From an optimization exercise on the open Yosys and OpenROAD flow, aimed at small area and a short achievable clock period; shortcuts taken in it are not production practice. Where RTL was checked, it was by simulation tests only, not by an equivalence proof against the original. Some runs may be left out. An edit can pass the tests and still lose a function that they never use. Only the layout flow was run in runs 11 and 12; the RTL was not checked for function there. No activity file was given, so power comes from the tool's default toggle rates.

==> run_1/zoom.png <==
Window x 8 to 48, y 65 to 105 um. Cells in gray, sequential cells in the stronger gray; small squares are vias.
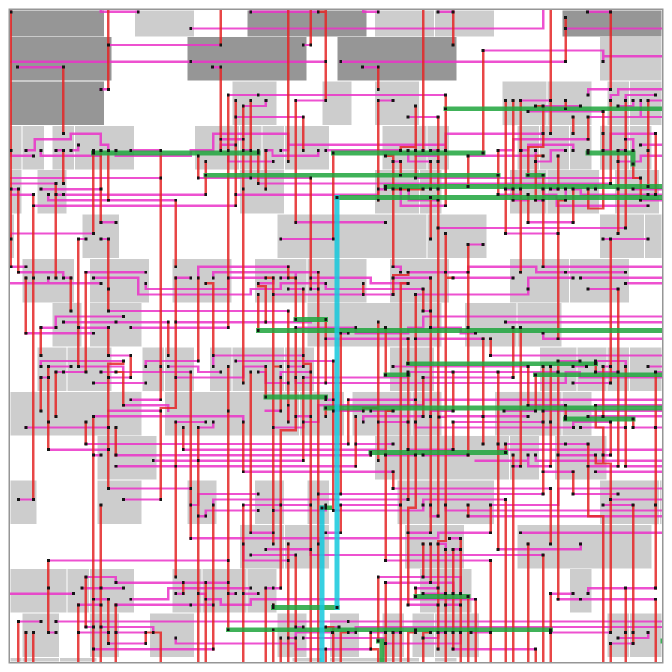
==> run_1/final_routing.png <==
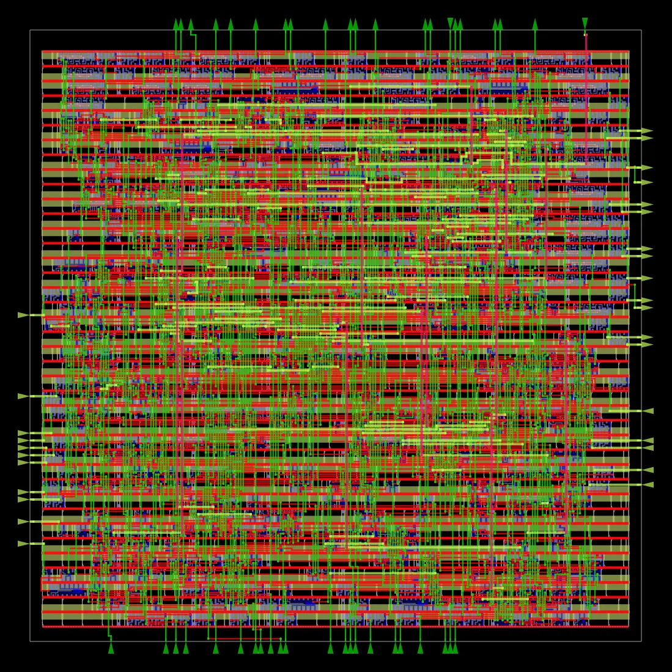
==> run_1/clock_map.png <==
Bar = 20 um.
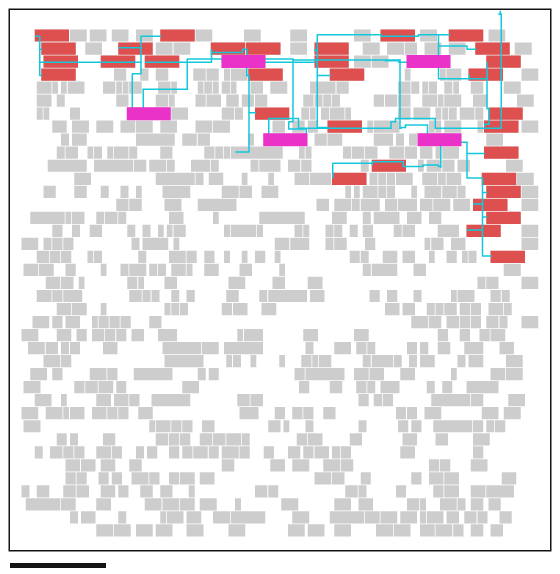
==> design/flow/design.v <==
module barrel_shifter
    (
        input logic i_clk,
        input logic i_signed,
        input logic i_shift_left,
        input logic [4 : 0] i_shift_amt,
        input logic [31 : 0] i_data,
        output logic [31 : 0] o_data
    );
        const logic [15 : 0] c_fill = 0;
    always_ff @(posedge i_clk) begin : proc_shift
        logic [31 : 0] r_tmp;
        if (i_shift_left) begin
            for (int i=0;i<=31;i++) begin
                r_tmp[i] = i_data[31 - i];
            end
        end else if (i_signed) begin
            if (i_data[$high(i_data)])
                r_tmp = ~i_data;
            else
                r_tmp = i_data;
        end else
            r_tmp = i_data;
        case (i_shift_amt[4])
            1'b0 :
                r_tmp = r_tmp;
            default :
                r_tmp = {c_fill, r_tmp[31 : 16]};
        endcase
        case (i_shift_amt[3 : 2])
            2'b00 :
                r_tmp = r_tmp;
            2'b01 :
                r_tmp = {c_fill[3 : 0], r_tmp[31 : 4]};
            2'b10 :
                r_tmp = {c_fill[7 : 0], r_tmp[31 : 8]};
            default :
                r_tmp = {c_fill[11 : 0], r_tmp[31 : 12]};
        endcase
        case (i_shift_amt[1 : 0])
            2'b00 :
                r_tmp = r_tmp;
            2'b01 :
                r_tmp = {c_fill[0], r_tmp[31 : 1]};
            2'b10 :
                r_tmp = {c_fill[1 : 0], r_tmp[31 : 2]};
            default :
                r_tmp = {c_fill[2 : 0], r_tmp[31 : 3]};
        endcase
        if (i_shift_left) begin
            for (int i=0;i<=31;i++) begin
                o_data[i] <= r_tmp[31 - i];
            end
        end else if (i_signed)
            if (i_data[$high(i_data)])
                o_data <= ~r_tmp;
            else
                o_data <= r_tmp;
        else
            o_data <= r_tmp;
    end
endmodule
==> design/flow/run.sh <==
#!/bin/bash
# synth_recipe.tcl (not shown) runs the flow's synth.tcl, then flattens the netlist and writes it again
# the make line also repeats each setting of config.mk as NAME=value (left out here)
make -C /OpenROAD-flow-scripts/flow DESIGN_CONFIG=/design/flow/config.mk WORK_HOME=/design/flow/orfs CLKGATE_MAP_FILE= SYNTH_SCRIPT=/design/flow/synth_recipe.tcl finish
==> design/flow/config.mk <==
export PLATFORM = sky130hd
export DESIGN_NAME = barrel_shifter
export DESIGN_NICKNAME = barrel_shifter
export VERILOG_FILES = /design/flow/design.v
export SDC_FILE = /design/flow/constraint.sdc
export NUM_CORES = 4
export LEC_CHECK = 0
export CAP_MARGIN = 20
export CORE_MARGIN = 2
export CORE_UTILIZATION = 40
export SLEW_MARGIN = 20
==> design/flow/constraint.sdc <==
create_clock -name core_clock -period 3.5 [get_ports {i_clk}]
set_input_delay 0.7000 -clock core_clock [delete_from_list [all_inputs] [get_ports {i_clk}]]
set_output_delay 0.7000 -clock core_clock [all_outputs]
set_load 0.01 [all_outputs]
==> flow_metrics.py, run 1 <==
metrics = {
    "outcome": {
        "status": "complete, no violations",
    },
    "critical_path": {
        "critPathKind": "in2reg",
        "worstPathRequired_ns": 3.64,
        "critPathLaunchType": "input port",
        "cp_slowest_stage_delay_ns": 0.63,
        "crit_start": "i_data[19]",
        "crit_chain": "clkdlybuf4s50_1 > and3b_1 > o311ai_0 > nand3_1 > o22ai_1 > a211oi_2 > a222oi_1 > o211ai_1",
        "endpoint_kind": "register",
        "cp.arrival_ns": 3.49,
        "critPathSlowestCell": "o311ai_0",
        "crit_fanout": 4,
    },
    "yosys": {
        "synthCells": 601,
        "yosys-top-cells-area": "dfxtp_1 (14%), mux4_2 (6.2%), mux2i_1 (4.7%), a211oi_1 (4.1%), nand4_1 (4.0%)",
        "yosysSeqAreaShare_pct": 13.5,
        "synth_warnings": 1,
        "synth.avg_cell_area_um2": 7.87,
        "async_reset_ff_share_pct": 0,
        "ys_types": 89,
        "syn_nets": 641,
        "synth_area_mm2": 0.00473,
        "yosysTopAreaCellShare_pct": 13.5,
        "synth_top_area_cell": "dfxtp_1",
        "yosys_register_bits": 32,
        "synth_ff_type": "dfxtp_1",
        "synth_edf_count": 0,
    },
    "placed_design": {
        "globalplace.congestion": 0.954,
        "io_buffers": 71,
        "place_area_mm2": 0.00571,
        "place_hpwl_um": 15200,
    },
    "timing": {
        "rsz0062_at_grt": "no",
        "hold_violations": 0,
        "setup_violations": 0,
        "slew_headroom_pct": 48.2,
        "slew_viol_final": 0,
        "hold_ws_ns": 1.21,
        "period_share_pct": 95.7,
        "worst_slew_pin_slew_ns": 0.768,
        "max_freq_mhz": 299,
        "min_period_ns": 3.35,
    },
    "grt": {
        "track_usage_pct": 30.2,
        "grt_max_degree": 45,
        "grt_pass1_wl_um": 30000,
        "antenna_found_initial": 0,
        "grt_pass1_vias": 5111,
        "grt_overflow": 0,
    },
    "cells_and_area": {
        "final_area_mm2": 0.00589,
        "fillers": 1137,
        "antennaDiodeCount": 0,
        "largest_reg_flops": 32,
        "nets": 712,
        "max_flop_register": "o_data",
        "drive_gt1_share_pct": 15.8,
        "area_delta_synth_final_pct": 24.4,
        "reg_top3": "o_data (32)",
    },
    "clocking": {
        "clk_pin_slew_ns": 0.05,
        "cts_root_buf": "clkbuf_16",
        "cts_tree": "yes",
        "h-tree-depth": 2,
        "ctsHoldBuffers": 0,
        "max-clock-path-buffers": 2,
        "clkSinkCount": 32,
        "numCtsBuffers": 5,
    },
    "worst_hold_path": {
        "min_from": "i_data[31]",
    },
    "power": {
        "p_per_area_mw_per_mm2": 311,
        "cellLeakagePower_nw": 2.16,
        "ir_drop_mv": 0.339,
    },
    "floorplanning": {
        "die-area_mm2": 0.0127,
        "rows": 39,
        "design.core.area_mm2": 0.0115,
        "ioPinCount": 72,
        "fp.dieH_um": 113,
        "initial_core_util_pct": 41.3,
        "die_width_um": 113,
    },
    "routing": {
        "antenna_left": 0,
        "finalWirelength_um": 19300,
        "vias_per_cell": 6.79,
        "first_pass_iters": 5,
        "wl_per_cell_um": 23.6,
        "drt_iter0_drc": 561,
        "drc": 0,
    },
    "run": {
        "drv_cap": 0,
    },
}
Back to the opening pictures, zoom.png:
- magenta: met1
- green: met3
- red: met2
- cyan: met4
- cells with their middle in the window: 105
- most frequent: nor2_1 (12), a21oi_1 (10)
- netlist names of flops here include: o_data (7)
- sequential cells in the window: 7

Back to the opening pictures, final_routing.png:
met2 wire length: 8910 um
Vias: 5539

Back to the opening pictures, clock_map.png:
- magenta: cells driving clock nets (count 5)
- cyan: clock wires (length 505 um)
- red: flip-flops (count 32)
- routed clock nets: 6
share of total power in the clock network: 26.6%
Clk. pwr: 0.487 mW

==> run 1: where the power goes <==
part           switching [mW]  total, mW  internal, mW
Combinational           0.500      0.913         0.412
Clock                   0.153      0.487         0.334
Sequential             0.0132      0.432         0.419
Total                   0.667       1.83          1.17
==> run 1: per-stage QoR <==
stage	util, %	instances	setup slack, ns	power [mW]	TNS (ns)
after floorplan	-	601	0.636	0.972	0
after global placement	49.8	808	-0.342	1.33	-0.955
after detailed placement	49.8	808	-0.239	1.33	-0.597
after CTS	51.2	816	0.0184	1.82	0
after global routing	51.3	816	0.00875	1.93	0
final	51.3	816	0.151	1.83	0
==> run 1: cell usage after synthesis (all sizes together) (4+ instances only) <==
| cell | number |
|---|---|
| xnor2 | 9 |
| mux2 | 4 |
| and4b | 11 |
| a21oi | 27 |
| a221oi | 11 |
| nor2 | 40 |
| nand2b | 18 |
| a41oi | 6 |
| nor3 | 23 |
| mux2i | 23 |
| o21ai | 26 |
| a22oi | 8 |
| a31oi | 10 |
| a211o | 20 |
| and2 | 5 |
| clkbuf | 21 |
| nor4 | 7 |
| a211oi | 29 |
| buf | 42 |
| a2111oi | 5 |
| nand2 | 31 |
| nand3 | 20 |
| mux4 | 14 |
| nand4b | 17 |
| inv | 7 |
| a2bb2oi | 4 |
| nor2b | 10 |
| and3 | 15 |
| o211ai | 6 |
| nand4 | 30 |
| o311ai | 4 |
| dfxtp | 32 |
==> run 1: metal layers <==
metal | track usage (%) | part of all wire [%] | up-vias
li1 | - | - | 2581
met1 | 41.8 | 43 | 2697
met2 | 47.8 | 46 | 230
met3 | 7.28 | 8.0 | 31
met4 | 6.75 | 2.3 | 0
met5 | 0 | 0 | -
==> run 1: kinds of logic (layout without fill, tap and decap cells) <==
group | Yosys count | after routing | share of synthesized area (%)
XOR/XNOR | 9 | 9 | 1.67
AO/OA/AOI/OAI | 204 | 204 | 33.5
AND/OR/NAND/NOR | 243 | 243 | 30.1
buffers and inverters | 72 | 144 | 8.41
multiplexers | 41 | 41 | 12.8
flip-flops | 32 | 32 | 13.5
==> run 1: critical path: cells and delay by family <==
kind | cells | cell delay [ns]
AO/OA/AOI/OAI | 5 | 1.73
buffers and inverters | 1 | 0.50
AND/OR/NAND/NOR | 2 | 0.56
==> run 1: final cells by class <==
type,instances,area [um2],share of cell area [%]
Multi-Input combinational cell,497,3700,62.9
Timing Repair Buffer,127,1170,19.8
Sequential cell,32,641,10.9
Tap cell,143,179,3.04
Clock buffer,6,129,2.19
Clock inverter,2,35.0,0.595
Inverter,9,33.8,0.574
==> run 1: placed cells by master, fill, tap and decap left out, drive strengths merged, types with 10 or more instances in the layout <==
cell           Yosys  final
clkdlybuf4s50      0     68
buf               42     59
nor2              40     40
dfxtp             32     32
nand2             31     31
nand4             30     30
a211oi            29     29
a21oi             27     27
o21ai             26     26
nor3              23     23
mux2i             23     23
a211o             20     20
nand3             20     20
nand2b            18     18
nand4b            17     17
and3              15     15
mux4              14     14
and4b             11     11
a221oi            11     11
nor2b             10     10
a31oi             10     10
==> run 1: path summary, 6_finish.rpt <==
| check | to | cells past startpoint |
|---|---|---|
| max | o_data[6]$_DFF_P_ | 8 |
| min | o_data[9]$_DFF_P_ | 5 |
==> run 1: what timing repair did <==
item                                    in CTS  in global routing
gates resized for setup                      0                  2
buffers inserted                             0                  0
endpoints found under the setup margin       0                  4
==> run 1 -> run 2 <==
==> design/flow/design.v (replaced) <==
module barrel_shifter (
    input  logic        i_clk,
    input  logic        i_signed,
    input  logic        i_shift_left,
    input  logic [4:0]  i_shift_amt,
    input  logic [31:0] i_data,
    output logic [31:0] o_data
);
    logic        left, left_n;
    logic [4:0]  sh, sh_n;
    logic        fill;
    logic [4:0]  g;
    assign left   = i_shift_left;
    assign left_n = ~i_shift_left;
    assign sh     = i_shift_amt;
    assign sh_n   = ~i_shift_amt;
    assign fill   = i_signed & ~i_shift_left & i_data[31];
    logic [31:0] r_n, a16, a8_n, a4, a2_n, a1, res;
    for (genvar j = 0; j < 32; j++) begin : g_rev_in
        bs_mux_n u (.a(i_data[j]), .sa_n(left), .b(i_data[31-j]), .sb_n(left_n), .y(r_n[j]));
    end
    assign g[4] = ~fill | sh_n[4];
    for (genvar j = 0; j < 32; j++) begin : g_s16
        if (j < 16) begin : m
            bs_mux_n u (.a(r_n[j]), .sa_n(sh[4]), .b(r_n[j+16]), .sb_n(sh_n[4]), .y(a16[j]));
        end else begin : f
            bs_fill_n u (.a(r_n[j]), .s(sh[4]), .g(g[4]), .y(a16[j]));
        end
    end
    assign g[3] = fill | sh_n[3];
    for (genvar j = 0; j < 32; j++) begin : g_s8
        if (j < 24) begin : m
            bs_mux_n u (.a(a16[j]), .sa_n(sh[3]), .b(a16[j+8]), .sb_n(sh_n[3]), .y(a8_n[j]));
        end else begin : f
            bs_fill_n u (.a(a16[j]), .s(sh[3]), .g(g[3]), .y(a8_n[j]));
        end
    end
    assign g[2] = ~fill | sh_n[2];
    for (genvar j = 0; j < 32; j++) begin : g_s4
        if (j < 28) begin : m
            bs_mux_n u (.a(a8_n[j]), .sa_n(sh[2]), .b(a8_n[j+4]), .sb_n(sh_n[2]), .y(a4[j]));
        end else begin : f
            bs_fill_n u (.a(a8_n[j]), .s(sh[2]), .g(g[2]), .y(a4[j]));
        end
    end
    assign g[1] = fill | sh_n[1];
    for (genvar j = 0; j < 32; j++) begin : g_s2
        if (j < 30) begin : m
            bs_mux_n u (.a(a4[j]), .sa_n(sh[1]), .b(a4[j+2]), .sb_n(sh_n[1]), .y(a2_n[j]));
        end else begin : f
            bs_fill_n u (.a(a4[j]), .s(sh[1]), .g(g[1]), .y(a2_n[j]));
        end
    end
    assign g[0] = ~fill | sh_n[0];
    for (genvar j = 0; j < 32; j++) begin : g_s1
        if (j < 31) begin : m
            bs_mux_n u (.a(a2_n[j]), .sa_n(sh[0]), .b(a2_n[j+1]), .sb_n(sh_n[0]), .y(a1[j]));
        end else begin : f
            bs_fill_n u (.a(a2_n[j]), .s(sh[0]), .g(g[0]), .y(a1[j]));
        end
    end
    for (genvar j = 0; j < 32; j++) begin : g_rev_out
        bs_mux_p u (.a(a1[j]), .sa(left_n), .b(a1[31-j]), .sb(left), .y(res[j]));
    end
    always_ff @(posedge i_clk) o_data <= res;
endmodule
module bs_mux_n (input logic a, sa_n, b, sb_n, output logic y);
    assign y = ~((a | sa_n) & (b | sb_n));
endmodule
module bs_fill_n (input logic a, s, g, output logic y);
    assign y = ~((a | s) & g);
endmodule
module bs_mux_p (input logic a, sa, b, sb, output logic y);
    assign y = (a & sa) | (b & sb);
endmodule
--- a/design/flow/config.mk
+++ b/design/flow/config.mk
@@ -9,3 +9,6 @@
 export CORE_MARGIN = 2
 export CORE_UTILIZATION = 40
+export SETUP_SLACK_MARGIN = 1.4
 export SLEW_MARGIN = 20
+export SYNTH_HIERARCHICAL = 1
+export SYNTH_MINIMUM_KEEP_SIZE = 0
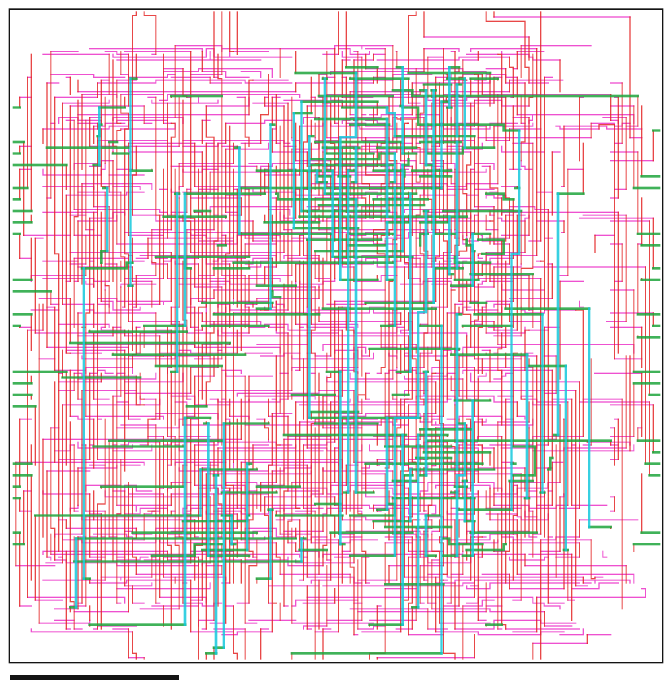
(run_2/metal_stack.png)
Bar = 20 um.
- magenta: met1 (wire length 4830 um)
- cyan: met4 (wire length 1030 um)
- green: met3 (wire length 1270 um)
- red: met2 (wire length 6220 um)
Routed Wire Length: 13400 um
routed len/inst: 29.0 um
Vias: 3749
GR Util All Layers: 33.1%

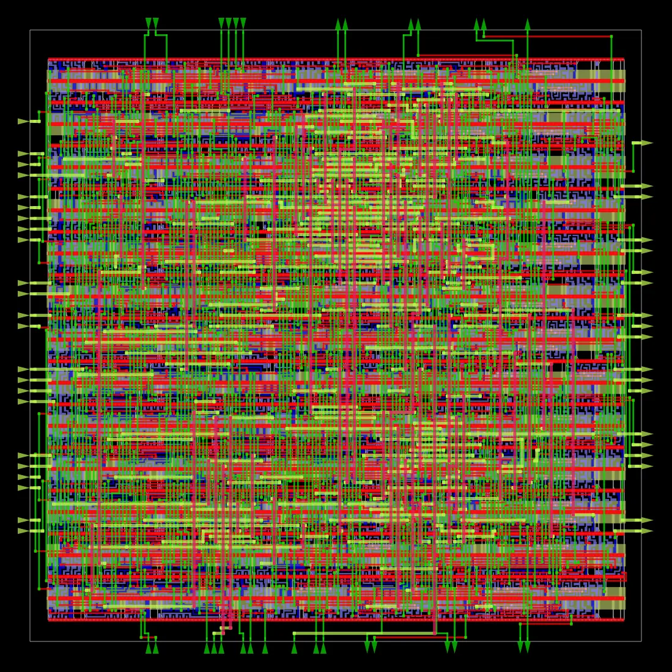
(run_2/final_routing.png)
met2 wire length: 6220 um
Top Metal Used: met4
WL met1: 4830 um
met3 wire length: 1270 um

==> run 2 against run 1 <==
Area after synthesis fell by 55%. Non-clock buffer count shrank 21. Sequential cell count unchanged. Critical path depth is the same. Fmax grew 38%. Largest cell class unchanged. Cell area is 20% lower. Largest power group unchanged. Synthesized cell count shrank 55%. Still clean. Sequential power is essentially flat.
==> flow_metrics.py, run 2 <==
metrics = {
    "placed_design": {
        "place_area_mm2": 0.00301,
        "io_buffers": 71,
        "place_hpwl_um": 5560,
        "globalplace.congestion": 0.917,
        "dpl_worst_slack_ns": 0.364,
    },
    "cells_and_area": {
        "area_delta_synth_final_pct": 120,
        "final_area_mm2": 0.00471,
        "nets": 430,
        "layout_commonest_cell": "o22ai_2",
        "max_flop_register": "o_data",
        "reg_top3": "o_data (32)",
        "drive_gt1_share_pct": 58.3,
        "antennaDiodeCount": 0,
        "postLayoutCoreUtil_pct": 91.7,
        "largest_reg_flops": 32,
        "mostFrequentLayoutCells": "o22ai_2 (118), clkdlybuf4s50_1 (40), a22o_1 (32), dfxtp_1 (32), o22ai_1 (26)",
    },
    "power": {
        "ir_drop_mv": 0.270,
        "clkPwrFrac_pct": 21.5,
        "cellLeakagePower_nw": 1.76,
        "p_switching_mw": 0.640,
        "p_per_area_mw_per_mm2": 353,
        "p_sw_share_pct": 38.5,
        "comb_power_share_pct": 52.5,
        "seqPwrFrac_pct": 26.1,
        "internal_power_mw": 1.02,
    },
    "clocking": {
        "clk_pin_slew_ns": 0.07,
        "numCtsBuffers": 5,
        "cts_root_buf": "clkbuf_8",
        "max-clock-path-buffers": 2,
        "h-tree-depth": 2,
        "clkSinkCount": 32,
        "cts_tree": "yes",
    },
    "critical_path": {
        "cp.arrival_ns": 2.61,
        "worstPathRequired_ns": 3.67,
        "crit_fanout": 2,
        "endpoint_kind": "register",
        "critPathKind": "in2reg",
        "critPathLaunchType": "input port",
    },
    "yosys": {
        "async_reset_ff_share_pct": 0,
        "ys_types": 8,
        "synth_warnings": 7,
        "syn_nets": 309,
        "yosys-top-cells-area": "o22ai_1 (47%), dfxtp_1 (30%), a22o_1 (13%), o21ai_1 (7.2%), inv_1 (1.1%)",
        "synth_area_mm2": 0.00214,
        "synthCells": 269,
        "yosysSeqAreaShare_pct": 29.9,
        "synth.avg_cell_area_um2": 7.96,
        "synthTopCellsByCount": "o22ai_1 (161), a22o_1 (32), dfxtp_1 (32), o21ai_1 (31), inv_1 (6)",
        "yosysTopAreaCellShare_pct": 47.0,
        "synth_top_area_cell": "o22ai_1",
        "synth_edf_count": 0,
        "yosysMostFrequentCell": "o22ai_1",
        "synth_ff_type": "dfxtp_1",
        "yosys_register_bits": 32,
    },
    "floorplanning": {
        "die-area_mm2": 0.00595,
        "fp.dieH_um": 77.2,
        "design.core.area_mm2": 0.00514,
        "ioPinCount": 72,
        "initial_core_util_pct": 41.7,
        "die_width_um": 77.2,
        "rows": 26,
    },
    "outcome": {
        "status": "complete, no violations",
    },
    "timing": {
        "rsz0062_at_grt": "yes",
        "slew_headroom_pct": 69.6,
        "worst_slew_pin_slew_ns": 0.456,
        "final.setup.tns_ns": 0,
        "min_period_ns": 2.43,
        "setup_violations": 0,
        "max_freq_mhz": 411,
        "setup_ws_ns": 1.07,
        "hold_violations": 0,
        "period_share_pct": 69.5,
        "slew_viol_final": 0,
    },
    "grt": {
        "grt_pass1_wl_um": 16100,
        "grt_max_degree": 35,
        "antenna_found_initial": 0,
        "grt_overflow": 0,
        "grt_pass1_vias": 3178,
    },
    "routing": {
        "drt_iter0_drc": 736,
        "drc": 0,
        "antenna_left": 0,
        "vias_per_cell": 8.13,
        "first_pass_iters": 5,
    },
    "worst_hold_path": {
        "hold_depth": 3,
        "hold_path.class": "in2reg",
    },
    "run": {
        "drv_cap": 0,
    },
}
[run 2: cell types whose count changed after synthesis, moves of 21 or more]
cell      delta
a21oi_1     -27
nor3_1      -23
mux2i_1     -22
a22o_1      +31
clkbuf_1    -21
o21ai_0     -21
a211oi_1    -26
nand4_1     -30
nand2_1     -25
buf_2       -21
o22ai_1    +158
nor2_1      -39
o21ai_1     +26
[run 2: what timing repair did]
action	CTS	global route
cloned	7	1
buffers inserted	23	2
hold buffers	0	0
pin swaps	82	45
endpoints found under the setup margin	32	32
gates resized for setup	220	54
[run 2: stage by stage]
step | std cells | hold slack [ns] | power (mW)
floorplan | 269 | 0.821 | 0.712
global placement | 420 | 1.31 | 0.955
detailed placement | 420 | 1.32 | 0.962
CTS | 458 | 0.963 | 1.51
global route | 461 | 0.994 | 1.70
finish | 461 | 0.993 | 1.66
[run 2: final cells by class]
class / count / area (um2)
multi-input combinational: 232 / 2670
timing repair buffer: 106 / 1110
sequential: 32 / 641
fill: 181 / 429
tap: 70 / 87.6
clock buffer: 6 / 72.6
timing repair inverter: 7 / 50.0
inverter: 6 / 45.0
clock inverter: 2 / 35.0
[run 2: layer usage]
layer | wire length [um] | track usage, % | vias to the layer above
met5 | 0 | 0 | -
met3 | 1270 | 3.65 | 135
met1 | 4830 | 39.8 | 1742
met4 | 1030 | 15.0 | 0
met2 | 6220 | 58.7 | 387
li1 | - | - | 1485
[run 2: Yosys stat by module, one instance, submodules excluded]
module / times used / flip-flops and latches / cells inside / cell area, um2
barrel_shifter: 1 / 32 / 45 / 698
bs_fill_n: 31 / 0 / 1 / 5.00
bs_mux_n: 161 / 0 / 1 / 6.26
bs_mux_p: 32 / 0 / 1 / 8.76
[run 2: path summary, 6_finish.rpt]
path	startpoint	to	slack (ns)
max	i_data[27]	o_data[10]$_DFF_P_	1.07
min	i_shift_left	o_data[18]$_DFF_P_	0.99
[run 2: power by group through the flow]
stage	clock network [mW]	logic [mW]	registers, mW
5_1_grt	0.368	0.891	0.436
6_report	0.357	0.872	0.433
3_5_place_dp	0	0.524	0.438
2_1_floorplan	0	0.249	0.463
4_1_cts	0.343	0.740	0.429
3_3_place_gp	0	0.521	0.433
[run 2: worst max-delay path, stage by stage]
cell and delay [ns]:
clkdlybuf4s50_1 0.47, o22ai_2 0.25, o22ai_2 0.14, o22ai_2 0.24, o22ai_2 0.14, o22ai_2 0.22
o22ai_1 0.15, a22o_1 0.29
[run 2: cell families (layout without fill, tap and decap cells)]
family          after synthesis  count (layout)  synth area share, %
flops                        32              32                 29.9
compound gates              224             224                 67.4
simple gates                  7               8                 1.64
buf+inv                       6             127                 1.05
==> run 2 -> run 3 <==
--- a/design/flow/config.mk
+++ b/design/flow/config.mk
@@ -9,5 +9,5 @@
 export CORE_MARGIN = 2
 export CORE_UTILIZATION = 40
-export SETUP_SLACK_MARGIN = 1.4
+export SETUP_SLACK_MARGIN = 0.8
 export SLEW_MARGIN = 20
 export SYNTH_HIERARCHICAL = 1
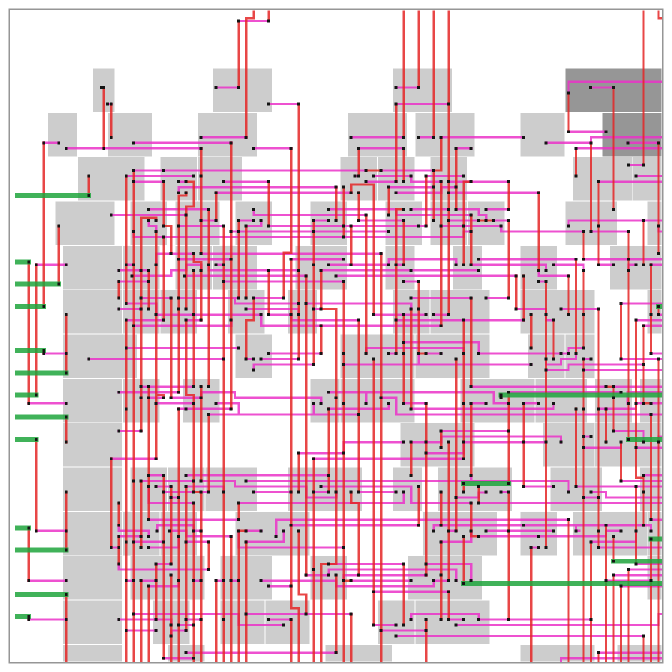
(run_3/zoom.png)
Window x 0 to 40, y 37 to 77 um. Cells in gray, sequential cells in the stronger gray; small squares are vias.
- red: met2
- magenta: met1
- green: met3
- sequential cells in the window: 1
- cells with their middle in the window: 87
- most frequent: o22ai_1 (30), clkdlybuf4s50_1 (16), o22ai_2 (15)
- netlist names of flops here include: o_data (1)

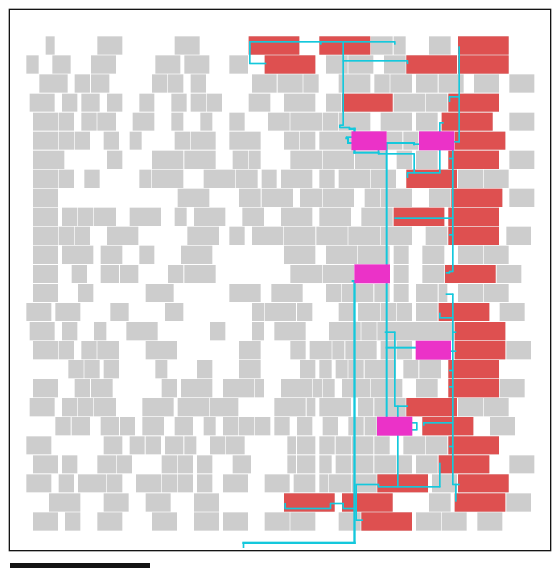
(run_3/clock_map.png)
Bar = 20 um.
- magenta: cells driving clock nets (count 5)
- red: flip-flops (count 32)
- cyan: clock wires (length 359 um)
- routed clock nets: 6
- flops lie: a vertical strip on the right
share of total power in the clock network: 24.2%
Clk. pwr: 0.342 mW

==> run 3 against run 2 <==
Worst hold slack worse by 0.15 ns. Final cell count down 5.6%. Sequential cell count unchanged. Clock power down 4%. Power down 15%. Count of clock-buffer cells in the layout unchanged.
==> flow_metrics.py, run 3 <==
metrics = {
    "routing": {
        "drc": 0,
        "first_pass_iters": 5,
        "vias_per_cell": 7.17,
        "finalWirelength_um": 8760,
        "vias": 3119,
        "antenna_left": 0,
        "drt_iter0_drc": 431,
        "wl_per_cell_um": 20.1,
    },
    "floorplanning": {
        "fp.dieH_um": 77.2,
        "ioPinCount": 72,
        "die-area_mm2": 0.00595,
        "rows": 26,
        "initial_core_util_pct": 41.7,
        "die_width_um": 77.2,
        "design.core.area_mm2": 0.00514,
    },
    "timing": {
        "hold_violations": 0,
        "period_share_pct": 77.2,
        "worst_slew_pin_slew_ns": 1.14,
        "min_period_ns": 2.70,
        "setup_violations": 0,
        "setup_ws_ns": 0.799,
        "hold_ws_ns": 0.840,
        "rsz0062_at_grt": "yes",
        "max_freq_mhz": 370,
        "slew_viol_final": 0,
        "slew_headroom_pct": 23.7,
        "final.setup.tns_ns": 0,
    },
    "cells_and_area": {
        "postLayoutCoreUtil_pct": 70.6,
        "area_delta_synth_final_pct": 69.4,
        "seq_area_um2": 641,
        "drive_gt1_share_pct": 28.5,
        "layout_commonest_cell": "o22ai_1",
        "antennaDiodeCount": 0,
        "fillers": 440,
        "final_area_mm2": 0.00363,
        "multi_input_area_mm2": 0.00192,
        "largest_reg_flops": 32,
        "nets": 404,
        "max_flop_register": "o_data",
        "reg_top3": "o_data (32)",
        "mostFrequentLayoutCells": "o22ai_1 (100), clkdlybuf4s50_1 (68), o22ai_2 (61)",
    },
    "power": {
        "p_per_area_mw_per_mm2": 390,
        "ir_drop_mv": 0.235,
        "cellLeakagePower_nw": 1.30,
    },
    "critical_path": {
        "endpoint_kind": "register",
        "crit_fanout": 8,
        "cp.arrival_ns": 2.93,
        "critPathKind": "in2reg",
        "worstPathRequired_ns": 3.73,
        "critPathLaunchType": "input port",
    },
    "placed_design": {
        "place_area_mm2": 0.00302,
        "dpl_worst_slack_ns": 0.00350,
        "io_buffers": 71,
        "globalplace.congestion": 0.930,
        "place_hpwl_um": 5810,
    },
    "grt": {
        "grt_pass1_wl_um": 12800,
        "grt_overflow": 0,
        "antenna_found_initial": 0,
        "grt_pass1_vias": 2644,
        "track_usage_pct": 25.9,
        "grt_max_degree": 36,
    },
    "outcome": {
        "status": "complete, no violations",
    },
    "run": {
        "drv_cap": 0,
    },
    "yosys": {
        "synth_warnings": 7,
        "ys_types": 8,
        "synthCells": 269,
        "synth_edf_count": 0,
        "yosysSeqAreaShare_pct": 29.9,
        "synthTopCellsByCount": "o22ai_1 (161), a22o_1 (32), dfxtp_1 (32), o21ai_1 (31), inv_1 (6)",
        "async_reset_ff_share_pct": 0,
        "yosysTopAreaCellShare_pct": 47.0,
        "yosys-top-cells-area": "o22ai_1 (47%), dfxtp_1 (30%), a22o_1 (13%), o21ai_1 (7.2%), inv_1 (1.1%)",
        "synth.avg_cell_area_um2": 7.96,
        "synth_ff_type": "dfxtp_1",
        "yosys_register_bits": 32,
        "syn_nets": 309,
        "synth_top_area_cell": "o22ai_1",
        "yosysMostFrequentCell": "o22ai_1",
        "synth_area_mm2": 0.00214,
    },
    "clocking": {
        "numCtsBuffers": 5,
        "cts_root_buf": "clkbuf_8",
        "clkSinkCount": 32,
        "h-tree-depth": 2,
        "cts_tree": "yes",
        "ctsHoldBuffers": 0,
        "clk_pin_slew_ns": 0.07,
        "max-clock-path-buffers": 2,
    },
    "worst_hold_path": {
        "hold_path.class": "in2reg",
        "hold_depth": 2,
    },
}
-- run 3: cell counts after synthesis --
Identical to the previous run, type by type.
-- run 3: per-module statistics from Yosys, one instance, submodules excluded --
module          times used  cell area (um2)
bs_mux_n               161             6.26
bs_fill_n               31             5.00
bs_mux_p                32             8.76
barrel_shifter           1              698
-- run 3: path summary, 6_finish.rpt --
kind	startpoint	endpoint	slack (ns)
setup / recovery	i_data[31]	o_data[17]$_DFF_P_	0.80
hold / removal	i_shift_left	o_data[31]$_DFF_P_	0.84
-- run 3: worst max-delay path, stage by stage --
cell and delay [ns]:
clkdlybuf4s50_1 0.52, and3b_2 0.31, nand2_4 0.11, o21ai_1 0.16, o22ai_2 0.12, o22ai_1 0.35, o22ai_2 0.15, o22ai_1 0.31
a22o_1 0.20
-- run 3: cell type report --
class,count,share of cell area (%)
Clock inverter,2,0.966
Inverter,6,0.931
Tap cell,70,2.41
Multi-Input combinational cell,232,53.1
Timing Repair inverter,2,0.414
Sequential cell,32,17.7
Timing Repair Buffer,85,22.6
Clock buffer,6,2.00
-- run 3: cell families (layout without fill, tap and decap cells) --
group | Yosys count | count (layout) | share of synthesized area (%)
flops | 32 | 32 | 29.9
buf+inv | 6 | 101 | 1.05
compound gates | 224 | 224 | 67.4
simple gates | 7 | 8 | 1.64
-- run 3: timing repair --
action | CTS | global route
gates cloned | 1 | 2
setup buffers | 3 | 0
resized for setup | 5 | 83
endpoints found under the setup margin | 32 | 32
pin swaps | 1 | 6
-- run 3: layer usage --
layer	vias up	track usage [%]	wire length (um)
li1	1426	-	-
met1	1478	33.2	3670
met2	184	44.1	4340
met3	31	2.47	537
met4	0	11.3	206
met5	-	0	0
-- run 3: stage by stage --
step | total power, mW | instances
after floorplan | 0.712 | 269
after global placement | 0.955 | 421
after CTS | 1.31 | 433
final | 1.41 | 435
after global routing | 1.47 | 435
after detailed placement | 0.966 | 421
-- run 3: where the power goes --
part	total, mW	switching [mW]	internal (mW)
clock network	0.342	0.131	0.211
logic	0.642	0.337	0.305
registers	0.429	0.0136	0.416
==> run 3 -> run 4 <==
--- a/design/flow/config.mk
+++ b/design/flow/config.mk
@@ -9,5 +9,4 @@
 export CORE_MARGIN = 2
 export CORE_UTILIZATION = 40
-export SETUP_SLACK_MARGIN = 0.8
 export SLEW_MARGIN = 20
 export SYNTH_HIERARCHICAL = 1
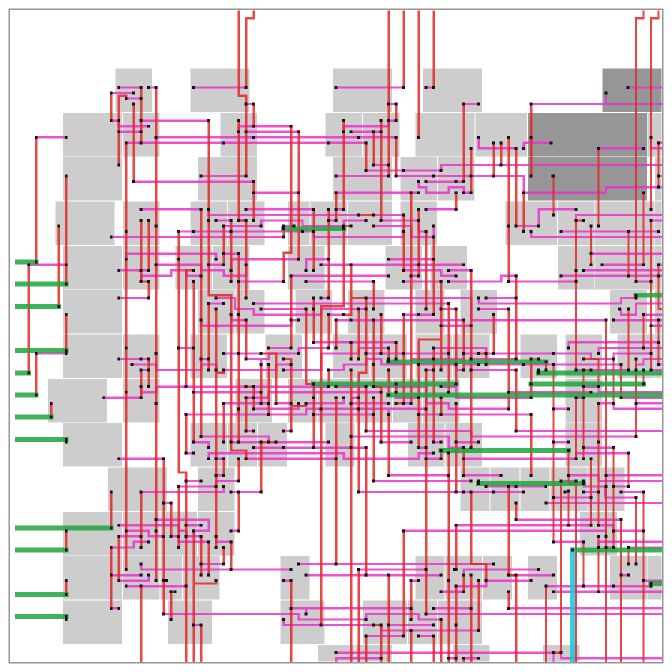
(run_4/zoom.png)
Window x 0 to 40, y 37 to 77 um. Cells in gray, sequential cells in the stronger gray; small squares are vias.
- red: met2
- cyan: met4
- green: met3
- magenta: met1
- netlist names of flops here include: o_data (2)
- cells with their middle in the window: 102
- most frequent: o22ai_1 (56), clkdlybuf4s50_1 (20), o21ai_1 (15)
- sequential cells in the window: 2

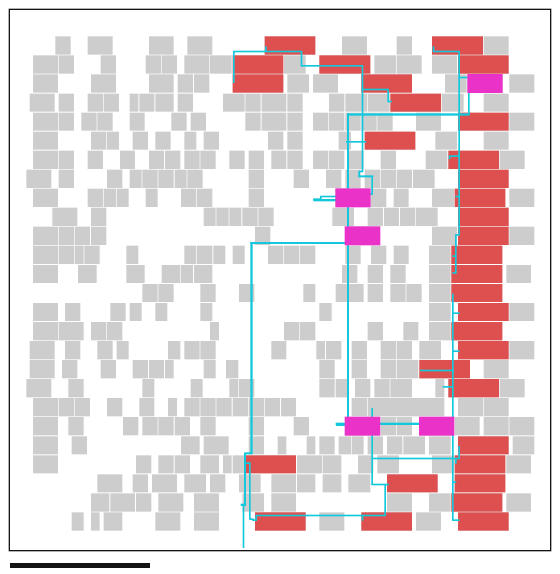
(run_4/clock_map.png)
Bar = 20 um.
- cyan: clock wires (length 357 um)
- magenta: cells driving clock nets (count 5)
- red: flip-flops (count 32)
- routed clock nets: 6
Clk. pwr: 0.340 mW
share of total power in the clock network: 26.1%

==> run 4 against run 3 <==
Die area stayed put. Critical path type unchanged. Area after synthesis stayed put. Count of clock-buffer cells in the layout unchanged. Critical endpoint is now o_data[10]$_DFF_P_. Worst hold slack improved by 0.25 ns. Sequential cell count is the same. Largest power group unchanged. Largest cell class unchanged. Still clean on timing, DRC and antenna. Clock power about the same. Non-clock buffer count down 3.
==> flow_metrics.py, run 4 <==
metrics = {
    "cells_and_area": {
        "area_delta_synth_final_pct": 45.9,
        "mostFrequentLayoutCells": "o22ai_1 (161), clkdlybuf4s50_1 (70), a22o_1 (32), dfxtp_1 (32), o21ai_1 (31)",
        "antennaDiodeCount": 0,
        "max_flop_register": "o_data",
        "drive_gt1_share_pct": 5.29,
        "largest_reg_flops": 32,
        "reg_top3": "o_data (32)",
        "fillers": 496,
        "nets": 398,
        "postLayoutCoreUtil_pct": 60.8,
        "final_area_mm2": 0.00312,
        "layout_commonest_cell": "o22ai_1",
        "fin_cells": 429,
    },
    "critical_path": {
        "worst-path-buf-inv": 1,
        "critPathSlowestCell": "clkdlybuf4s50_1",
        "worst_path_most_repeated_cell": "o22ai_1",
        "critPathKind": "in2reg",
        "worstPathRequired_ns": 3.68,
        "crit_chain": "clkdlybuf4s50_1 > and3b_1 > nand2_1 > o21ai_1 > o22ai_1 > o22ai_1 > o22ai_1 > o22ai_1 > a22o_1",
        "crit_fanout": 16,
        "critPathLaunchType": "input port",
        "cp_slowest_stage_delay_ns": 0.47,
        "path_delay_family": "compound AO/OA/AOI/OAI gates",
        "cp.arrival_ns": 3.16,
    },
    "floorplanning": {
        "rows": 26,
        "design.core.area_mm2": 0.00514,
        "die-area_mm2": 0.00595,
        "die_width_um": 77.2,
        "ioPinCount": 72,
        "fp.dieH_um": 77.2,
    },
    "routing": {
        "vias": 2918,
        "drc": 0,
        "wl_per_cell_um": 17.5,
        "drt_iter0_drc": 319,
        "antenna_left": 0,
        "vias_per_cell": 6.80,
        "finalWirelength_um": 7520,
        "first_pass_iters": 5,
    },
    "clocking": {
        "max-clock-path-buffers": 2,
        "clk_pin_slew_ns": 0.06,
        "h-tree-depth": 2,
        "numCtsBuffers": 5,
        "clkSinkCount": 32,
        "post_cts.repair.setup_buffers": 0,
        "cts_tree": "yes",
        "cts_root_buf": "clkbuf_8",
        "ctsHoldBuffers": 0,
        "cts_resized": 0,
    },
    "timing": {
        "min_period_ns": 2.99,
        "max_freq_mhz": 335,
        "worst_slew_pin_slew_ns": 0.842,
        "setup_violations": 0,
        "rsz0062_at_grt": "no",
        "period_share_pct": 85.4,
        "slew_headroom_pct": 43.8,
        "slew_viol_final": 0,
        "setup_ws_ns": 0.512,
        "hold_violations": 0,
        "final.setup.tns_ns": 0,
    },
    "outcome": {
        "status": "complete, no violations",
    },
    "yosys": {
        "synth_top_area_cell": "o22ai_1",
        "yosysSeqAreaShare_pct": 29.9,
        "synth_xor_area_share_pct": 0,
        "synth-adder-area-share_pct": 0,
        "yosys-top-cells-area": "o22ai_1 (47%), dfxtp_1 (30%), a22o_1 (13%), o21ai_1 (7.2%), inv_1 (1.1%)",
        "synth_ff_type": "dfxtp_1",
        "synth.avg_cell_area_um2": 7.96,
        "syn_nets": 309,
        "synth_compound_area_share_pct": 67.4,
        "synth_edf_count": 0,
        "yosysMostFrequentCell": "o22ai_1",
        "ys_types": 8,
        "synthCells": 269,
        "synth_area_mm2": 0.00214,
        "synthTopCellsByCount": "o22ai_1 (161), a22o_1 (32), dfxtp_1 (32), o21ai_1 (31), inv_1 (6)",
        "synth_warnings": 7,
        "muxShareOfSynthArea_pct": 0,
        "async_reset_ff_share_pct": 0,
        "synth-simple-area-share_pct": 1.64,
        "yosysTopAreaCellShare_pct": 47.0,
        "yosys_register_bits": 32,
    },
    "grt": {
        "grt_pass1_vias": 2540,
        "grt_max_degree": 66,
        "grt_pass1_wl_um": 12600,
        "antenna_found_initial": 0,
        "track_usage_pct": 25.6,
        "grt_overflow": 0,
    },
    "worst_hold_path": {
        "min_from": "i_shift_left",
        "hold_path.class": "in2reg",
        "hold-path-endpoint": "o_data[15]$_DFF_P_",
        "hold_depth": 4,
    },
    "placed_design": {
        "place_area_mm2": 0.00302,
        "dp_cells": 421,
        "globalplace.congestion": 0.892,
        "dpl_worst_slack_ns": 0.268,
        "io_buffers": 71,
    },
    "power": {
        "cellLeakagePower_nw": 1.08,
        "ir_drop_mv": 0.242,
        "p_per_area_mw_per_mm2": 418,
    },
    "run": {
        "drv_cap": 0,
    },
}
[run 4: routing by layer]
metal	track usage (%)	routed length, um
met5	0	0
met4	8.39	97
met3	2.71	423
met2	43.7	3630
met1	33.7	3380
[run 4: worst max path at each step]
| stage | startpoint | end | slack, ns | cells past startpoint |
|---|---|---|---|---|
| 6_report | i_data[31] | o_data[10]$_DFF_P_ | 0.51 | 9 |
| 5_1_grt | i_data[31] | o_data[10]$_DFF_P_ | 0.36 | 9 |
| 4_1_cts | i_data[31] | o_data[10]$_DFF_P_ | 0.56 | 9 |
| 3_5_place_dp | i_data[31] | o_data[10]$_DFF_P_ | 0.27 | 9 |
| 3_3_place_gp | i_data[31] | o_data[11]$_DFF_P_ | 0.31 | 9 |
| 2_1_floorplan | i_shift_left | o_data[16]$_DFF_P_ | 0.60 | 8 |
[run 4: cell families (layout without fill, tap and decap cells)]
group | Yosys count | after routing
flops | 32 | 32
buf+inv | 6 | 96
simple gates | 7 | 7
compound gates | 224 | 224
[run 4: metrics by stage]
stage	power, mW	hold slack, ns
2_1_floorplan	0.713	0.821
3_3_place_gp	0.958	1.37
3_5_place_dp	0.964	1.38
4_1_cts	1.30	1.08
5_1_grt	1.38	1.12
6_report	1.30	1.08
[run 4: tightest hold or removal path, delay by kind of cell]
| kind | cells | cell delay (ns) |
|---|---|---|
| buf+inv | 3 | 0.37 |
| compound gates | 1 | 0.24 |
[run 4: cell type report]
| type | count | area (um2) | share of cell area, % |
|---|---|---|---|
| inverter | 6 | 22.5 | 0.721 |
| tap | 70 | 87.6 | 2.80 |
| multi-input combinational | 231 | 1480 | 47.3 |
| clock buffer | 6 | 72.6 | 2.32 |
| clock inverter | 2 | 35.0 | 1.12 |
| sequential | 32 | 641 | 20.5 |
| timing repair buffer | 82 | 788 | 25.2 |
[run 4: report_power, final]
group	switching [mW]	internal (mW)
Combinational	0.275	0.261
Clock	0.130	0.211
Sequential	0.0131	0.416
[run 4: modules after synthesis, one instance, submodules excluded]
module / area (um2) / copies in the design / cells inside
barrel_shifter: 698 / 1 / 45
bs_mux_p: 8.76 / 32 / 1
bs_mux_n: 6.26 / 161 / 1
bs_fill_n: 5.00 / 31 / 1
==> run 4 -> run 5 <==
==> design/flow/flow/run.sh (new file) <==
#!/bin/bash
set -e
export BUFFER_PORTS_ARGS="-buffer_cell sky130_fd_sc_hd__buf_1"
bash standard.sh > standard.log 2>&1
==> design/flow/standard.sh (new file) <==
#!/bin/bash
# synth_recipe.tcl (not shown) runs the flow's synth.tcl, then flattens the netlist and writes it again
# the make line also repeats each setting of config.mk as NAME=value (left out here)
make -C /OpenROAD-flow-scripts/flow DESIGN_CONFIG=/design/flow/config.mk WORK_HOME=/design/flow/orfs CLKGATE_MAP_FILE= SYNTH_SCRIPT=/design/flow/synth_recipe.tcl "${@:-finish}"
removed: design/flow/run.sh
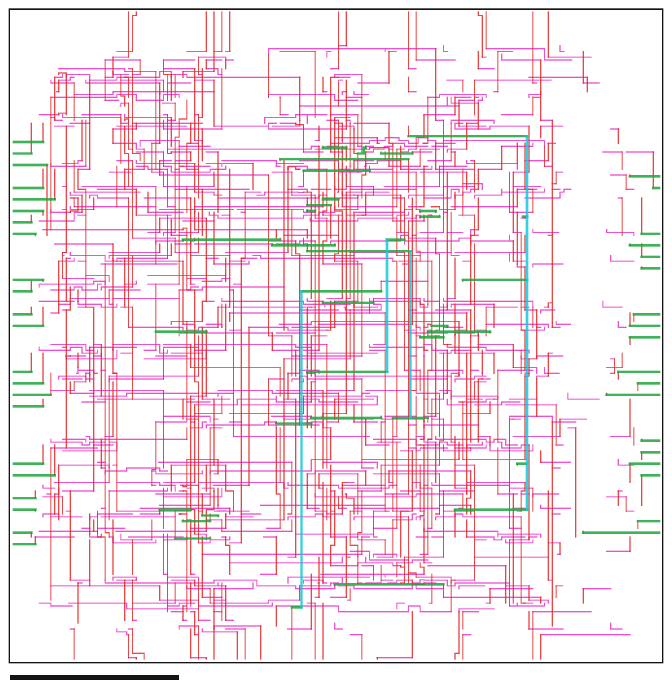
(run_5/metal_stack.png)
Bar = 20 um.
- green: met3 (wire length 318 um)
- red: met2 (wire length 3000 um)
- cyan: met4 (wire length 117 um)
- magenta: met1 (wire length 3340 um)

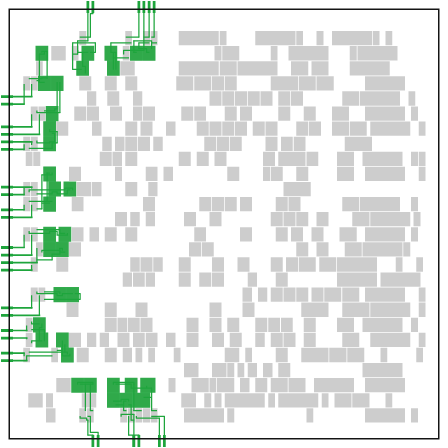
(run_5/port_nets.png)
- green: i_data (bits 32; direction input; edge 20 left, 6 bottom, 6 top; end cells 34; buffers 32; wire 441 um)

==> run 5 against run 4 <==
Still clean. Count of clock-buffer cells in the layout is 1 higher. Sequential power hardly changed. Cell area is 15% lower. Worst hold slack worse by 0.082 ns. Power is 11% lower. Largest power group unchanged. Highest routed layer unchanged.
==> flow_metrics.py, run 5 <==
metrics = {
    "outcome": {
        "status": "complete, no violations",
    },
    "yosys": {
        "yosysTopAreaCellShare_pct": 47.0,
        "syn_nets": 309,
        "yosysSeqAreaShare_pct": 29.9,
        "synthTopCellsByCount": "o22ai_1 (161), a22o_1 (32), dfxtp_1 (32), o21ai_1 (31), inv_1 (6)",
        "yosys_register_bits": 32,
        "yosysMostFrequentCell": "o22ai_1",
        "synth_area_mm2": 0.00214,
        "async_reset_ff_share_pct": 0,
        "synth_ff_type": "dfxtp_1",
        "yosys-top-cells-area": "o22ai_1 (47%), dfxtp_1 (30%), a22o_1 (13%), o21ai_1 (7.2%), inv_1 (1.1%)",
        "ys_types": 8,
        "synth_warnings": 7,
        "synth_edf_count": 0,
        "synth.avg_cell_area_um2": 7.96,
        "synth_top_area_cell": "o22ai_1",
    },
    "timing": {
        "slew_viol_final": 0,
        "slew_headroom_pct": 43.9,
        "period_share_pct": 75.2,
        "hold_violations": 0,
        "final.setup.tns_ns": 0,
        "rsz0062_at_grt": "no",
        "worst_slew_pin_slew_ns": 0.840,
        "max_freq_mhz": 380,
        "min_period_ns": 2.63,
        "setup_violations": 0,
    },
    "cells_and_area": {
        "reg_top3": "o_data (32)",
        "nets": 397,
        "final_area_mm2": 0.00267,
        "antennaDiodeCount": 0,
        "drive_gt1_share_pct": 5.04,
        "layout_commonest_cell": "o22ai_1",
        "largest_reg_flops": 32,
        "fillers": 575,
        "max_flop_register": "o_data",
        "mostFrequentLayoutCells": "o22ai_1 (161), buf_1 (70), a22o_1 (32), dfxtp_1 (32), o21ai_1 (31)",
    },
    "critical_path": {
        "worstPathRequired_ns": 3.73,
        "cp_slowest_stage_delay_ns": 0.43,
        "path_delay_family": "compound AO/OA/AOI/OAI gates",
        "critPathSlowestCell": "buf_1",
        "crit_chain": "buf_1 > inv_1 > o22ai_1 > o22ai_1 > o22ai_1 > o22ai_1 > o22ai_1 > a22o_1",
        "cp.arrival_ns": 2.86,
        "worst_path_most_repeated_cell": "o22ai_1",
        "crit_fanout": 16,
        "critPathLaunchType": "input port",
        "critPathKind": "in2reg",
        "worst-path-buf-inv": 2,
    },
    "placed_design": {
        "globalplace.congestion": 0.893,
        "io_buffers": 71,
        "place_area_mm2": 0.00257,
    },
    "floorplanning": {
        "fp.dieH_um": 77.2,
        "rows": 26,
        "ioPinCount": 72,
        "design.core.area_mm2": 0.00514,
        "die-area_mm2": 0.00595,
        "die_width_um": 77.2,
    },
    "worst_hold_path": {
        "min_from": "i_shift_left",
        "hold_path.class": "in2reg",
        "hold-path-endpoint": "o_data[14]$_DFF_P_",
        "hold_depth": 3,
    },
    "routing": {
        "first_pass_iters": 5,
        "drt_iter0_drc": 258,
        "wl_per_cell_um": 15.9,
        "finalWirelength_um": 6770,
        "antenna_left": 0,
        "vias": 2775,
        "drc": 0,
        "vias_per_cell": 6.50,
    },
    "clocking": {
        "clk_pin_slew_ns": 0.06,
        "max-clock-path-buffers": 2,
        "numCtsBuffers": 5,
        "cts_tree": "yes",
        "ctsHoldBuffers": 0,
        "clkSinkCount": 32,
        "h-tree-depth": 2,
        "post_cts.repair.setup_buffers": 0,
        "cts_root_buf": "clkbuf_8",
    },
    "power": {
        "ir_drop_mv": 0.205,
        "cellLeakagePower_nw": 0.889,
        "p_per_area_mw_per_mm2": 434,
    },
    "run": {
        "drv_cap": 0,
    },
    "grt": {
        "grt_pass1_wl_um": 11600,
        "track_usage_pct": 23.1,
        "antenna_found_initial": 0,
        "grt_overflow": 0,
        "grt_pass1_vias": 2413,
        "grt_max_degree": 37,
    },
}
run 5: cell count changes in the layout (fill, tap and decap cells not counted):
cell             previous run  this run
buf_2                       1         0
clkinv_2                    1         0
buf_1                       0        70
clkdlybuf4s50_1            70         0
clkbuf_2                    0         1
clkbuf_8                    5         7
clkbuf_1                    1         0
buf_4                      11        10
bufinv_16                   1         0
run 5: logic make-up (layout without fill, tap and decap cells):
kind of cell | Yosys count | count (layout) | synth area share (%)
AO/OA/AOI/OAI | 224 | 224 | 67.4
buffers and inverters | 6 | 94 | 1.05
flip-flops | 32 | 32 | 29.9
AND/OR/NAND/NOR | 7 | 7 | 1.64
run 5: routing by layer:
metal	routed length (um)	share of wire, %	GRT usage (%)	vias to the layer above
met5	0	0	0	-
met4	116	1.7	8.04	0
met3	318	4.7	2.94	11
met2	3000	44	36.1	103
met1	3340	49	32.6	1249
li1	-	-	-	1412
run 5: worst max-delay path by stage:
| stage | start | end | slack [ns] | cells past startpoint |
|---|---|---|---|---|
| after floorplan | i_shift_left | o_data[16]$_DFF_P_ | 0.60 | 8 |
| after global placement | i_shift_left | o_data[19]$_DFF_P_ | 0.66 | 9 |
| after detailed placement | i_shift_amt[4] | o_data[12]$_DFF_P_ | 0.64 | 8 |
| after CTS | i_shift_amt[4] | o_data[2]$_DFF_P_ | 0.91 | 8 |
| after global routing | i_shift_amt[4] | o_data[4]$_DFF_P_ | 0.62 | 8 |
| final | i_shift_amt[4] | o_data[4]$_DFF_P_ | 0.87 | 8 |
run 5: final cells by class:
cell class	count	area, um2	area share [%]
multi-input combinational	231	1480	55.4
sequential	32	641	24.0
timing repair buffer	81	343	12.9
clock buffer	7	96.3	3.61
tap	70	87.6	3.28
inverter	6	22.5	0.844
run 5: Yosys stat by module (local to each module, per instance):
module | flops+latches | cells | copies in the design
bs_fill_n | 0 | 1 | 31
barrel_shifter | 32 | 45 | 1
bs_mux_p | 0 | 1 | 32
bs_mux_n | 0 | 1 | 161
run 5: through the flow:
step	worst slack (ns)	hold slack (ns)	power (mW)	instances	utilization [%]
3_3_place_gp	0.658	1.09	0.866	420	50.0
3_5_place_dp	0.639	1.09	0.864	420	50.0
5_1_grt	0.621	1.04	1.23	427	51.9
4_1_cts	0.912	0.998	1.16	427	51.9
2_1_floorplan	0.599	0.821	0.713	269	-
6_report	0.867	1.00	1.16	427	51.9
run 5: report_power, final:
part           internal [mW]  switching, mW  total, mW  leakage, nW
Combinational          0.170          0.265      0.435        0.569
Clock                  0.175          0.121      0.296       0.0503
Sequential             0.415         0.0105      0.426        0.269
Total                  0.760          0.397       1.16        0.889
==> run 5 -> run 6 <==
--- a/design/flow/config.mk
+++ b/design/flow/config.mk
@@ -9,4 +9,5 @@
 export CORE_MARGIN = 2
 export CORE_UTILIZATION = 40
+export SETUP_SLACK_MARGIN = 0.5
 export SLEW_MARGIN = 20
 export SYNTH_HIERARCHICAL = 1
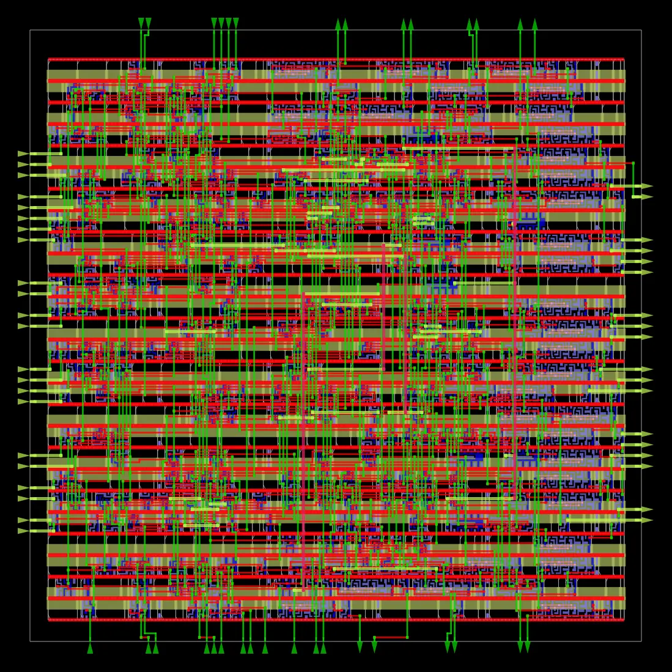
(run_6/final_routing.png)
met3 wire length: 318 um
WL met1: 3340 um
Routed Wire Length: 6770 um
routed len/inst: 15.9 um
Vias: 2775

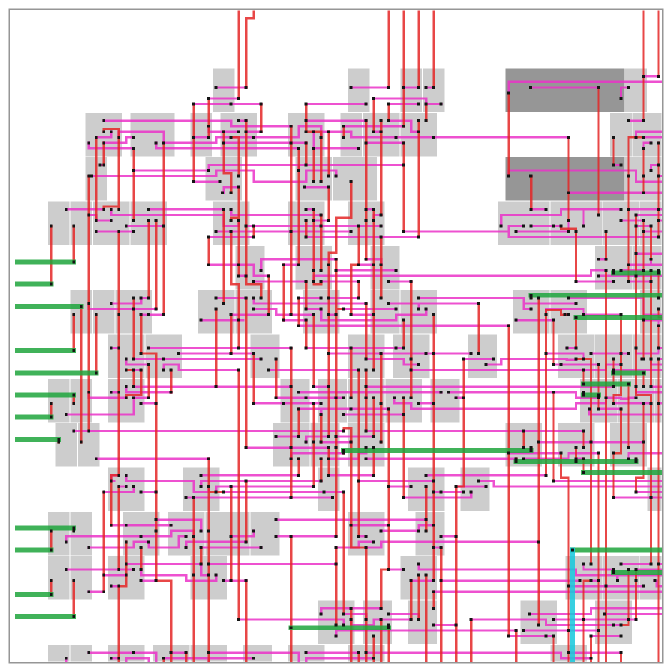
(run_6/zoom.png)
Window x 0 to 40, y 37 to 77 um. Cells in gray, sequential cells in the stronger gray; small squares are vias.
- green: met3
- red: met2
- magenta: met1
- cyan: met4
- cells with their middle in the window: 102
- most frequent: o22ai_1 (57), buf_1 (20), o21ai_1 (14)
- netlist names of flops here include: o_data (2)
- sequential cells in the window: 2

==> run 6 against run 5 <==
Still clean. Clock power about the same. Sequential share of layout area unchanged. Critical path depth unchanged. Global-route usage unchanged. Count of clock-buffer cells in the layout unchanged. Synthesized cell count unchanged. Area after synthesis unchanged. Non-clock buffer count unchanged. Worst setup slack unchanged. Routed wire length unchanged. Via count unchanged. Critical path type unchanged. Largest cell class unchanged.
==> flow_metrics.py, run 6 <==
metrics = {
    "outcome": {
        "status": "complete, no violations",
    },
    "cells_and_area": {
        "antennaDiodeCount": 0,
        "multi_input_area_mm2": 0.00148,
        "max_flop_register": "o_data",
        "seq_area_um2": 641,
        "reg_top3": "o_data (32)",
        "postLayoutCoreUtil_pct": 51.9,
        "area_delta_synth_final_pct": 24.6,
        "largest_reg_flops": 32,
        "drive_gt1_share_pct": 5.04,
        "layout_commonest_cell": "o22ai_1",
        "fillers": 575,
        "nets": 397,
        "mostFrequentLayoutCells": "o22ai_1 (161), buf_1 (70), a22o_1 (32), dfxtp_1 (32), o21ai_1 (31)",
    },
    "critical_path": {
        "crit_fanout": 16,
        "endpoint_kind": "register",
        "critPathKind": "in2reg",
        "critPathLaunchType": "input port",
        "worstPathRequired_ns": 3.73,
        "cp.arrival_ns": 2.86,
    },
    "power": {
        "ir_drop_mv": 0.205,
        "internal_power_mw": 0.760,
        "p_switching_mw": 0.397,
        "p_per_area_mw_per_mm2": 434,
        "seqPwrFrac_pct": 36.8,
        "clkPwrFrac_pct": 25.6,
        "power_mw": 1.16,
        "cellLeakagePower_nw": 0.889,
        "p_sw_share_pct": 34.3,
        "comb_power_share_pct": 37.6,
    },
    "clocking": {
        "clk_pin_slew_ns": 0.06,
        "max-clock-path-buffers": 2,
        "numCtsBuffers": 5,
        "post_cts.repair.setup_buffers": 0,
        "cts_resized": 0,
        "cts_root_buf": "clkbuf_8",
        "ctsHoldBuffers": 0,
        "clkSinkCount": 32,
        "cts_tree": "yes",
        "h-tree-depth": 2,
    },
    "timing": {
        "period_share_pct": 75.2,
        "max_freq_mhz": 380,
        "final.setup.tns_ns": 0,
        "slew_headroom_pct": 43.9,
        "hold_violations": 0,
        "rsz0062_at_grt": "no",
        "setup_violations": 0,
        "worst_slew_pin_slew_ns": 0.840,
        "min_period_ns": 2.63,
        "slew_viol_final": 0,
    },
    "yosys": {
        "synth_edf_count": 0,
        "yosysSeqAreaShare_pct": 29.9,
        "synth_ff_type": "dfxtp_1",
        "synth_area_mm2": 0.00214,
        "synthTopCellsByCount": "o22ai_1 (161), a22o_1 (32), dfxtp_1 (32), o21ai_1 (31), inv_1 (6)",
        "syn_nets": 309,
        "synthCells": 269,
        "synth_top_area_cell": "o22ai_1",
        "yosys-top-cells-area": "o22ai_1 (47%), dfxtp_1 (30%), a22o_1 (13%), o21ai_1 (7.2%), inv_1 (1.1%)",
        "synth.avg_cell_area_um2": 7.96,
        "synth_warnings": 7,
        "async_reset_ff_share_pct": 0,
        "yosysTopAreaCellShare_pct": 47.0,
        "ys_types": 8,
        "yosys_register_bits": 32,
        "yosysMostFrequentCell": "o22ai_1",
    },
    "grt": {
        "grt_pass1_vias": 2413,
        "grt_overflow": 0,
        "track_usage_pct": 23.1,
        "antenna_found_initial": 0,
        "grt_pass1_wl_um": 11600,
        "grt_max_degree": 37,
    },
    "worst_hold_path": {
        "hold_depth": 3,
        "min_from": "i_shift_left",
        "hold_path.class": "in2reg",
        "hold-path-endpoint": "o_data[14]$_DFF_P_",
    },
    "placed_design": {
        "place_hpwl_um": 5220,
        "io_buffers": 71,
        "globalplace.congestion": 0.893,
    },
    "floorplanning": {
        "ioPinCount": 72,
        "design.core.area_mm2": 0.00514,
        "fp.dieH_um": 77.2,
        "die-area_mm2": 0.00595,
        "rows": 26,
        "initial_core_util_pct": 41.7,
        "die_width_um": 77.2,
    },
    "routing": {
        "antenna_left": 0,
        "drt_iter0_drc": 258,
        "drc": 0,
        "first_pass_iters": 5,
        "vias_per_cell": 6.50,
    },
    "run": {
        "drv_cap": 0,
    },
}
run 6: cell counts after synthesis:
No cell type changed its count.
run 6: kinds of logic (layout without fill, tap and decap cells):
logic type	after synthesis	after routing	synth area share, %
AOI/OAI and AO/OA	224	224	67.4
DFF	32	32	29.9
and+or+nand+nor	7	7	1.64
buffers and inverters	6	94	1.05
run 6: worst max path at each step:
stage / from / end / depth (start not counted)
after floorplan: i_shift_left / o_data[16]$_DFF_P_ / 8
after global placement: i_shift_left / o_data[19]$_DFF_P_ / 9
after detailed placement: i_shift_amt[4] / o_data[12]$_DFF_P_ / 8
after CTS: i_shift_amt[4] / o_data[2]$_DFF_P_ / 8
after global routing: i_shift_amt[4] / o_data[4]$_DFF_P_ / 8
final: i_shift_amt[4] / o_data[4]$_DFF_P_ / 8
run 6: area by class of cell:
type / count / area share (%)
inverters: 6 / 0.844
flip-flops and latches: 32 / 24.0
well taps: 70 / 3.28
multi-input cells: 231 / 55.4
clock buffers: 7 / 3.61
repair buffers: 81 / 12.9
run 6: Yosys stat by module, one instance, submodules excluded:
module          cell area [um2]  flops+latches  times used  cells inside
barrel_shifter              698             32           1            45
bs_mux_p                   8.76              0          32             1
bs_mux_n                   6.26              0         161             1
bs_fill_n                  5.00              0          31             1
run 6: metal layers:
metal | track usage, % | part of all wire (%) | up-vias
met5 | 0 | 0 | -
met4 | 8.04 | 1.7 | 0
met3 | 2.94 | 4.7 | 11
met2 | 36.1 | 44 | 103
met1 | 32.6 | 49 | 1249
li1 | - | - | 1412
run 6: power groups by stage:
stage	Clock, mW	Sequential (mW)	Combinational, mW
floorplan	0	0.463	0.249
global placement	0	0.433	0.433
detailed placement	0	0.434	0.430
CTS	0.306	0.426	0.432
global route	0.319	0.430	0.482
finish	0.296	0.426	0.435
run 6: worst max-delay path: stages:
cell and delay [ns]:
buf_1 0.43, inv_1 0.40, o22ai_1 0.28, o22ai_1 0.14
o22ai_1 0.32, o22ai_1 0.16, o22ai_1 0.26, a22o_1 0.17
run 6: through the flow:
step / hold slack (ns) / cell area, um2 / std cells / worst slack, ns
after global routing: 1.04 / 2670 / 427 / 0.621
after detailed placement: 1.09 / 2570 / 420 / 0.639
after global placement: 1.09 / 2570 / 420 / 0.658
after CTS: 0.998 / 2670 / 427 / 0.912
final: 1.00 / 2670 / 427 / 0.867
after floorplan: 0.821 / 2140 / 269 / 0.599
==> run 6 -> run 7 <==
--- a/design/flow/config.mk
+++ b/design/flow/config.mk
@@ -9,5 +9,5 @@
 export CORE_MARGIN = 2
 export CORE_UTILIZATION = 40
-export SETUP_SLACK_MARGIN = 0.5
+export SETUP_SLACK_MARGIN = 1.0
 export SLEW_MARGIN = 20
 export SYNTH_HIERARCHICAL = 1
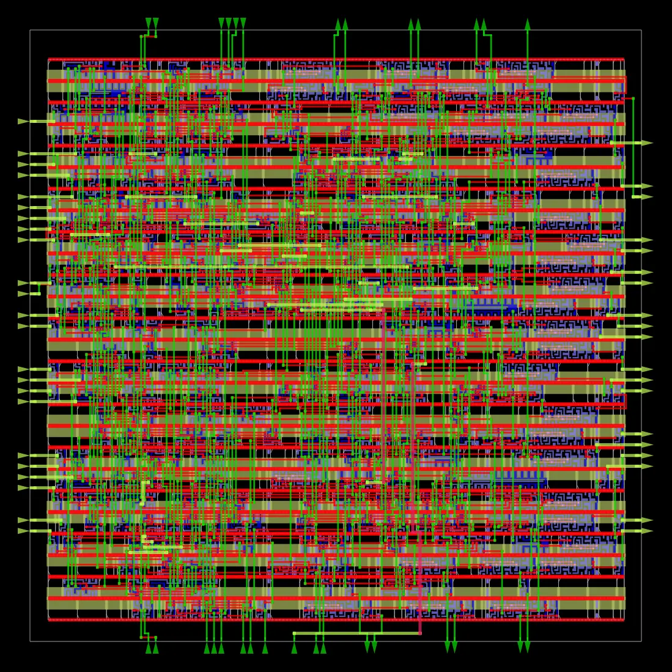
(run_7/final_routing.png)
Routed Wire Length: 7380 um
met3 wire length: 305 um
Vias: 2901
WL met1: 3470 um

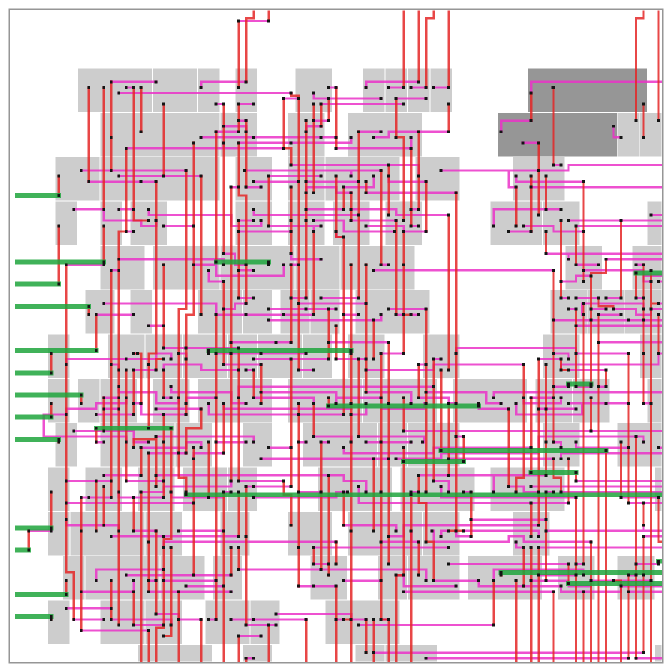
(run_7/zoom.png)
Window x 0 to 40, y 37 to 77 um. Cells in gray, sequential cells in the stronger gray; small squares are vias.
- green: met3
- red: met2
- magenta: met1
- cells with their middle in the window: 111
- most frequent: o22ai_1 (36), o22ai_2 (21), buf_1 (19)
- sequential cells in the window: 2
- netlist names of flops here include: o_data (2)

==> run 7 against run 6 <==
Global-route usage shrank 0.38 points. Via count grew 4.5%. Clock power grew 14%.
==> flow_metrics.py, run 7 <==
metrics = {
    "floorplanning": {
        "ioPinCount": 72,
        "fp.dieH_um": 77.2,
        "design.core.area_mm2": 0.00514,
        "die-area_mm2": 0.00595,
        "initial_core_util_pct": 41.7,
        "rows": 26,
    },
    "routing": {
        "antenna_left": 0,
        "first_pass_iters": 5,
        "vias_per_cell": 6.62,
    },
    "cells_and_area": {
        "largest_reg_flops": 32,
        "area_delta_synth_final_pct": 51.0,
        "final_area_mm2": 0.00323,
        "max_flop_register": "o_data",
        "nets": 407,
        "antennaDiodeCount": 0,
        "reg_top3": "o_data (32)",
    },
    "grt": {
        "grt_pass1_wl_um": 11300,
        "grt_overflow": 0,
        "grt_max_degree": 66,
        "grt_pass1_vias": 2343,
        "track_usage_pct": 22.7,
    },
    "yosys": {
        "synthTopCellsByCount": "o22ai_1 (161), a22o_1 (32), dfxtp_1 (32), o21ai_1 (31), inv_1 (6)",
        "synth_edf_count": 0,
        "synth_top_area_cell": "o22ai_1",
        "yosys_register_bits": 32,
        "synth_warnings": 7,
        "async_reset_ff_share_pct": 0,
    },
    "critical_path": {
        "endpoint_kind": "register",
        "crit_fanout": 33,
        "worstPathRequired_ns": 3.67,
        "critPathSlowestCell": "buf_6",
        "worst-path-buf-inv": 2,
        "cp_slowest_stage_delay_ns": 0.35,
        "crit_start": "i_shift_amt[3]",
        "crit_chain": "buf_1 > buf_6 > nand2_2 > o21ai_1 > o22ai_1 > o22ai_1 > o22ai_1 > a22o_1",
        "path_delay_family": "compound AO/OA/AOI/OAI gates",
    },
    "placed_design": {
        "globalplace.congestion": 0.889,
        "io_buffers": 71,
        "place_hpwl_um": 5080,
    },
    "clocking": {
        "max-clock-path-buffers": 2,
        "h-tree-depth": 2,
        "cts_root_buf": "clkbuf_8",
        "clkSinkCount": 32,
        "cts_tree": "yes",
        "ctsHoldBuffers": 0,
    },
    "run": {
        "drv_cap": 0,
    },
    "timing": {
        "max_freq_mhz": 410,
        "rsz0062_at_grt": "no",
        "final.setup.tns_ns": 0,
        "setup_violations": 0,
        "slew_headroom_pct": 28.2,
        "slew_viol_final": 0,
    },
    "outcome": {
        "status": "complete, no violations",
    },
    "worst_hold_path": {
        "hold_depth": 3,
        "min_from": "i_shift_left",
        "hold-path-endpoint": "o_data[30]$_DFF_P_",
    },
    "power": {
        "cellLeakagePower_nw": 1.12,
        "ir_drop_mv": 0.249,
    },
}
[run 7: worst max path at each step]
stage	end	slack, ns	depth (start not counted)
floorplan	o_data[10]$_DFF_P_	0.80	8
global placement	o_data[3]$_DFF_P_	0.46	9
detailed placement	o_data[11]$_DFF_P_	0.48	9
CTS	o_data[11]$_DFF_P_	0.98	10
global route	o_data[21]$_DFF_P_	0.95	10
finish	o_data[23]$_DFF_P_	1.06	8
[run 7: tightest hold or removal path, stage by stage]
cell	delay (ns)
buf_4	0.18
clkbuf_16	0.23
a22o_1	0.13
[run 7: logic make-up (layout without fill, tap and decap cells)]
group / count (synthesis) / after routing / synth area share, %
buf+inv: 6 / 105 / 1.05
compound gates: 224 / 224 / 67.4
simple gates: 7 / 7 / 1.64
flops: 32 / 32 / 29.9
[run 7: area by class of cell]
type | count | area [um2] | area share (%)
clock buffer | 6 | 72.6 | 2.25
clock inverter | 2 | 35.0 | 1.08
inverter | 6 | 33.8 | 1.05
multi-input combinational | 231 | 1900 | 58.7
sequential | 32 | 641 | 19.8
tap | 70 | 87.6 | 2.71
timing repair buffer | 88 | 445 | 13.8
timing repair inverter | 3 | 20.0 | 0.619
[run 7: metrics by stage]
stage | cells | hold WS (ns) | power, mW | setup slack (ns) | utilization [%]
finish | 438 | 1.01 | 1.29 | 1.06 | 62.9
global route | 438 | 1.01 | 1.37 | 0.946 | 62.9
CTS | 432 | 1.08 | 1.21 | 0.979 | 53.2
detailed placement | 419 | 1.08 | 0.863 | 0.475 | 50.0
global placement | 419 | 1.09 | 0.863 | 0.456 | 50.0
floorplan | 269 | 0.821 | 0.712 | 0.800 | -
[run 7: power breakdown]
| group | total (mW) | leakage (nW) | switching [mW] | internal [mW] |
|---|---|---|---|---|
| combinational | 0.530 | 0.796 | 0.311 | 0.219 |
| clock | 0.337 | 0.0552 | 0.126 | 0.211 |
| sequential | 0.426 | 0.269 | 0.0105 | 0.415 |
[run 7: timing repair]
action	4_1_cts	5_1_grt
cloned	1	3
endpoints found under the setup margin	32	32
pin swaps	0	20
setup buffers	4	3
resized for setup	5	77
[run 7: per-module statistics from Yosys (local to each module, per instance)]
module / cells / times used
barrel_shifter: 45 / 1
bs_fill_n: 1 / 31
bs_mux_n: 1 / 161
bs_mux_p: 1 / 32
[run 7: routing by layer]
| layer | track usage, % | share of wire, % | vias up |
|---|---|---|---|
| met1 | 32.3 | 47 | 1378 |
| met3 | 2.00 | 4.1 | 4 |
| met4 | 7.14 | 0.76 | 0 |
| li1 | - | - | 1425 |
| met2 | 36.3 | 48 | 94 |
| met5 | 0 | 0 | - |
==> run 7 -> run 8 <==
==> design/flow/design.v (replaced) <==
module barrel_shifter (
    input  logic        i_clk,
    input  logic        i_signed,
    input  logic        i_shift_left,
    input  logic [4:0]  i_shift_amt,
    input  logic [31:0] i_data,
    output logic [31:0] o_data
);
    logic        left, fill;
    logic [3:0]  a, a_n;
    logic        sr0, sr1, sl0, sl1;
    logic        fr1, fr;
    assign left = i_shift_left;
    assign fill = i_signed & i_data[31];
    assign a    = i_shift_amt[3:0] ^ {4{left}};
    assign a_n  = ~a;
    assign sr0 = ~left & ~i_shift_amt[4];
    assign sr1 = ~left &  i_shift_amt[4];
    assign sl0 =  left &  i_shift_amt[4];
    assign sl1 =  left & ~i_shift_amt[4];
    assign fr1 = fill & sr1;
    assign fr  = fill & ~left;
    logic [46:0] v16;
    logic [38:0] v8_n;
    logic [34:0] v4;
    logic [32:0] v2_n;
    logic [31:0] res;
    for (genvar i = 0; i < 15; i++) begin : g_s16_lo
        bs_ao22 u (.a(i_data[i]), .sa(sr0), .b(i_data[i+16]), .sb(sr1), .y(v16[i]));
    end
    assign v16[15] = (i_data[15] & sr0) | (i_data[31] & sr1) | (i_data[0] & sl1);
    for (genvar i = 16; i < 31; i++) begin : g_s16_mid
        bs_ao221 u (.a(i_data[i]), .sa(sr0), .b(i_data[i-15]), .sb(sl1), .c(fr1), .y(v16[i]));
    end
    assign v16[31] = (i_data[31] & sr0) | fr1 | (i_data[0] & sl0) | (i_data[16] & sl1);
    for (genvar i = 32; i < 47; i++) begin : g_s16_hi
        bs_ao221 u (.a(i_data[i-31]), .sa(sl0), .b(i_data[i-15]), .sb(sl1), .c(fr), .y(v16[i]));
    end
    for (genvar i = 0; i < 39; i++) begin : g_s8
        bs_mux_n u (.a(v16[i]), .sa_n(a[3]), .b(v16[i+8]), .sb_n(a_n[3]), .y(v8_n[i]));
    end
    for (genvar i = 0; i < 35; i++) begin : g_s4
        bs_mux_n u (.a(v8_n[i]), .sa_n(a[2]), .b(v8_n[i+4]), .sb_n(a_n[2]), .y(v4[i]));
    end
    for (genvar i = 0; i < 33; i++) begin : g_s2
        bs_mux_n u (.a(v4[i]), .sa_n(a[1]), .b(v4[i+2]), .sb_n(a_n[1]), .y(v2_n[i]));
    end
    for (genvar i = 0; i < 32; i++) begin : g_s1
        bs_mux_n u (.a(v2_n[i]), .sa_n(a[0]), .b(v2_n[i+1]), .sb_n(a_n[0]), .y(res[i]));
    end
    always_ff @(posedge i_clk) o_data <= res;
endmodule
module bs_mux_n (input logic a, sa_n, b, sb_n, output logic y);
    assign y = ~((a | sa_n) & (b | sb_n));
endmodule
module bs_ao22 (input logic a, sa, b, sb, output logic y);
    assign y = (a & sa) | (b & sb);
endmodule
module bs_ao221 (input logic a, sa, b, sb, c, output logic y);
    assign y = (a & sa) | (b & sb) | c;
endmodule
--- a/design/flow/config.mk
+++ b/design/flow/config.mk
@@ -9,5 +9,4 @@
 export CORE_MARGIN = 2
 export CORE_UTILIZATION = 40
-export SETUP_SLACK_MARGIN = 1.0
 export SLEW_MARGIN = 20
 export SYNTH_HIERARCHICAL = 1
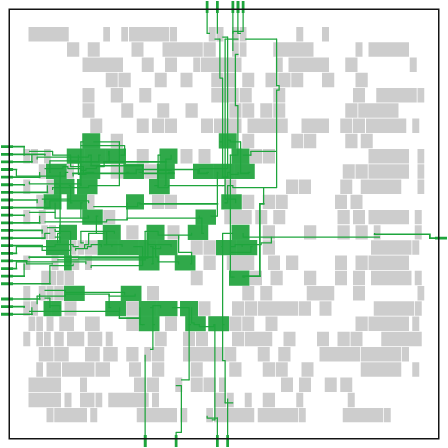
(run_8/port_nets.png)
- green: i_data (bits 32; direction input; edge 22 left, 5 top, 4 bottom, 1 right; end cells 50; buffers 32; wire 1110 um)
io pins: 72
IO Port Bufs: 71

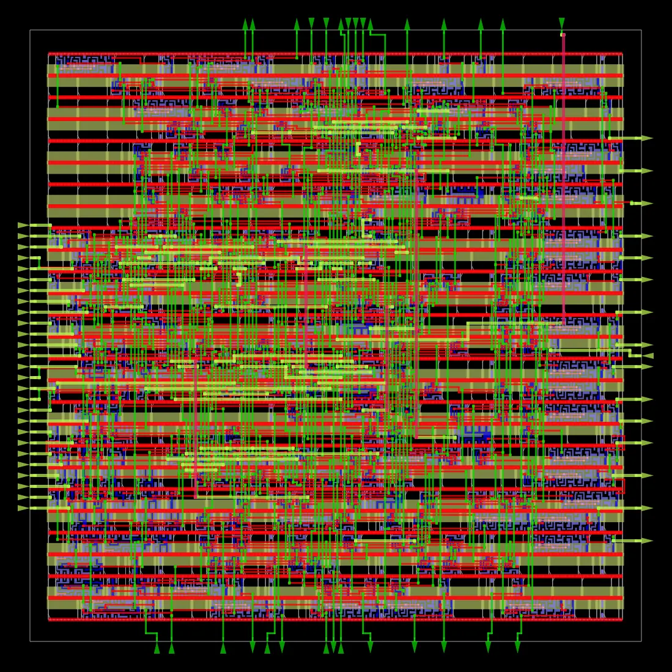
(run_8/final_routing.png)
routed len/inst: 19.2 um
GR Util All Layers: 25.6%
Routed Wire Length: 7640 um
Vias: 2767

==> run 8 against run 7 <==
Non-clock buffer count down 6. Synthesized cell count shrank 11%. Combinational power grew 18%. Via count decreased by 4.6%. Cell area is 18% lower. Sequential power grew 12%. Worst hold slack better by 0.061 ns. Critical path depth fell by 1. Fmax decreased by 3.3%. Still clean. Die area decreased by 1.9%. Power is 8.6% higher.
==> flow_metrics.py, run 8 <==
metrics = {
    "timing": {
        "worst_slew_pin_slew_ns": 0.924,
        "setup_violations": 0,
        "min_period_ns": 2.52,
        "period_share_pct": 72.0,
        "hold_ws_ns": 1.07,
        "final.setup.tns_ns": 0,
        "rsz0062_at_grt": "no",
        "setup_ws_ns": 0.979,
        "slew_headroom_pct": 38.4,
        "max_freq_mhz": 397,
        "slew_viol_final": 0,
        "hold_violations": 0,
    },
    "clocking": {
        "cts_tree": "yes",
        "clkSinkCount": 32,
        "h-tree-depth": 2,
        "numCtsBuffers": 5,
        "max-clock-path-buffers": 2,
        "ctsHoldBuffers": 0,
        "clk_pin_slew_ns": 0.06,
        "post_cts.repair.setup_buffers": 0,
        "cts_resized": 0,
        "cts_root_buf": "clkbuf_8",
    },
    "yosys": {
        "synth_edf_count": 0,
        "synthCells": 240,
        "yosysSeqAreaShare_pct": 30.5,
        "synth_area_mm2": 0.00210,
        "synth_ff_type": "dfxtp_1",
        "yosys-top-cells-area": "o22ai_1 (41%), dfxtp_1 (31%), a221o_1 (14%), a22o_1 (6.3%), xor2_2 (1.6%)",
        "syn_nets": 280,
        "yosysTopAreaCellShare_pct": 41.4,
        "synth.avg_cell_area_um2": 8.74,
        "synthTopCellsByCount": "o22ai_1 (139), dfxtp_1 (32), a221o_1 (30), a22o_1 (15), inv_1 (4)",
        "ys_types": 17,
        "yosys_register_bits": 32,
        "async_reset_ff_share_pct": 0,
        "synth_top_area_cell": "o22ai_1",
        "synth_warnings": 7,
        "yosysMostFrequentCell": "o22ai_1",
    },
    "critical_path": {
        "cp.arrival_ns": 2.73,
        "worstPathRequired_ns": 3.71,
        "critPathKind": "in2reg",
        "endpoint_kind": "register",
        "crit_start": "i_shift_left",
        "critPathLaunchType": "input port",
        "crit_fanout": 15,
    },
    "power": {
        "power_mw": 1.40,
        "clkPwrFrac_pct": 21.7,
        "internal_power_mw": 0.862,
        "comb_power_share_pct": 44.4,
        "p_sw_share_pct": 38.6,
        "seqPwrFrac_pct": 33.9,
        "ir_drop_mv": 0.280,
        "cellLeakagePower_nw": 0.873,
        "p_switching_mw": 0.541,
        "p_per_area_mw_per_mm2": 532,
    },
    "grt": {
        "grt_max_degree": 40,
        "grt_overflow": 0,
        "grt_pass1_wl_um": 12400,
        "grt_pass1_vias": 2445,
        "antenna_found_initial": 0,
    },
    "floorplanning": {
        "fp.dieH_um": 76.4,
        "design.core.area_mm2": 0.00507,
        "die-area_mm2": 0.00584,
        "die_width_um": 76.4,
        "rows": 26,
        "initial_core_util_pct": 41.3,
    },
    "run": {
        "drv_cap": 0,
    },
    "cells_and_area": {
        "final_area_mm2": 0.00264,
        "reg_top3": "o_data (32)",
        "max_flop_register": "o_data",
        "fin_cells": 398,
        "mostFrequentLayoutCells": "o22ai_1 (139), buf_1 (71), dfxtp_1 (32)",
        "nets": 368,
        "largest_reg_flops": 32,
        "layout_commonest_cell": "o22ai_1",
        "postLayoutCoreUtil_pct": 52.0,
        "drive_gt1_share_pct": 7.62,
        "fillers": 543,
        "antennaDiodeCount": 0,
        "area_delta_synth_final_pct": 25.7,
    },
    "routing": {
        "drt_iter0_drc": 289,
        "vias_per_cell": 6.95,
        "drc": 0,
        "first_pass_iters": 5,
        "antenna_left": 0,
    },
    "placed_design": {
        "globalplace.congestion": 0.928,
        "dp_cells": 391,
        "place_area_mm2": 0.00254,
        "dpl_worst_slack_ns": 0.472,
        "place_hpwl_um": 5500,
    },
    "worst_hold_path": {
        "min_from": "i_shift_amt[0]",
        "hold_path.class": "in2reg",
    },
    "outcome": {
        "status": "complete, no violations",
    },
}
-- run 8: cell count changes after synthesis, sizes merged, moves of 2 or more --
cell and change:
a221o +30, a22o -17, nand2 -2, nor2 +3
o21ai -28, o22ai -22, xor2 +4
-- run 8: cell families (layout without fill, tap and decap cells) --
family | count (synthesis) | in the layout | synth area share, %
AO/OA/AOI/OAI | 187 | 187 | 62.7
XOR/XNOR | 4 | 4 | 2.39
buffers and inverters | 6 | 94 | 1.43
flip-flops | 32 | 32 | 30.5
multiplexers | 2 | 2 | 1.01
AND/OR/NAND/NOR | 9 | 9 | 1.91
-- run 8: power by group through the flow --
stage          combinational (mW)  sequential, mW  clock, mW
2_1_floorplan               0.363           0.535          0
3_3_place_gp                0.616           0.481          0
3_5_place_dp                0.610           0.485          0
4_1_cts                     0.613           0.476      0.309
5_1_grt                     0.678           0.483      0.326
6_report                    0.624           0.475      0.304
-- run 8: worst paths after layout --
path	to	slack, ns	cells after the start
worst max-delay path	o_data[30]$_DFF_P_	0.98	7
worst min-delay path	o_data[27]$_DFF_P_	1.07	4
-- run 8: Yosys stat by module, one instance, submodules excluded --
module	cell area, um2	cells inside
bs_mux_n	6.26	1
bs_ao22	8.76	1
barrel_shifter	797	56
bs_ao221	10.0	1
-- run 8: metal layers --
layer	vias to the layer above	global-route usage, %	part of all wire [%]	wire length, um
met1	1292	38.0	47	3610
met4	0	8.36	1.5	114
met3	11	4.62	8.3	637
met2	162	37.3	43	3280
li1	1302	-	-	-
met5	-	0	0	0
-- run 8: worst max-delay path, stage by stage --
cell and delay, ns:
buf_1 0.33, and2_1 0.58, a221o_1 0.34, o22ai_1 0.15, o22ai_1 0.29, o22ai_1 0.13, o22ai_1 0.20
-- run 8: area by class of cell --
cell class                 instances  area [um2]  area share, %
clock buffer                       7        96.3           3.65
sequential                        32         641           24.3
multi-input combinational        202        1450           54.8
timing repair buffer              82         349           13.2
tap                               70        87.6           3.32
inverter                           5        18.8          0.712
==> run 8 -> run 9 <==
--- a/design/flow/config.mk
+++ b/design/flow/config.mk
@@ -9,5 +9,5 @@
 export CORE_MARGIN = 2
 export CORE_UTILIZATION = 40
-export SLEW_MARGIN = 20
+export SLEW_MARGIN = 85
 export SYNTH_HIERARCHICAL = 1
 export SYNTH_MINIMUM_KEEP_SIZE = 0
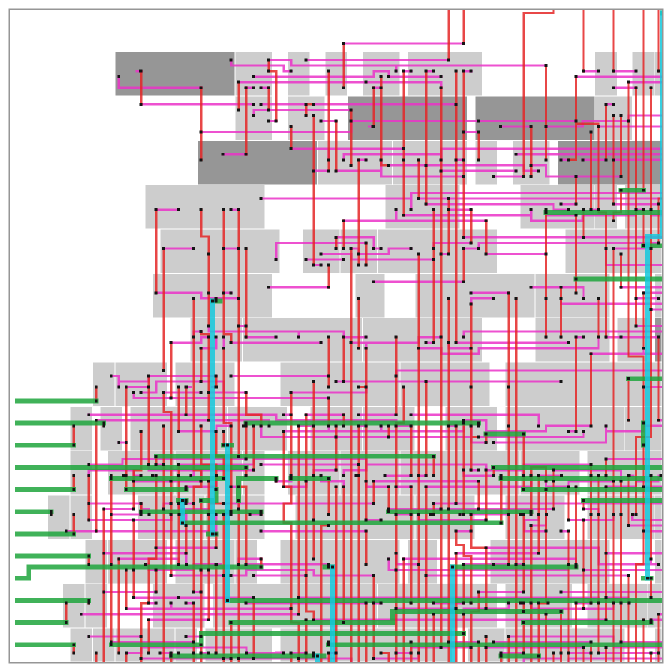
(run_9/zoom.png)
Window x 0 to 40, y 36 to 76 um. Cells in gray, sequential cells in the stronger gray; small squares are vias.
- cyan: met4
- green: met3
- magenta: met1
- red: met2
- netlist names of flops here include: o_data (5)
- most frequent: buf_1 (19), o22ai_4 (17), a221o_1 (11)
- sequential cells in the window: 5
- cells with their middle in the window: 91

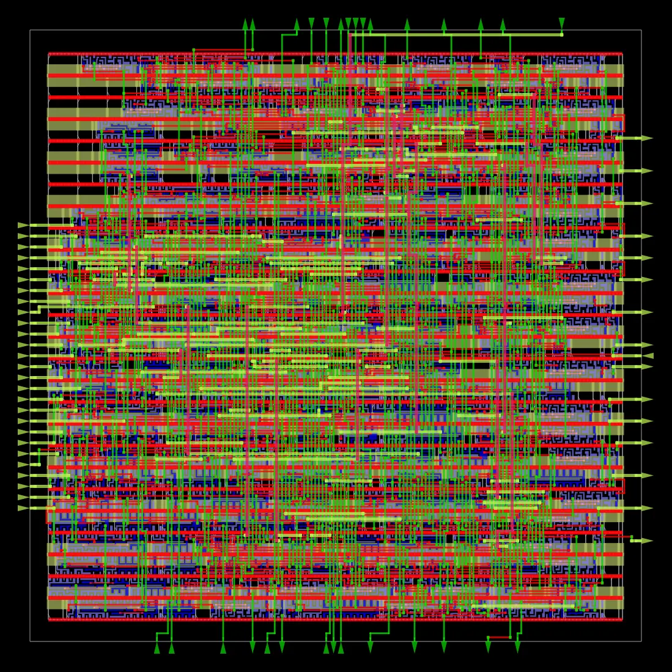
(run_9/final_routing.png)
Vias: 3127
met3 wire length: 902 um
Routed Wire Length: 9820 um

==> run 9 against run 8 <==
Global-route usage is 5.3 points higher. Sequential power hardly changed. Still clean. Final cell count is 7.0% higher. Synthesized cell count stayed put. Critical endpoint is now o_data[7]$_DFF_P_.
==> flow_metrics.py, run 9 <==
metrics = {
    "routing": {
        "drc": 0,
        "vias_per_cell": 7.34,
        "first_pass_iters": 5,
        "antenna_left": 0,
        "wl_per_cell_um": 23.0,
    },
    "floorplanning": {
        "design.core.area_mm2": 0.00507,
        "ioPinCount": 72,
        "fp.dieH_um": 76.4,
        "die-area_mm2": 0.00584,
    },
    "clocking": {
        "cts_tree": "yes",
        "clkSinkCount": 32,
        "numCtsBuffers": 5,
        "cts_root_buf": "clkbuf_8",
        "ctsHoldBuffers": 0,
        "cts_resized": 0,
        "post_cts.repair.setup_buffers": 0,
        "clk_pin_slew_ns": 0.07,
        "max-clock-path-buffers": 2,
    },
    "timing": {
        "slew_viol_final": 0,
        "final.setup.tns_ns": 0,
        "min_period_ns": 2.42,
        "worst_slew_pin_slew_ns": 0.256,
        "period_share_pct": 69.2,
        "setup_violations": 0,
        "hold_violations": 0,
        "slew_headroom_pct": 82.9,
        "rsz0062_at_grt": "no",
        "max_freq_mhz": 413,
    },
    "worst_hold_path": {
        "hold_path.class": "in2reg",
    },
    "grt": {
        "track_usage_pct": 30.9,
        "grt_overflow": 0,
        "grt_pass1_vias": 2795,
        "grt_max_degree": 33,
    },
    "cells_and_area": {
        "largest_reg_flops": 32,
        "area_delta_synth_final_pct": 99.3,
        "antennaDiodeCount": 0,
        "final_area_mm2": 0.00418,
        "multi_input_area_mm2": 0.00252,
        "fillers": 293,
        "seq_area_um2": 641,
        "max_flop_register": "o_data",
        "nets": 395,
        "mostFrequentLayoutCells": "buf_1 (66), o22ai_2 (54), o22ai_4 (47)",
    },
    "yosys": {
        "synth-adder-area-share_pct": 0,
        "yosys_register_bits": 32,
        "synth_ff_type": "dfxtp_1",
        "async_reset_ff_share_pct": 0,
        "yosys-top-cells-area": "o22ai_1 (41%), dfxtp_1 (31%), a221o_1 (14%), a22o_1 (6.3%), xor2_2 (1.6%)",
        "synth_edf_count": 0,
        "yosysSeqAreaShare_pct": 30.5,
        "synth_top_family_by_area": "compound AO/OA/AOI/OAI gates",
        "synth_top_area_cell": "o22ai_1",
        "synthCells": 240,
        "yosysTopAreaCellShare_pct": 41.4,
        "ys_types": 17,
        "synth.avg_cell_area_um2": 8.74,
        "synth_warnings": 7,
        "yosysMostFrequentCell": "o22ai_1",
        "muxShareOfSynthArea_pct": 1.01,
        "synth_compound_area_share_pct": 62.7,
    },
    "power": {
        "ir_drop_mv": 0.263,
    },
    "critical_path": {
        "endpoint_kind": "register",
        "cp.arrival_ns": 2.63,
        "critPathLaunchType": "input port",
        "critPathKind": "in2reg",
        "worstPathRequired_ns": 3.71,
        "crit_fanout": 10,
    },
    "placed_design": {
        "place_hpwl_um": 7020,
        "io_buffers": 71,
        "globalplace.congestion": 0.928,
    },
    "outcome": {
        "status": "complete, no violations",
    },
    "run": {
        "drv_cap": 0,
    },
}
[run 9: where the power goes]
group | leakage (nW) | switching, mW | internal [mW]
clock network | 0.0552 | 0.141 | 0.211
registers | 0.270 | 0.0207 | 0.455
logic | 1.06 | 0.633 | 0.499
[run 9: kinds of logic (layout without fill, tap and decap cells)]
group                  count (synthesis)  in the layout
multiplexers                           2              2
buffers and inverters                  6            122
AND/OR/NAND/NOR                        9              9
AO/OA/AOI/OAI                        187            187
flip-flops                            32             32
XOR/XNOR                               4              4
[run 9: area by class of cell]
type                       instances  area share [%]
inverter                           5           0.987
clock buffer                       6            1.73
multi-input combinational        202            60.4
timing repair buffer             109            18.7
sequential                        32            15.3
clock inverter                     2           0.838
tap                               70            2.09
[run 9: worst max-delay path, stage by stage]
cell	delay, ns
buf_2	0.11
buf_2	0.17
xor2_4	0.19
buf_2	0.16
inv_8	0.12
buf_8	0.18
buf_8	0.21
o22ai_4	0.09
buf_2	0.15
o22ai_2	0.24
o22ai_2	0.13
o22ai_1	0.17
[run 9: final timing paths]
kind | startpoint | to | slack, ns | depth (start not counted)
worst min-delay path | i_shift_amt[0] | o_data[26]$_DFF_P_ | 1.07 | 4
worst max-delay path | i_shift_left | o_data[7]$_DFF_P_ | 1.08 | 12
[run 9: per-module statistics from Yosys, one instance, submodules excluded]
module	flip-flops and latches	cells inside	times used	cell area, um2
barrel_shifter	32	56	1	797
bs_ao221	0	1	30	10.0
bs_ao22	0	1	15	8.76
bs_mux_n	0	1	139	6.26
[run 9: layer usage]
| metal | routed length, um | part of all wire, % | vias up | track usage, % |
|---|---|---|---|---|
| met5 | 0 | 0 | - | 0 |
| met4 | 340 | 3.5 | 0 | 10.2 |
| met3 | 902 | 9.2 | 41 | 6.52 |
| met2 | 4670 | 48 | 204 | 50.5 |
| met1 | 3900 | 40 | 1507 | 40.5 |
| li1 | - | - | 1375 | - |
[run 9: metrics by stage]
step	setup WS, ns	total power, mW	util, %	hold WS [ns]	cells
after detailed placement	0.898	1.55	78.1	1.08	412
after floorplan	0.00231	0.898	-	1.00	240
final	1.08	1.96	82.4	1.07	426
after CTS	1.18	1.90	80.2	1.08	420
after global placement	0.427	1.10	50.1	1.09	391
after global routing	1.02	2.03	82.4	1.11	426
==> run 9 -> run 10 <==
--- a/design/flow/config.mk
+++ b/design/flow/config.mk
@@ -9,5 +9,5 @@
 export CORE_MARGIN = 2
 export CORE_UTILIZATION = 40
-export SLEW_MARGIN = 85
+export SLEW_MARGIN = 75
 export SYNTH_HIERARCHICAL = 1
 export SYNTH_MINIMUM_KEEP_SIZE = 0
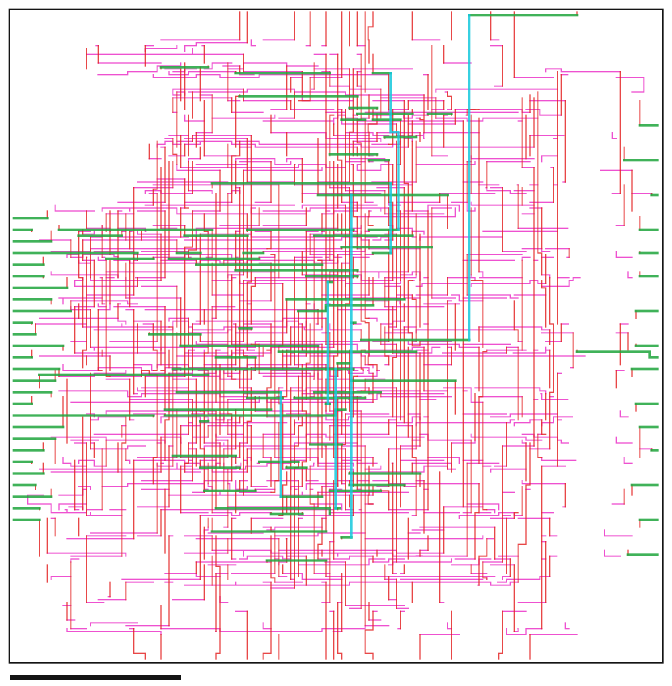
(run_10/metal_stack.png)
Bar = 20 um.
- red: met2 (wire length 3220 um)
- magenta: met1 (wire length 3490 um)
- cyan: met4 (wire length 149 um)
- green: met3 (wire length 705 um)

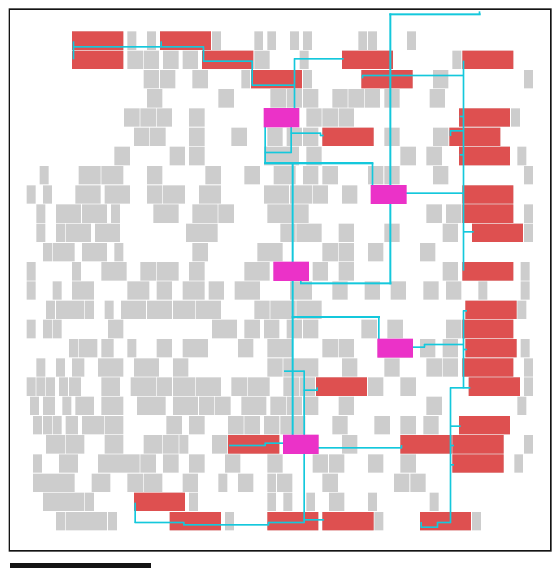
(run_10/clock_map.png)
Bar = 20 um.
- cyan: clock wires (length 412 um)
- magenta: cells driving clock nets (count 5)
- red: flip-flops (count 32)
- routed clock nets: 6
share of total power in the clock network: 21.4%
Clk. pwr: 0.301 mW

==> run 10 against run 9 <==
Still clean on timing, DRC and antenna. Worst hold slack got worse by 0.021 ns. Global-route usage fell by 5.9 points. Sequential power barely moved. Sequential share of layout area rose by 8.8 points. Combinational power fell by 44%. Power fell by 28%. Clock power fell by 14%. Count of clock-buffer cells in the layout rose by 1. Critical endpoint is now o_data[23]$_DFF_P_. Highest routed layer unchanged.
==> flow_metrics.py, run 10 <==
metrics = {
    "outcome": {
        "status": "complete, no violations",
    },
    "yosys": {
        "yosysTopAreaCellShare_pct": 41.4,
        "synth_ff_type": "dfxtp_1",
        "ys_types": 17,
        "async_reset_ff_share_pct": 0,
        "yosys_register_bits": 32,
        "synth_top_area_cell": "o22ai_1",
        "yosys-top-cells-area": "o22ai_1 (41%), dfxtp_1 (31%), a221o_1 (14%), a22o_1 (6.3%), xor2_2 (1.6%)",
        "synth_warnings": 7,
    },
    "cells_and_area": {
        "area_delta_synth_final_pct": 26.8,
        "mostFrequentLayoutCells": "o22ai_1 (138), buf_1 (70), dfxtp_1 (32)",
        "fin_cells": 398,
        "antennaDiodeCount": 0,
        "nets": 368,
    },
    "routing": {
        "antenna_left": 0,
        "drc": 0,
    },
    "clocking": {
        "post_cts.repair.setup_buffers": 0,
        "numCtsBuffers": 5,
        "cts_tree": "yes",
        "clk_pin_slew_ns": 0.06,
        "ctsHoldBuffers": 0,
        "cts_resized": 0,
        "cts_root_buf": "clkbuf_8",
        "clkSinkCount": 32,
    },
    "placed_design": {
        "io_buffers": 71,
        "place_hpwl_um": 5450,
        "dp_cells": 391,
    },
    "floorplanning": {
        "design.core.area_mm2": 0.00507,
        "fp.dieH_um": 76.4,
        "ioPinCount": 72,
    },
    "critical_path": {
        "cp.arrival_ns": 2.45,
        "worstPathRequired_ns": 3.65,
        "endpoint_kind": "register",
        "critPathKind": "in2reg",
    },
    "worst_hold_path": {
        "hold_path.class": "in2reg",
    },
    "grt": {
        "track_usage_pct": 25.0,
        "grt_max_degree": 40,
    },
    "timing": {
        "max_freq_mhz": 434,
        "worst_slew_pin_slew_ns": 0.339,
        "rsz0062_at_grt": "no",
    },
    "power": {
        "ir_drop_mv": 0.225,
    },
}
run 10: cell counts after synthesis:
No cell type changed its count.
run 10: worst max-delay path, cell delays in order:
cell and delay (ns):
buf_1 0.24, nor2_1 0.07, buf_4 0.24, a221o_1 0.39, o22ai_1 0.31, o22ai_1 0.16, o22ai_1 0.23, o22ai_1 0.10
run 10: worst paths after layout:
check / startpoint / endpoint / cells after the start
hold / removal: i_shift_amt[0] / o_data[27]$_DFF_P_ / 4
setup / recovery: i_shift_amt[4] / o_data[23]$_DFF_P_ / 8
run 10: through the flow:
stage	area, um2	setup WS (ns)	total power, mW	hold slack [ns]	utilization (%)
global route	2660	1.10	1.49	1.11	52.4
global placement	2540	0.427	1.10	1.09	50.1
CTS	2660	1.25	1.40	1.05	52.3
floorplan	2110	0.00231	0.898	1.00	-
finish	2660	1.20	1.40	1.05	52.4
detailed placement	2560	0.947	1.10	1.08	50.4
run 10: final cells by class:
cell class                 instances  area share, %
clock buffer                       7           3.62
inverter                           5           1.08
multi-input combinational        202           54.6
sequential                        32           24.1
tap                               70           3.29
timing repair buffer              82           13.3
run 10: Yosys stat by module (local to each module, per instance):
module / copies in the design / flops+latches / cell area [um2] / cells inside
barrel_shifter: 1 / 32 / 797 / 56
bs_ao221: 30 / 0 / 10.0 / 1
bs_ao22: 15 / 0 / 8.76 / 1
bs_mux_n: 139 / 0 / 6.26 / 1
run 10: cells by family (layout without fill, tap and decap cells):
| family | Yosys count | in the layout | synth area share [%] |
|---|---|---|---|
| AO/OA/AOI/OAI | 187 | 187 | 62.7 |
| flip-flops | 32 | 32 | 30.5 |
| AND/OR/NAND/NOR | 9 | 9 | 1.91 |
| buffers and inverters | 6 | 94 | 1.43 |
| XOR/XNOR | 4 | 4 | 2.39 |
| multiplexers | 2 | 2 | 1.01 |
run 10: per-layer routing:
metal,GRT usage (%),routed length [um],share of wire [%]
met1,36.3,3490,46
met2,37.0,3220,43
met3,4.50,705,9.3
met4,8.91,148,2.0
met5,0,0,0
run 10: power by group:
group	switching (mW)	internal (mW)	total [mW]
combinational	0.392	0.235	0.628
sequential	0.0198	0.455	0.475
clock	0.126	0.175	0.301
==> run 10 -> run 11 <==
==> design/flow/design.v (replaced) <==
module barrel_shifter (
    input  logic        i_clk,
    input  logic        i_signed,
    input  logic        i_shift_left,
    input  logic [4:0]  i_shift_amt,
    input  logic [31:0] i_data,
    output logic [31:0] o_data
);
    logic        left, fill;
    logic [3:0]  a, a_n;
    logic        sr0, sr1, sl0, sl1;
    logic        fr1, fr;
    assign left = i_shift_left;
    assign fill = i_signed & i_data[31];
    assign a    = i_shift_amt[3:0] ^ {4{left}};
    assign a_n  = ~a;
    assign sr0 = ~left & ~i_shift_amt[4];
    assign sr1 = ~left &  i_shift_amt[4];
    assign sl0 =  left &  i_shift_amt[4];
    assign sl1 =  left & ~i_shift_amt[4];
    assign fr1 = fill & sr1;
    assign fr  = fill & ~left;
    logic [46:0] v16_n;
    logic [38:0] v8;
    logic [34:0] v4_n;
    logic [32:0] v2;
    logic [31:0] res_n;
    logic [31:0] q_n;
    for (genvar i = 0; i < 15; i++) begin : g_s16_lo
        bs_aoi22 u (.a(i_data[i]), .sa(sr0), .b(i_data[i+16]), .sb(sr1), .y(v16_n[i]));
    end
    assign v16_n[15] = ~((i_data[15] & sr0) | (i_data[31] & sr1) | (i_data[0] & sl1));
    for (genvar i = 16; i < 31; i++) begin : g_s16_mid
        bs_aoi221 u (.a(i_data[i]), .sa(sr0), .b(i_data[i-15]), .sb(sl1), .c(fr1), .y(v16_n[i]));
    end
    assign v16_n[31] = ~((i_data[31] & sr0) | fr1 | (i_data[0] & sl0) | (i_data[16] & sl1));
    for (genvar i = 32; i < 47; i++) begin : g_s16_hi
        bs_aoi221 u (.a(i_data[i-31]), .sa(sl0), .b(i_data[i-15]), .sb(sl1), .c(fr), .y(v16_n[i]));
    end
    for (genvar i = 0; i < 39; i++) begin : g_s8
        bs_mux_n u (.a(v16_n[i]), .sa_n(a[3]), .b(v16_n[i+8]), .sb_n(a_n[3]), .y(v8[i]));
    end
    for (genvar i = 0; i < 35; i++) begin : g_s4
        bs_mux_n u (.a(v8[i]), .sa_n(a[2]), .b(v8[i+4]), .sb_n(a_n[2]), .y(v4_n[i]));
    end
    for (genvar i = 0; i < 33; i++) begin : g_s2
        bs_mux_n u (.a(v4_n[i]), .sa_n(a[1]), .b(v4_n[i+2]), .sb_n(a_n[1]), .y(v2[i]));
    end
    for (genvar i = 0; i < 32; i++) begin : g_s1
        bs_mux_n u (.a(v2[i]), .sa_n(a[0]), .b(v2[i+1]), .sb_n(a_n[0]), .y(res_n[i]));
    end
    always_ff @(posedge i_clk) q_n <= res_n;
    assign o_data = ~q_n;
endmodule
module bs_mux_n (input logic a, sa_n, b, sb_n, output logic y);
    assign y = ~((a | sa_n) & (b | sb_n));
endmodule
module bs_aoi22 (input logic a, sa, b, sb, output logic y);
    assign y = ~((a & sa) | (b & sb));
endmodule
module bs_aoi221 (input logic a, sa, b, sb, c, output logic y);
    assign y = ~((a & sa) | (b & sb) | c);
endmodule
==> design/flow/flow/run.sh (replaced) <==
#!/bin/bash
set -e
here=$(pwd)
export BUFFER_PORTS_ARGS="-buffer_cell sky130_fd_sc_hd__buf_1"
export POST_FLOORPLAN_TCL="$here/flow/post_floorplan.tcl"
bash standard.sh > standard.log 2>&1
==> design/flow/flow/post_floorplan.tcl (new file) <==
# Synthesis maps the first-stage AOI cells at drive strength 2; they drive
# only two gates each, so use drive strength 1.
foreach inst [[ord::get_db_block] getInsts] {
  set m [[$inst getMaster] getName]
  if { [regexp {^sky130_fd_sc_hd__(a22oi|a221oi|o22ai)_2$} $m -> base] } {
    set small [[ord::get_db] findMaster "sky130_fd_sc_hd__${base}_1"]
    $inst swapMaster $small
  }
}
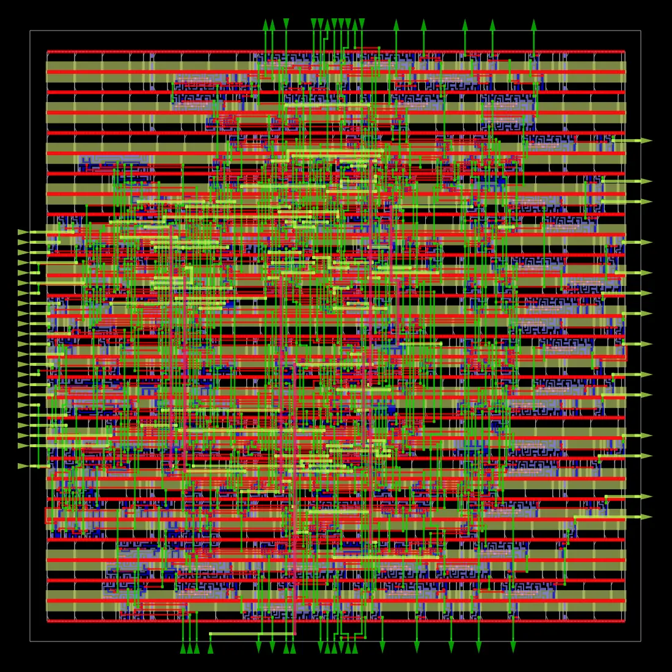
(run_11/final_routing.png)
routed len/inst: 17.3 um
Vias: 2897
met3 wire length: 600 um
met2 wire length: 3450 um
GR Util All Layers: 23.5%

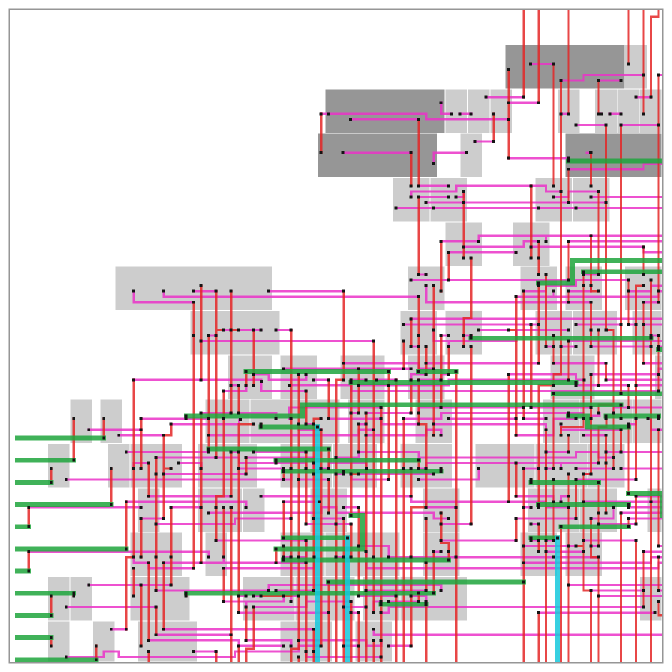
(run_11/zoom.png)
Window x 0 to 40, y 41 to 81 um. Cells in gray, sequential cells in the stronger gray; small squares are vias.
- cyan: met4
- green: met3
- red: met2
- magenta: met1
- cells with their middle in the window: 81
- most frequent: o22ai_1 (29), buf_1 (17), a221oi_1 (10)
- sequential cells in the window: 4
- netlist names of flops here include: q_n (4)

==> run 11 against run 10 <==
Synthesized cell count grew 13%. Fmax shrank 19%. Utilization shrank 3.6 points. Largest cell class unchanged.
==> flow_metrics.py, run 11 <==
metrics = {
    "cells_and_area": {
        "mostFrequentLayoutCells": "o22ai_1 (138), buf_1 (71), inv_1 (34)",
        "fin_cells": 442,
        "final_area_mm2": 0.00287,
        "area_delta_synth_final_pct": 18.9,
        "antennaDiodeCount": 0,
    },
    "routing": {
        "antenna_left": 0,
        "dr.max_layer_used": "met4",
        "drc": 0,
    },
    "timing": {
        "hold_ws_ns": 1.03,
        "worst_slew_pin_slew_ns": 0.387,
        "max_freq_mhz": 351,
    },
    "clocking": {
        "numCtsBuffers": 5,
        "clk_pin_slew_ns": 0.07,
        "cts_tree": "yes",
        "cts_resized": 0,
        "clkSinkCount": 32,
    },
    "placed_design": {
        "place_area_mm2": 0.00274,
        "io_buffers": 71,
        "place_hpwl_um": 5650,
    },
    "yosys": {
        "async_reset_ff_share_pct": 0,
        "yosys_register_bits": 32,
        "synth_compound_area_share_pct": 62.8,
        "synth-simple-area-share_pct": 1.66,
        "yosys-top-cells-area": "o22ai_1 (36%), dfxtp_1 (27%), a221oi_2 (19%), a22oi_2 (7.8%), inv_1 (5.8%)",
        "yosysTopAreaCellShare_pct": 36.0,
        "synth-adder-area-share_pct": 0,
        "synth_top_family_by_area": "compound AO/OA/AOI/OAI gates",
        "synth_ff_type": "dfxtp_1",
        "synth_top_area_cell": "o22ai_1",
        "synth_warnings": 7,
    },
    "power": {
        "seqPwrFrac_pct": 33.5,
        "p_sw_share_pct": 38.4,
        "clkPwrFrac_pct": 21.6,
        "p_switching_mw": 0.540,
        "ir_drop_mv": 0.229,
        "comb_power_share_pct": 45.0,
    },
    "outcome": {
        "status": "complete, no violations",
    },
    "floorplanning": {
        "design.core.area_mm2": 0.00589,
        "fp.dieH_um": 81.7,
        "ioPinCount": 72,
    },
    "critical_path": {
        "crit_chain": "buf_1 > buf_4 > nor2_2 > buf_4 > a221oi_1 > clkdlybuf4s50_1 > o22ai_1 > o22ai_1 > o22ai_1 > o22ai_1",
        "endpoint_kind": "register",
        "critPathKind": "in2reg",
        "worst_path_most_repeated_cell": "o22ai_1",
        "critPathSlowestCell": "clkdlybuf4s50_1",
        "worstPathRequired_ns": 3.71,
    },
    "grt": {
        "grt_max_degree": 40,
    },
}
==> run 11: per-layer routing <==
layer,vias to the layer above,global-route usage [%]
met4,0,10.0
met1,1332,32.9
li1,1388,-
met2,158,36.2
met5,-,0
met3,19,3.19
==> run 11: worst min-delay path by stage <==
| stage | startpoint | to | slack [ns] | depth (start not counted) |
|---|---|---|---|---|
| 3_3_place_gp | q_n[21]$_DFF_P_ | o_data[21] | 1.12 | 2 |
| 2_1_floorplan | q_n[0]$_DFF_P_ | o_data[0] | 1.04 | 1 |
| 3_5_place_dp | q_n[17]$_DFF_P_ | o_data[17] | 1.12 | 2 |
| 6_report | i_shift_amt[0] | q_n[31]$_DFF_P_ | 1.03 | 4 |
| 4_1_cts | i_shift_amt[0] | q_n[31]$_DFF_P_ | 1.04 | 4 |
| 5_1_grt | i_shift_amt[0] | q_n[27]$_DFF_P_ | 1.10 | 4 |
==> run 11: Yosys stat by module (local to each module, per instance) <==
module          area [um2]  flops+latches  cells inside  copies in the design
bs_aoi22              12.5              0             1                    15
bs_aoi221             15.0              0             1                    30
bs_mux_n              6.26              0             1                   139
barrel_shifter         907             32            87                     1
==> run 11: kinds of logic after synthesis <==
family,Yosys count
mux,3
xor+xnor,4
flops,32
buf+inv,38
compound gates,186
simple gates,8
==> run 11: layout make-up <==
class                   count  share of cell area (%)
well taps                  75                    3.27
inverters                  37                    5.19
flip-flops and latches     32                    22.3
repair buffers             90                    15.3
multi-input cells         201                    50.6
clock buffers               7                    3.36
==> run 11: power groups by stage <==
stage / Clock (mW) / Sequential (mW) / Combinational (mW)
floorplan: 0 / 0.475 / 0.441
global placement: 0 / 0.477 / 0.599
detailed placement: 0 / 0.480 / 0.617
CTS: 0.309 / 0.472 / 0.620
global route: 0.323 / 0.480 / 0.704
finish: 0.303 / 0.471 / 0.633
==> run 11: worst max-delay path: cells and delay by family <==
kind                   cells  cell delay [ns]
AO/OA/AOI/OAI              5             0.97
buffers and inverters      4             1.32
AND/OR/NAND/NOR            1             0.05
==> run 11: metrics by stage <==
stage                     util (%)  setup WS, ns
after floorplan                  -        0.0277
after global placement        44.4         0.408
after detailed placement      46.5         0.360
after CTS                     48.1         0.647
after global routing          48.8         0.446
final                         48.8         0.653
==> run 11 -> run 12 <==
==> design/flow/flow/run.sh (replaced) <==
#!/bin/bash
set -e
here=$(pwd)
export BUFFER_PORTS_ARGS="-buffer_cell sky130_fd_sc_hd__buf_1"
export POST_FLOORPLAN_TCL="$here/flow/post_floorplan.tcl"
export PRE_RESIZE_TCL="$here/flow/pre_resize.tcl"
bash standard.sh > standard.log 2>&1
==> design/flow/flow/pre_resize.tcl (new file) <==
# Split the high-fanout select nets into buffer trees during repair_design,
# using plain buffers rather than delay cells.
set_dont_use [get_lib_cells {sky130_fd_sc_hd__clkdlybuf4s* sky130_fd_sc_hd__dlygate* sky130_fd_sc_hd__dlymetal*}]
set_max_fanout 10 [current_design]
--- a/design/flow/config.mk
+++ b/design/flow/config.mk
@@ -9,5 +9,5 @@
 export CORE_MARGIN = 2
 export CORE_UTILIZATION = 40
-export SLEW_MARGIN = 75
+export SLEW_MARGIN = 20
 export SYNTH_HIERARCHICAL = 1
 export SYNTH_MINIMUM_KEEP_SIZE = 0
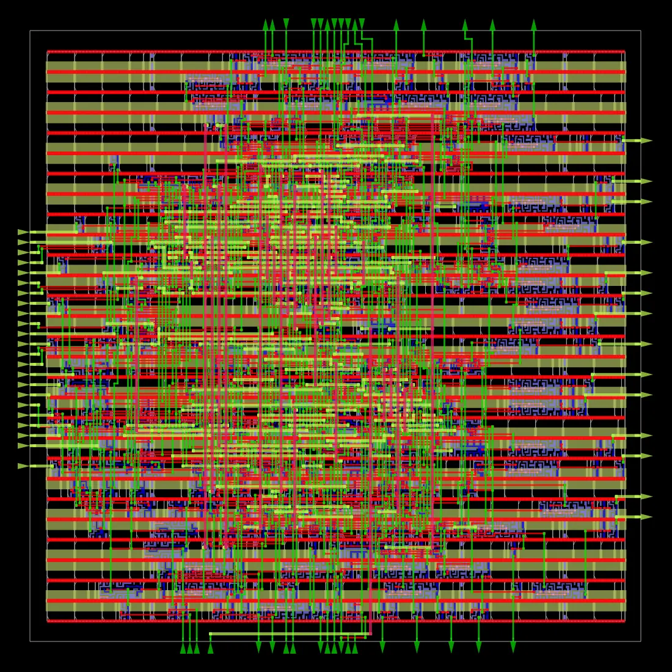
(run_12/final_routing.png)
routed len/inst: 17.9 um
WL met1: 3330 um
GR Util All Layers: 26.5%
met3 wire length: 1040 um

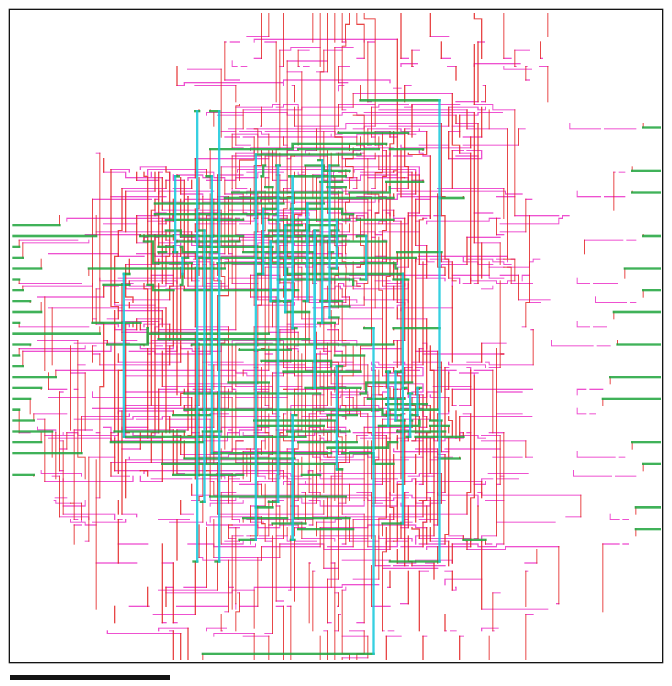
(run_12/metal_stack.png)
Bar = 20 um.
- magenta: met1 (wire length 3330 um)
- green: met3 (wire length 1040 um)
- red: met2 (wire length 3640 um)
- cyan: met4 (wire length 613 um)

==> run 12 against run 11 <==
Combinational power increased by 3%. Sequential share of layout area shrank 0.14 points. Critical path type unchanged. First-iteration DRC count is 63% higher. Count of clock-buffer cells in the layout stayed put. Utilization up 0.30 points. Largest power group unchanged. Sequential power hardly changed.
==> flow_metrics.py, run 12 <==
metrics = {
    "outcome": {
        "status": "complete, no violations",
    },
    "critical_path": {
        "cp_slowest_stage_delay_ns": 0.63,
        "endpoint_kind": "register",
        "crit_chain": "buf_1 > buf_4 > nor2_2 > buf_4 > buf_1 > buf_1 > a221oi_1 > o22ai_1 > o22ai_1 > o22ai_1 > o22ai_1",
        "worstPathRequired_ns": 3.70,
        "critPathSlowestCell": "a221oi_1",
        "path_delay_family": "compound AO/OA/AOI/OAI gates",
        "worst_path_most_repeated_cell": "o22ai_1",
        "cp.arrival_ns": 3.32,
        "critPathLaunchType": "input port",
        "crit_fanout": 10,
        "critPathKind": "in2reg",
        "worst-path-buf-inv": 5,
    },
    "yosys": {
        "yosys-top-cells-area": "o22ai_1 (36%), dfxtp_1 (27%), a221oi_2 (19%), a22oi_2 (7.8%), inv_1 (5.8%)",
        "synth_warnings": 7,
        "synth_area_mm2": 0.00241,
        "async_reset_ff_share_pct": 0,
        "synth_edf_count": 0,
        "synthTopCellsByCount": "o22ai_1 (139), inv_1 (37), dfxtp_1 (32), a221oi_2 (30), a22oi_2 (15)",
        "synth_top_area_cell": "o22ai_1",
        "yosysTopAreaCellShare_pct": 36.0,
        "synth.avg_cell_area_um2": 8.91,
        "yosysSeqAreaShare_pct": 26.5,
        "synth_ff_type": "dfxtp_1",
        "ys_types": 16,
        "yosysMostFrequentCell": "o22ai_1",
        "syn_nets": 311,
        "synthCells": 271,
        "yosys_register_bits": 32,
    },
    "power": {
        "seqPwrFrac_pct": 33.0,
        "comb_power_share_pct": 45.7,
        "p_switching_mw": 0.561,
        "p_sw_share_pct": 39.3,
        "cellLeakagePower_nw": 1.03,
        "internal_power_mw": 0.865,
        "p_per_area_mw_per_mm2": 494,
        "clkPwrFrac_pct": 21.3,
        "ir_drop_mv": 0.195,
    },
    "placed_design": {
        "io_buffers": 71,
        "place_hpwl_um": 6730,
        "globalplace.congestion": 0.899,
    },
    "routing": {
        "first_pass_iters": 6,
        "drt_iter0_drc": 468,
        "vias_per_cell": 6.69,
        "drc": 0,
        "antenna_left": 0,
        "vias": 3218,
        "finalWirelength_um": 8620,
    },
    "floorplanning": {
        "initial_core_util_pct": 41.0,
        "die_width_um": 81.7,
        "rows": 28,
        "design.core.area_mm2": 0.00589,
        "die-area_mm2": 0.00667,
        "fp.dieH_um": 81.7,
        "ioPinCount": 72,
    },
    "clocking": {
        "clk_pin_slew_ns": 0.07,
        "cts_resized": 0,
        "cts_root_buf": "clkbuf_8",
        "numCtsBuffers": 5,
        "post_cts.repair.setup_buffers": 0,
        "max-clock-path-buffers": 2,
        "cts_tree": "yes",
        "clkSinkCount": 32,
        "h-tree-depth": 2,
    },
    "grt": {
        "grt_pass1_wl_um": 13500,
        "grt_pass1_vias": 2735,
        "grt_max_degree": 11,
        "antenna_found_initial": 0,
        "grt_overflow": 0,
    },
    "cells_and_area": {
        "drive_gt1_share_pct": 6.16,
        "reg_top3": "q_n (32)",
        "mostFrequentLayoutCells": "o22ai_1 (139), buf_1 (119), inv_1 (37)",
        "max_flop_register": "q_n",
        "area_delta_synth_final_pct": 19.6,
        "layout_commonest_cell": "o22ai_1",
        "largest_reg_flops": 32,
        "nets": 446,
        "antennaDiodeCount": 0,
    },
    "timing": {
        "setup_violations": 0,
        "slew_viol_final": 0,
        "hold_violations": 0,
        "max_freq_mhz": 321,
        "period_share_pct": 89.1,
        "slew_headroom_pct": 57.7,
        "hold_ws_ns": 1.12,
        "final.setup.tns_ns": 0,
        "worst_slew_pin_slew_ns": 0.634,
        "min_period_ns": 3.12,
        "rsz0062_at_grt": "no",
    },
    "worst_hold_path": {
        "hold-path-endpoint": "q_n[3]$_DFF_P_",
        "hold_depth": 5,
        "min_from": "i_shift_amt[0]",
        "hold_path.class": "in2reg",
    },
    "run": {
        "drv_cap": 0,
    },
}
run 12: cell type report:
type,count,area (um2)
fillers,616,3000
flip-flops and latches,32,641
clock buffers,7,96.3
inverters,37,139
well taps,75,93.8
multi-input cells,201,1400
repair buffers,129,522
run 12: power groups by stage:
stage | sequential, mW | combinational, mW | clock [mW]
after floorplan | 0.475 | 0.441 | 0
after global placement | 0.477 | 0.599 | 0
after detailed placement | 0.480 | 0.631 | 0
after CTS | 0.472 | 0.635 | 0.311
after global routing | 0.479 | 0.718 | 0.329
final | 0.471 | 0.651 | 0.304
run 12: cell families after synthesis:
family | share of synthesized area (%)
AO/OA/AOI/OAI | 62.8
XOR/XNOR | 1.45
buffers and inverters | 6.06
flip-flops | 26.5
multiplexers | 1.45
AND/OR/NAND/NOR | 1.66
run 12: per-layer routing:
metal,GRT usage (%),wire [um]
met1,33.8,3330
met2,39.3,3640
met3,5.38,1040
met4,19.5,612
met5,0,0
run 12: per-stage QoR:
stage	worst slack [ns]	util (%)	cell area (um2)	total power, mW	std cells
after floorplan	0.0277	-	2430	0.916	271
after global routing	0.311	49.1	2890	1.53	481
after CTS	0.540	49.1	2890	1.42	481
after global placement	0.408	44.4	2610	1.08	426
final	0.382	49.1	2890	1.43	481
after detailed placement	0.260	47.4	2790	1.11	474
run 12: modules after synthesis (local to each module, per instance):
| module | cells inside | cell area [um2] | flops+latches |
|---|---|---|---|
| bs_aoi22 | 1 | 12.5 | 0 |
| barrel_shifter | 87 | 907 | 32 |
| bs_mux_n | 1 | 6.26 | 0 |
| bs_aoi221 | 1 | 15.0 | 0 |
run 12: worst max-delay path by stage:
stage	from	endpoint	slack [ns]	cells after the start
3_3_place_gp	i_shift_left	q_n[12]$_DFF_P_	0.41	9
3_5_place_dp	i_shift_left	q_n[14]$_DFF_P_	0.26	11
6_report	i_shift_left	q_n[14]$_DFF_P_	0.38	11
4_1_cts	i_shift_left	q_n[14]$_DFF_P_	0.54	11
2_1_floorplan	i_shift_left	q_n[10]$_DFF_P_	0.03	5
5_1_grt	i_shift_left	q_n[14]$_DFF_P_	0.31	11

## Gallery

Wiring by layer.
Bar = 20 um.
shot_01.png
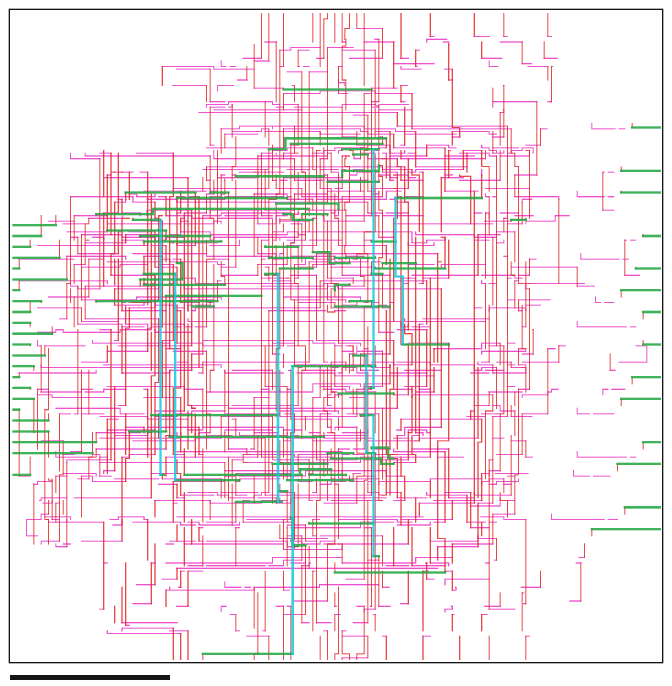
shot_02.png
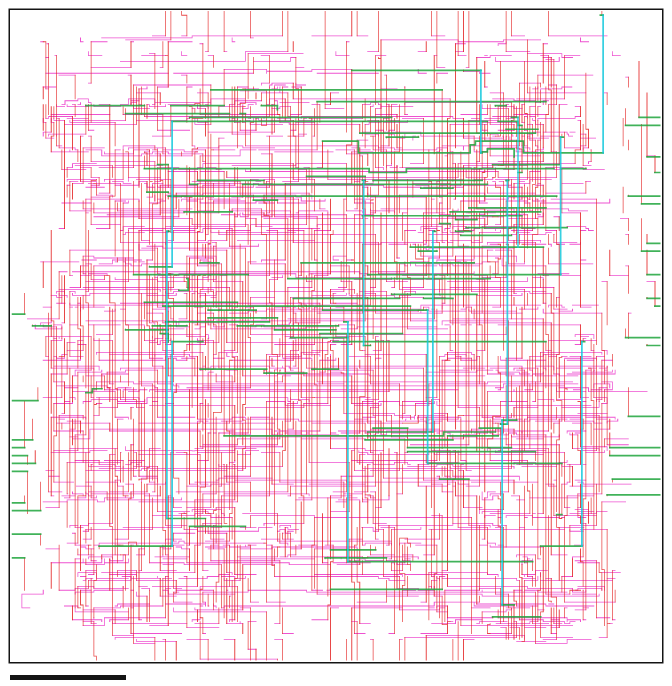
shot_03.png
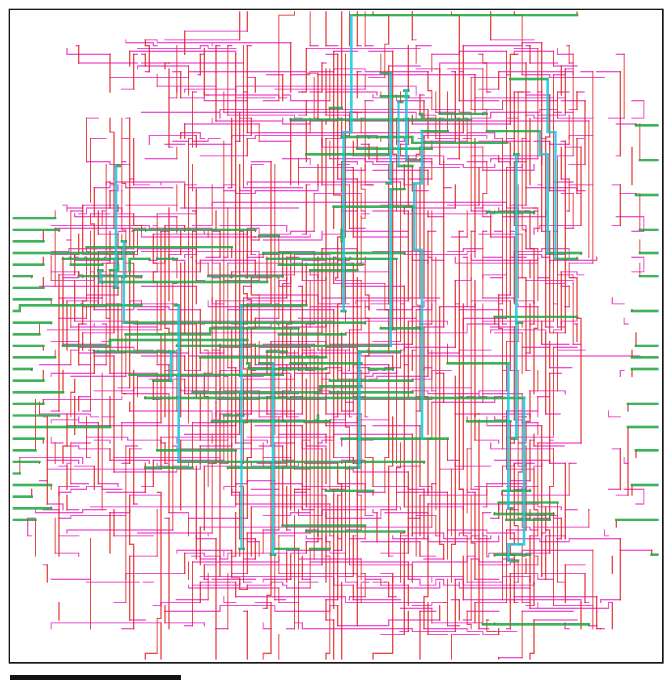
shot_04.png
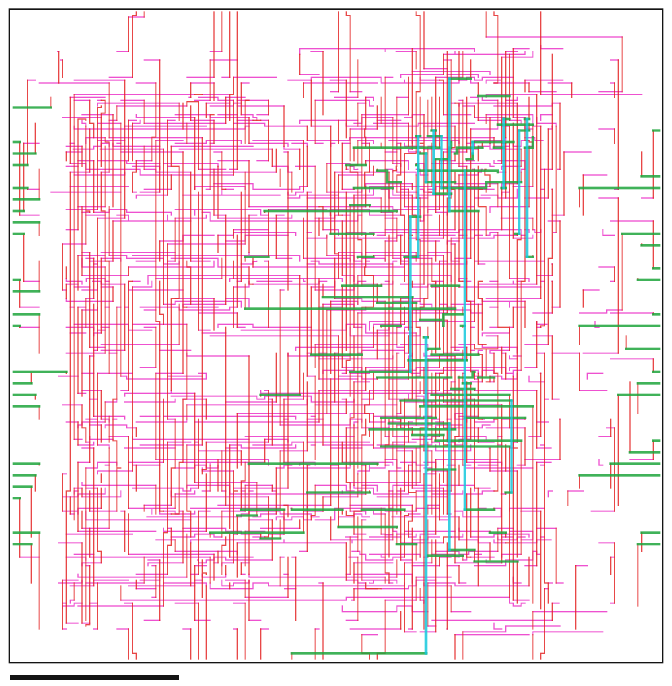
shot_05.png
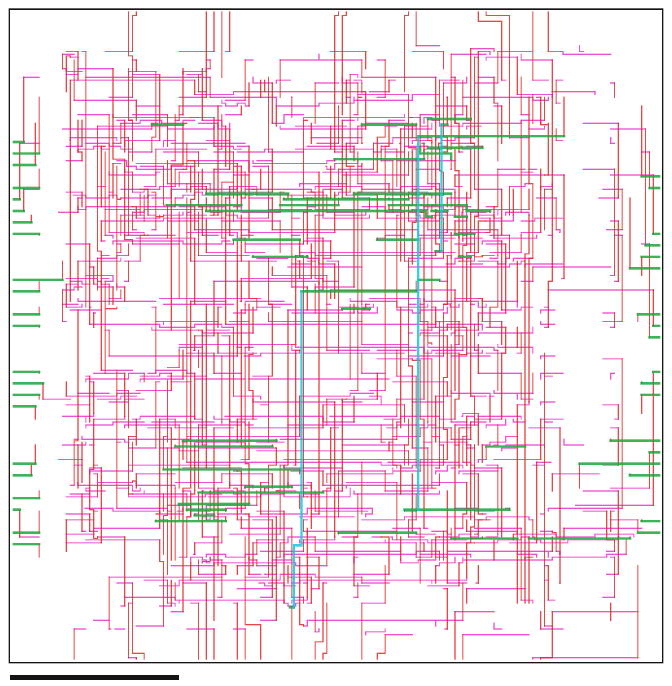
shot_06.png
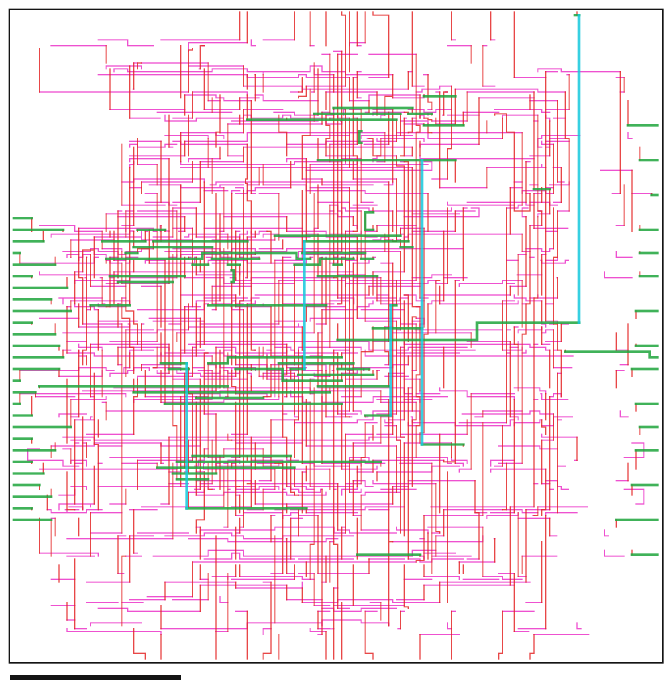
- shot_06.png = run 8
- shot_01.png = run 11
- shot_02.png = run 1
- shot_04.png = run 3
- shot_03.png = run 9
- shot_05.png = run 4
- most wire: shot_02.png

Key to shot_06.png:
- magenta: met1 (wire length 3610 um)
- cyan: met4 (wire length 114 um)
- green: met3 (wire length 638 um)
- red: met2 (wire length 3280 um)

## what the ideal ports hide
The results above use ideal ports. As a check the final layouts listed here were re-extracted and re-timed, cells and wires unchanged.
Step 1 (the two cells are an assumption about what drives the block):
set clk [get_ports {i_clk}]
set_driving_cell -lib_cell sky130_fd_sc_hd__clkbuf_16 $clk
set_driving_cell -lib_cell sky130_fd_sc_hd__buf_2 [delete_from_list [all_inputs] $clk]
Step 2 adds t to the input delays and takes it off the output delays; t is the mean of the earliest and latest rising clock arrival at the registers after step 1. Input paths then give back, and output paths get back, about the clock's delay inside the block.
a / b / c = no drivers / after step 1 / after step 2; a / b = the first two.
run | t, ns | slack for setup (ns) | worst data-port slew with drivers (ns)
run 1 | 0.314 | 0.151 / 0.162 / -0.152 | 0.04
run 2 | 0.316 | 1.066 / 1.051 / 0.735 | 0.06
run 3 | 0.308 | 0.799 / 0.801 / 0.493 | 0.04
run 4 | 0.312 | 0.512 / 0.519 / 0.207 | 0.03
run 5 | 0.305 | 0.867 / 0.865 / 0.559 | 0.03
run 6 | 0.305 | 0.867 / 0.865 / 0.559 | 0.03
run 7 | 0.299 | 1.061 / 1.062 / 0.762 | 0.03
run 8 | 0.308 | 0.979 / 0.984 / 0.676 | 0.03
run 9 | 0.314 | 1.078 / 1.088 / 0.774 | 0.04
run 10 | 0.307 | 1.197 / 1.205 / 0.897 | 0.04
run 11 | 0.309 | 0.653 / 0.661 / 0.351 | 0.04
run 12 | 0.311 | 0.382 / 0.390 / 0.078 | 0.04
With both steps, setup timing fails in run 1, where it was met with ideal ports. The setup slack of run 2, which loses most, moves by -0.015 ns with the drivers and by -0.331 ns with both steps.
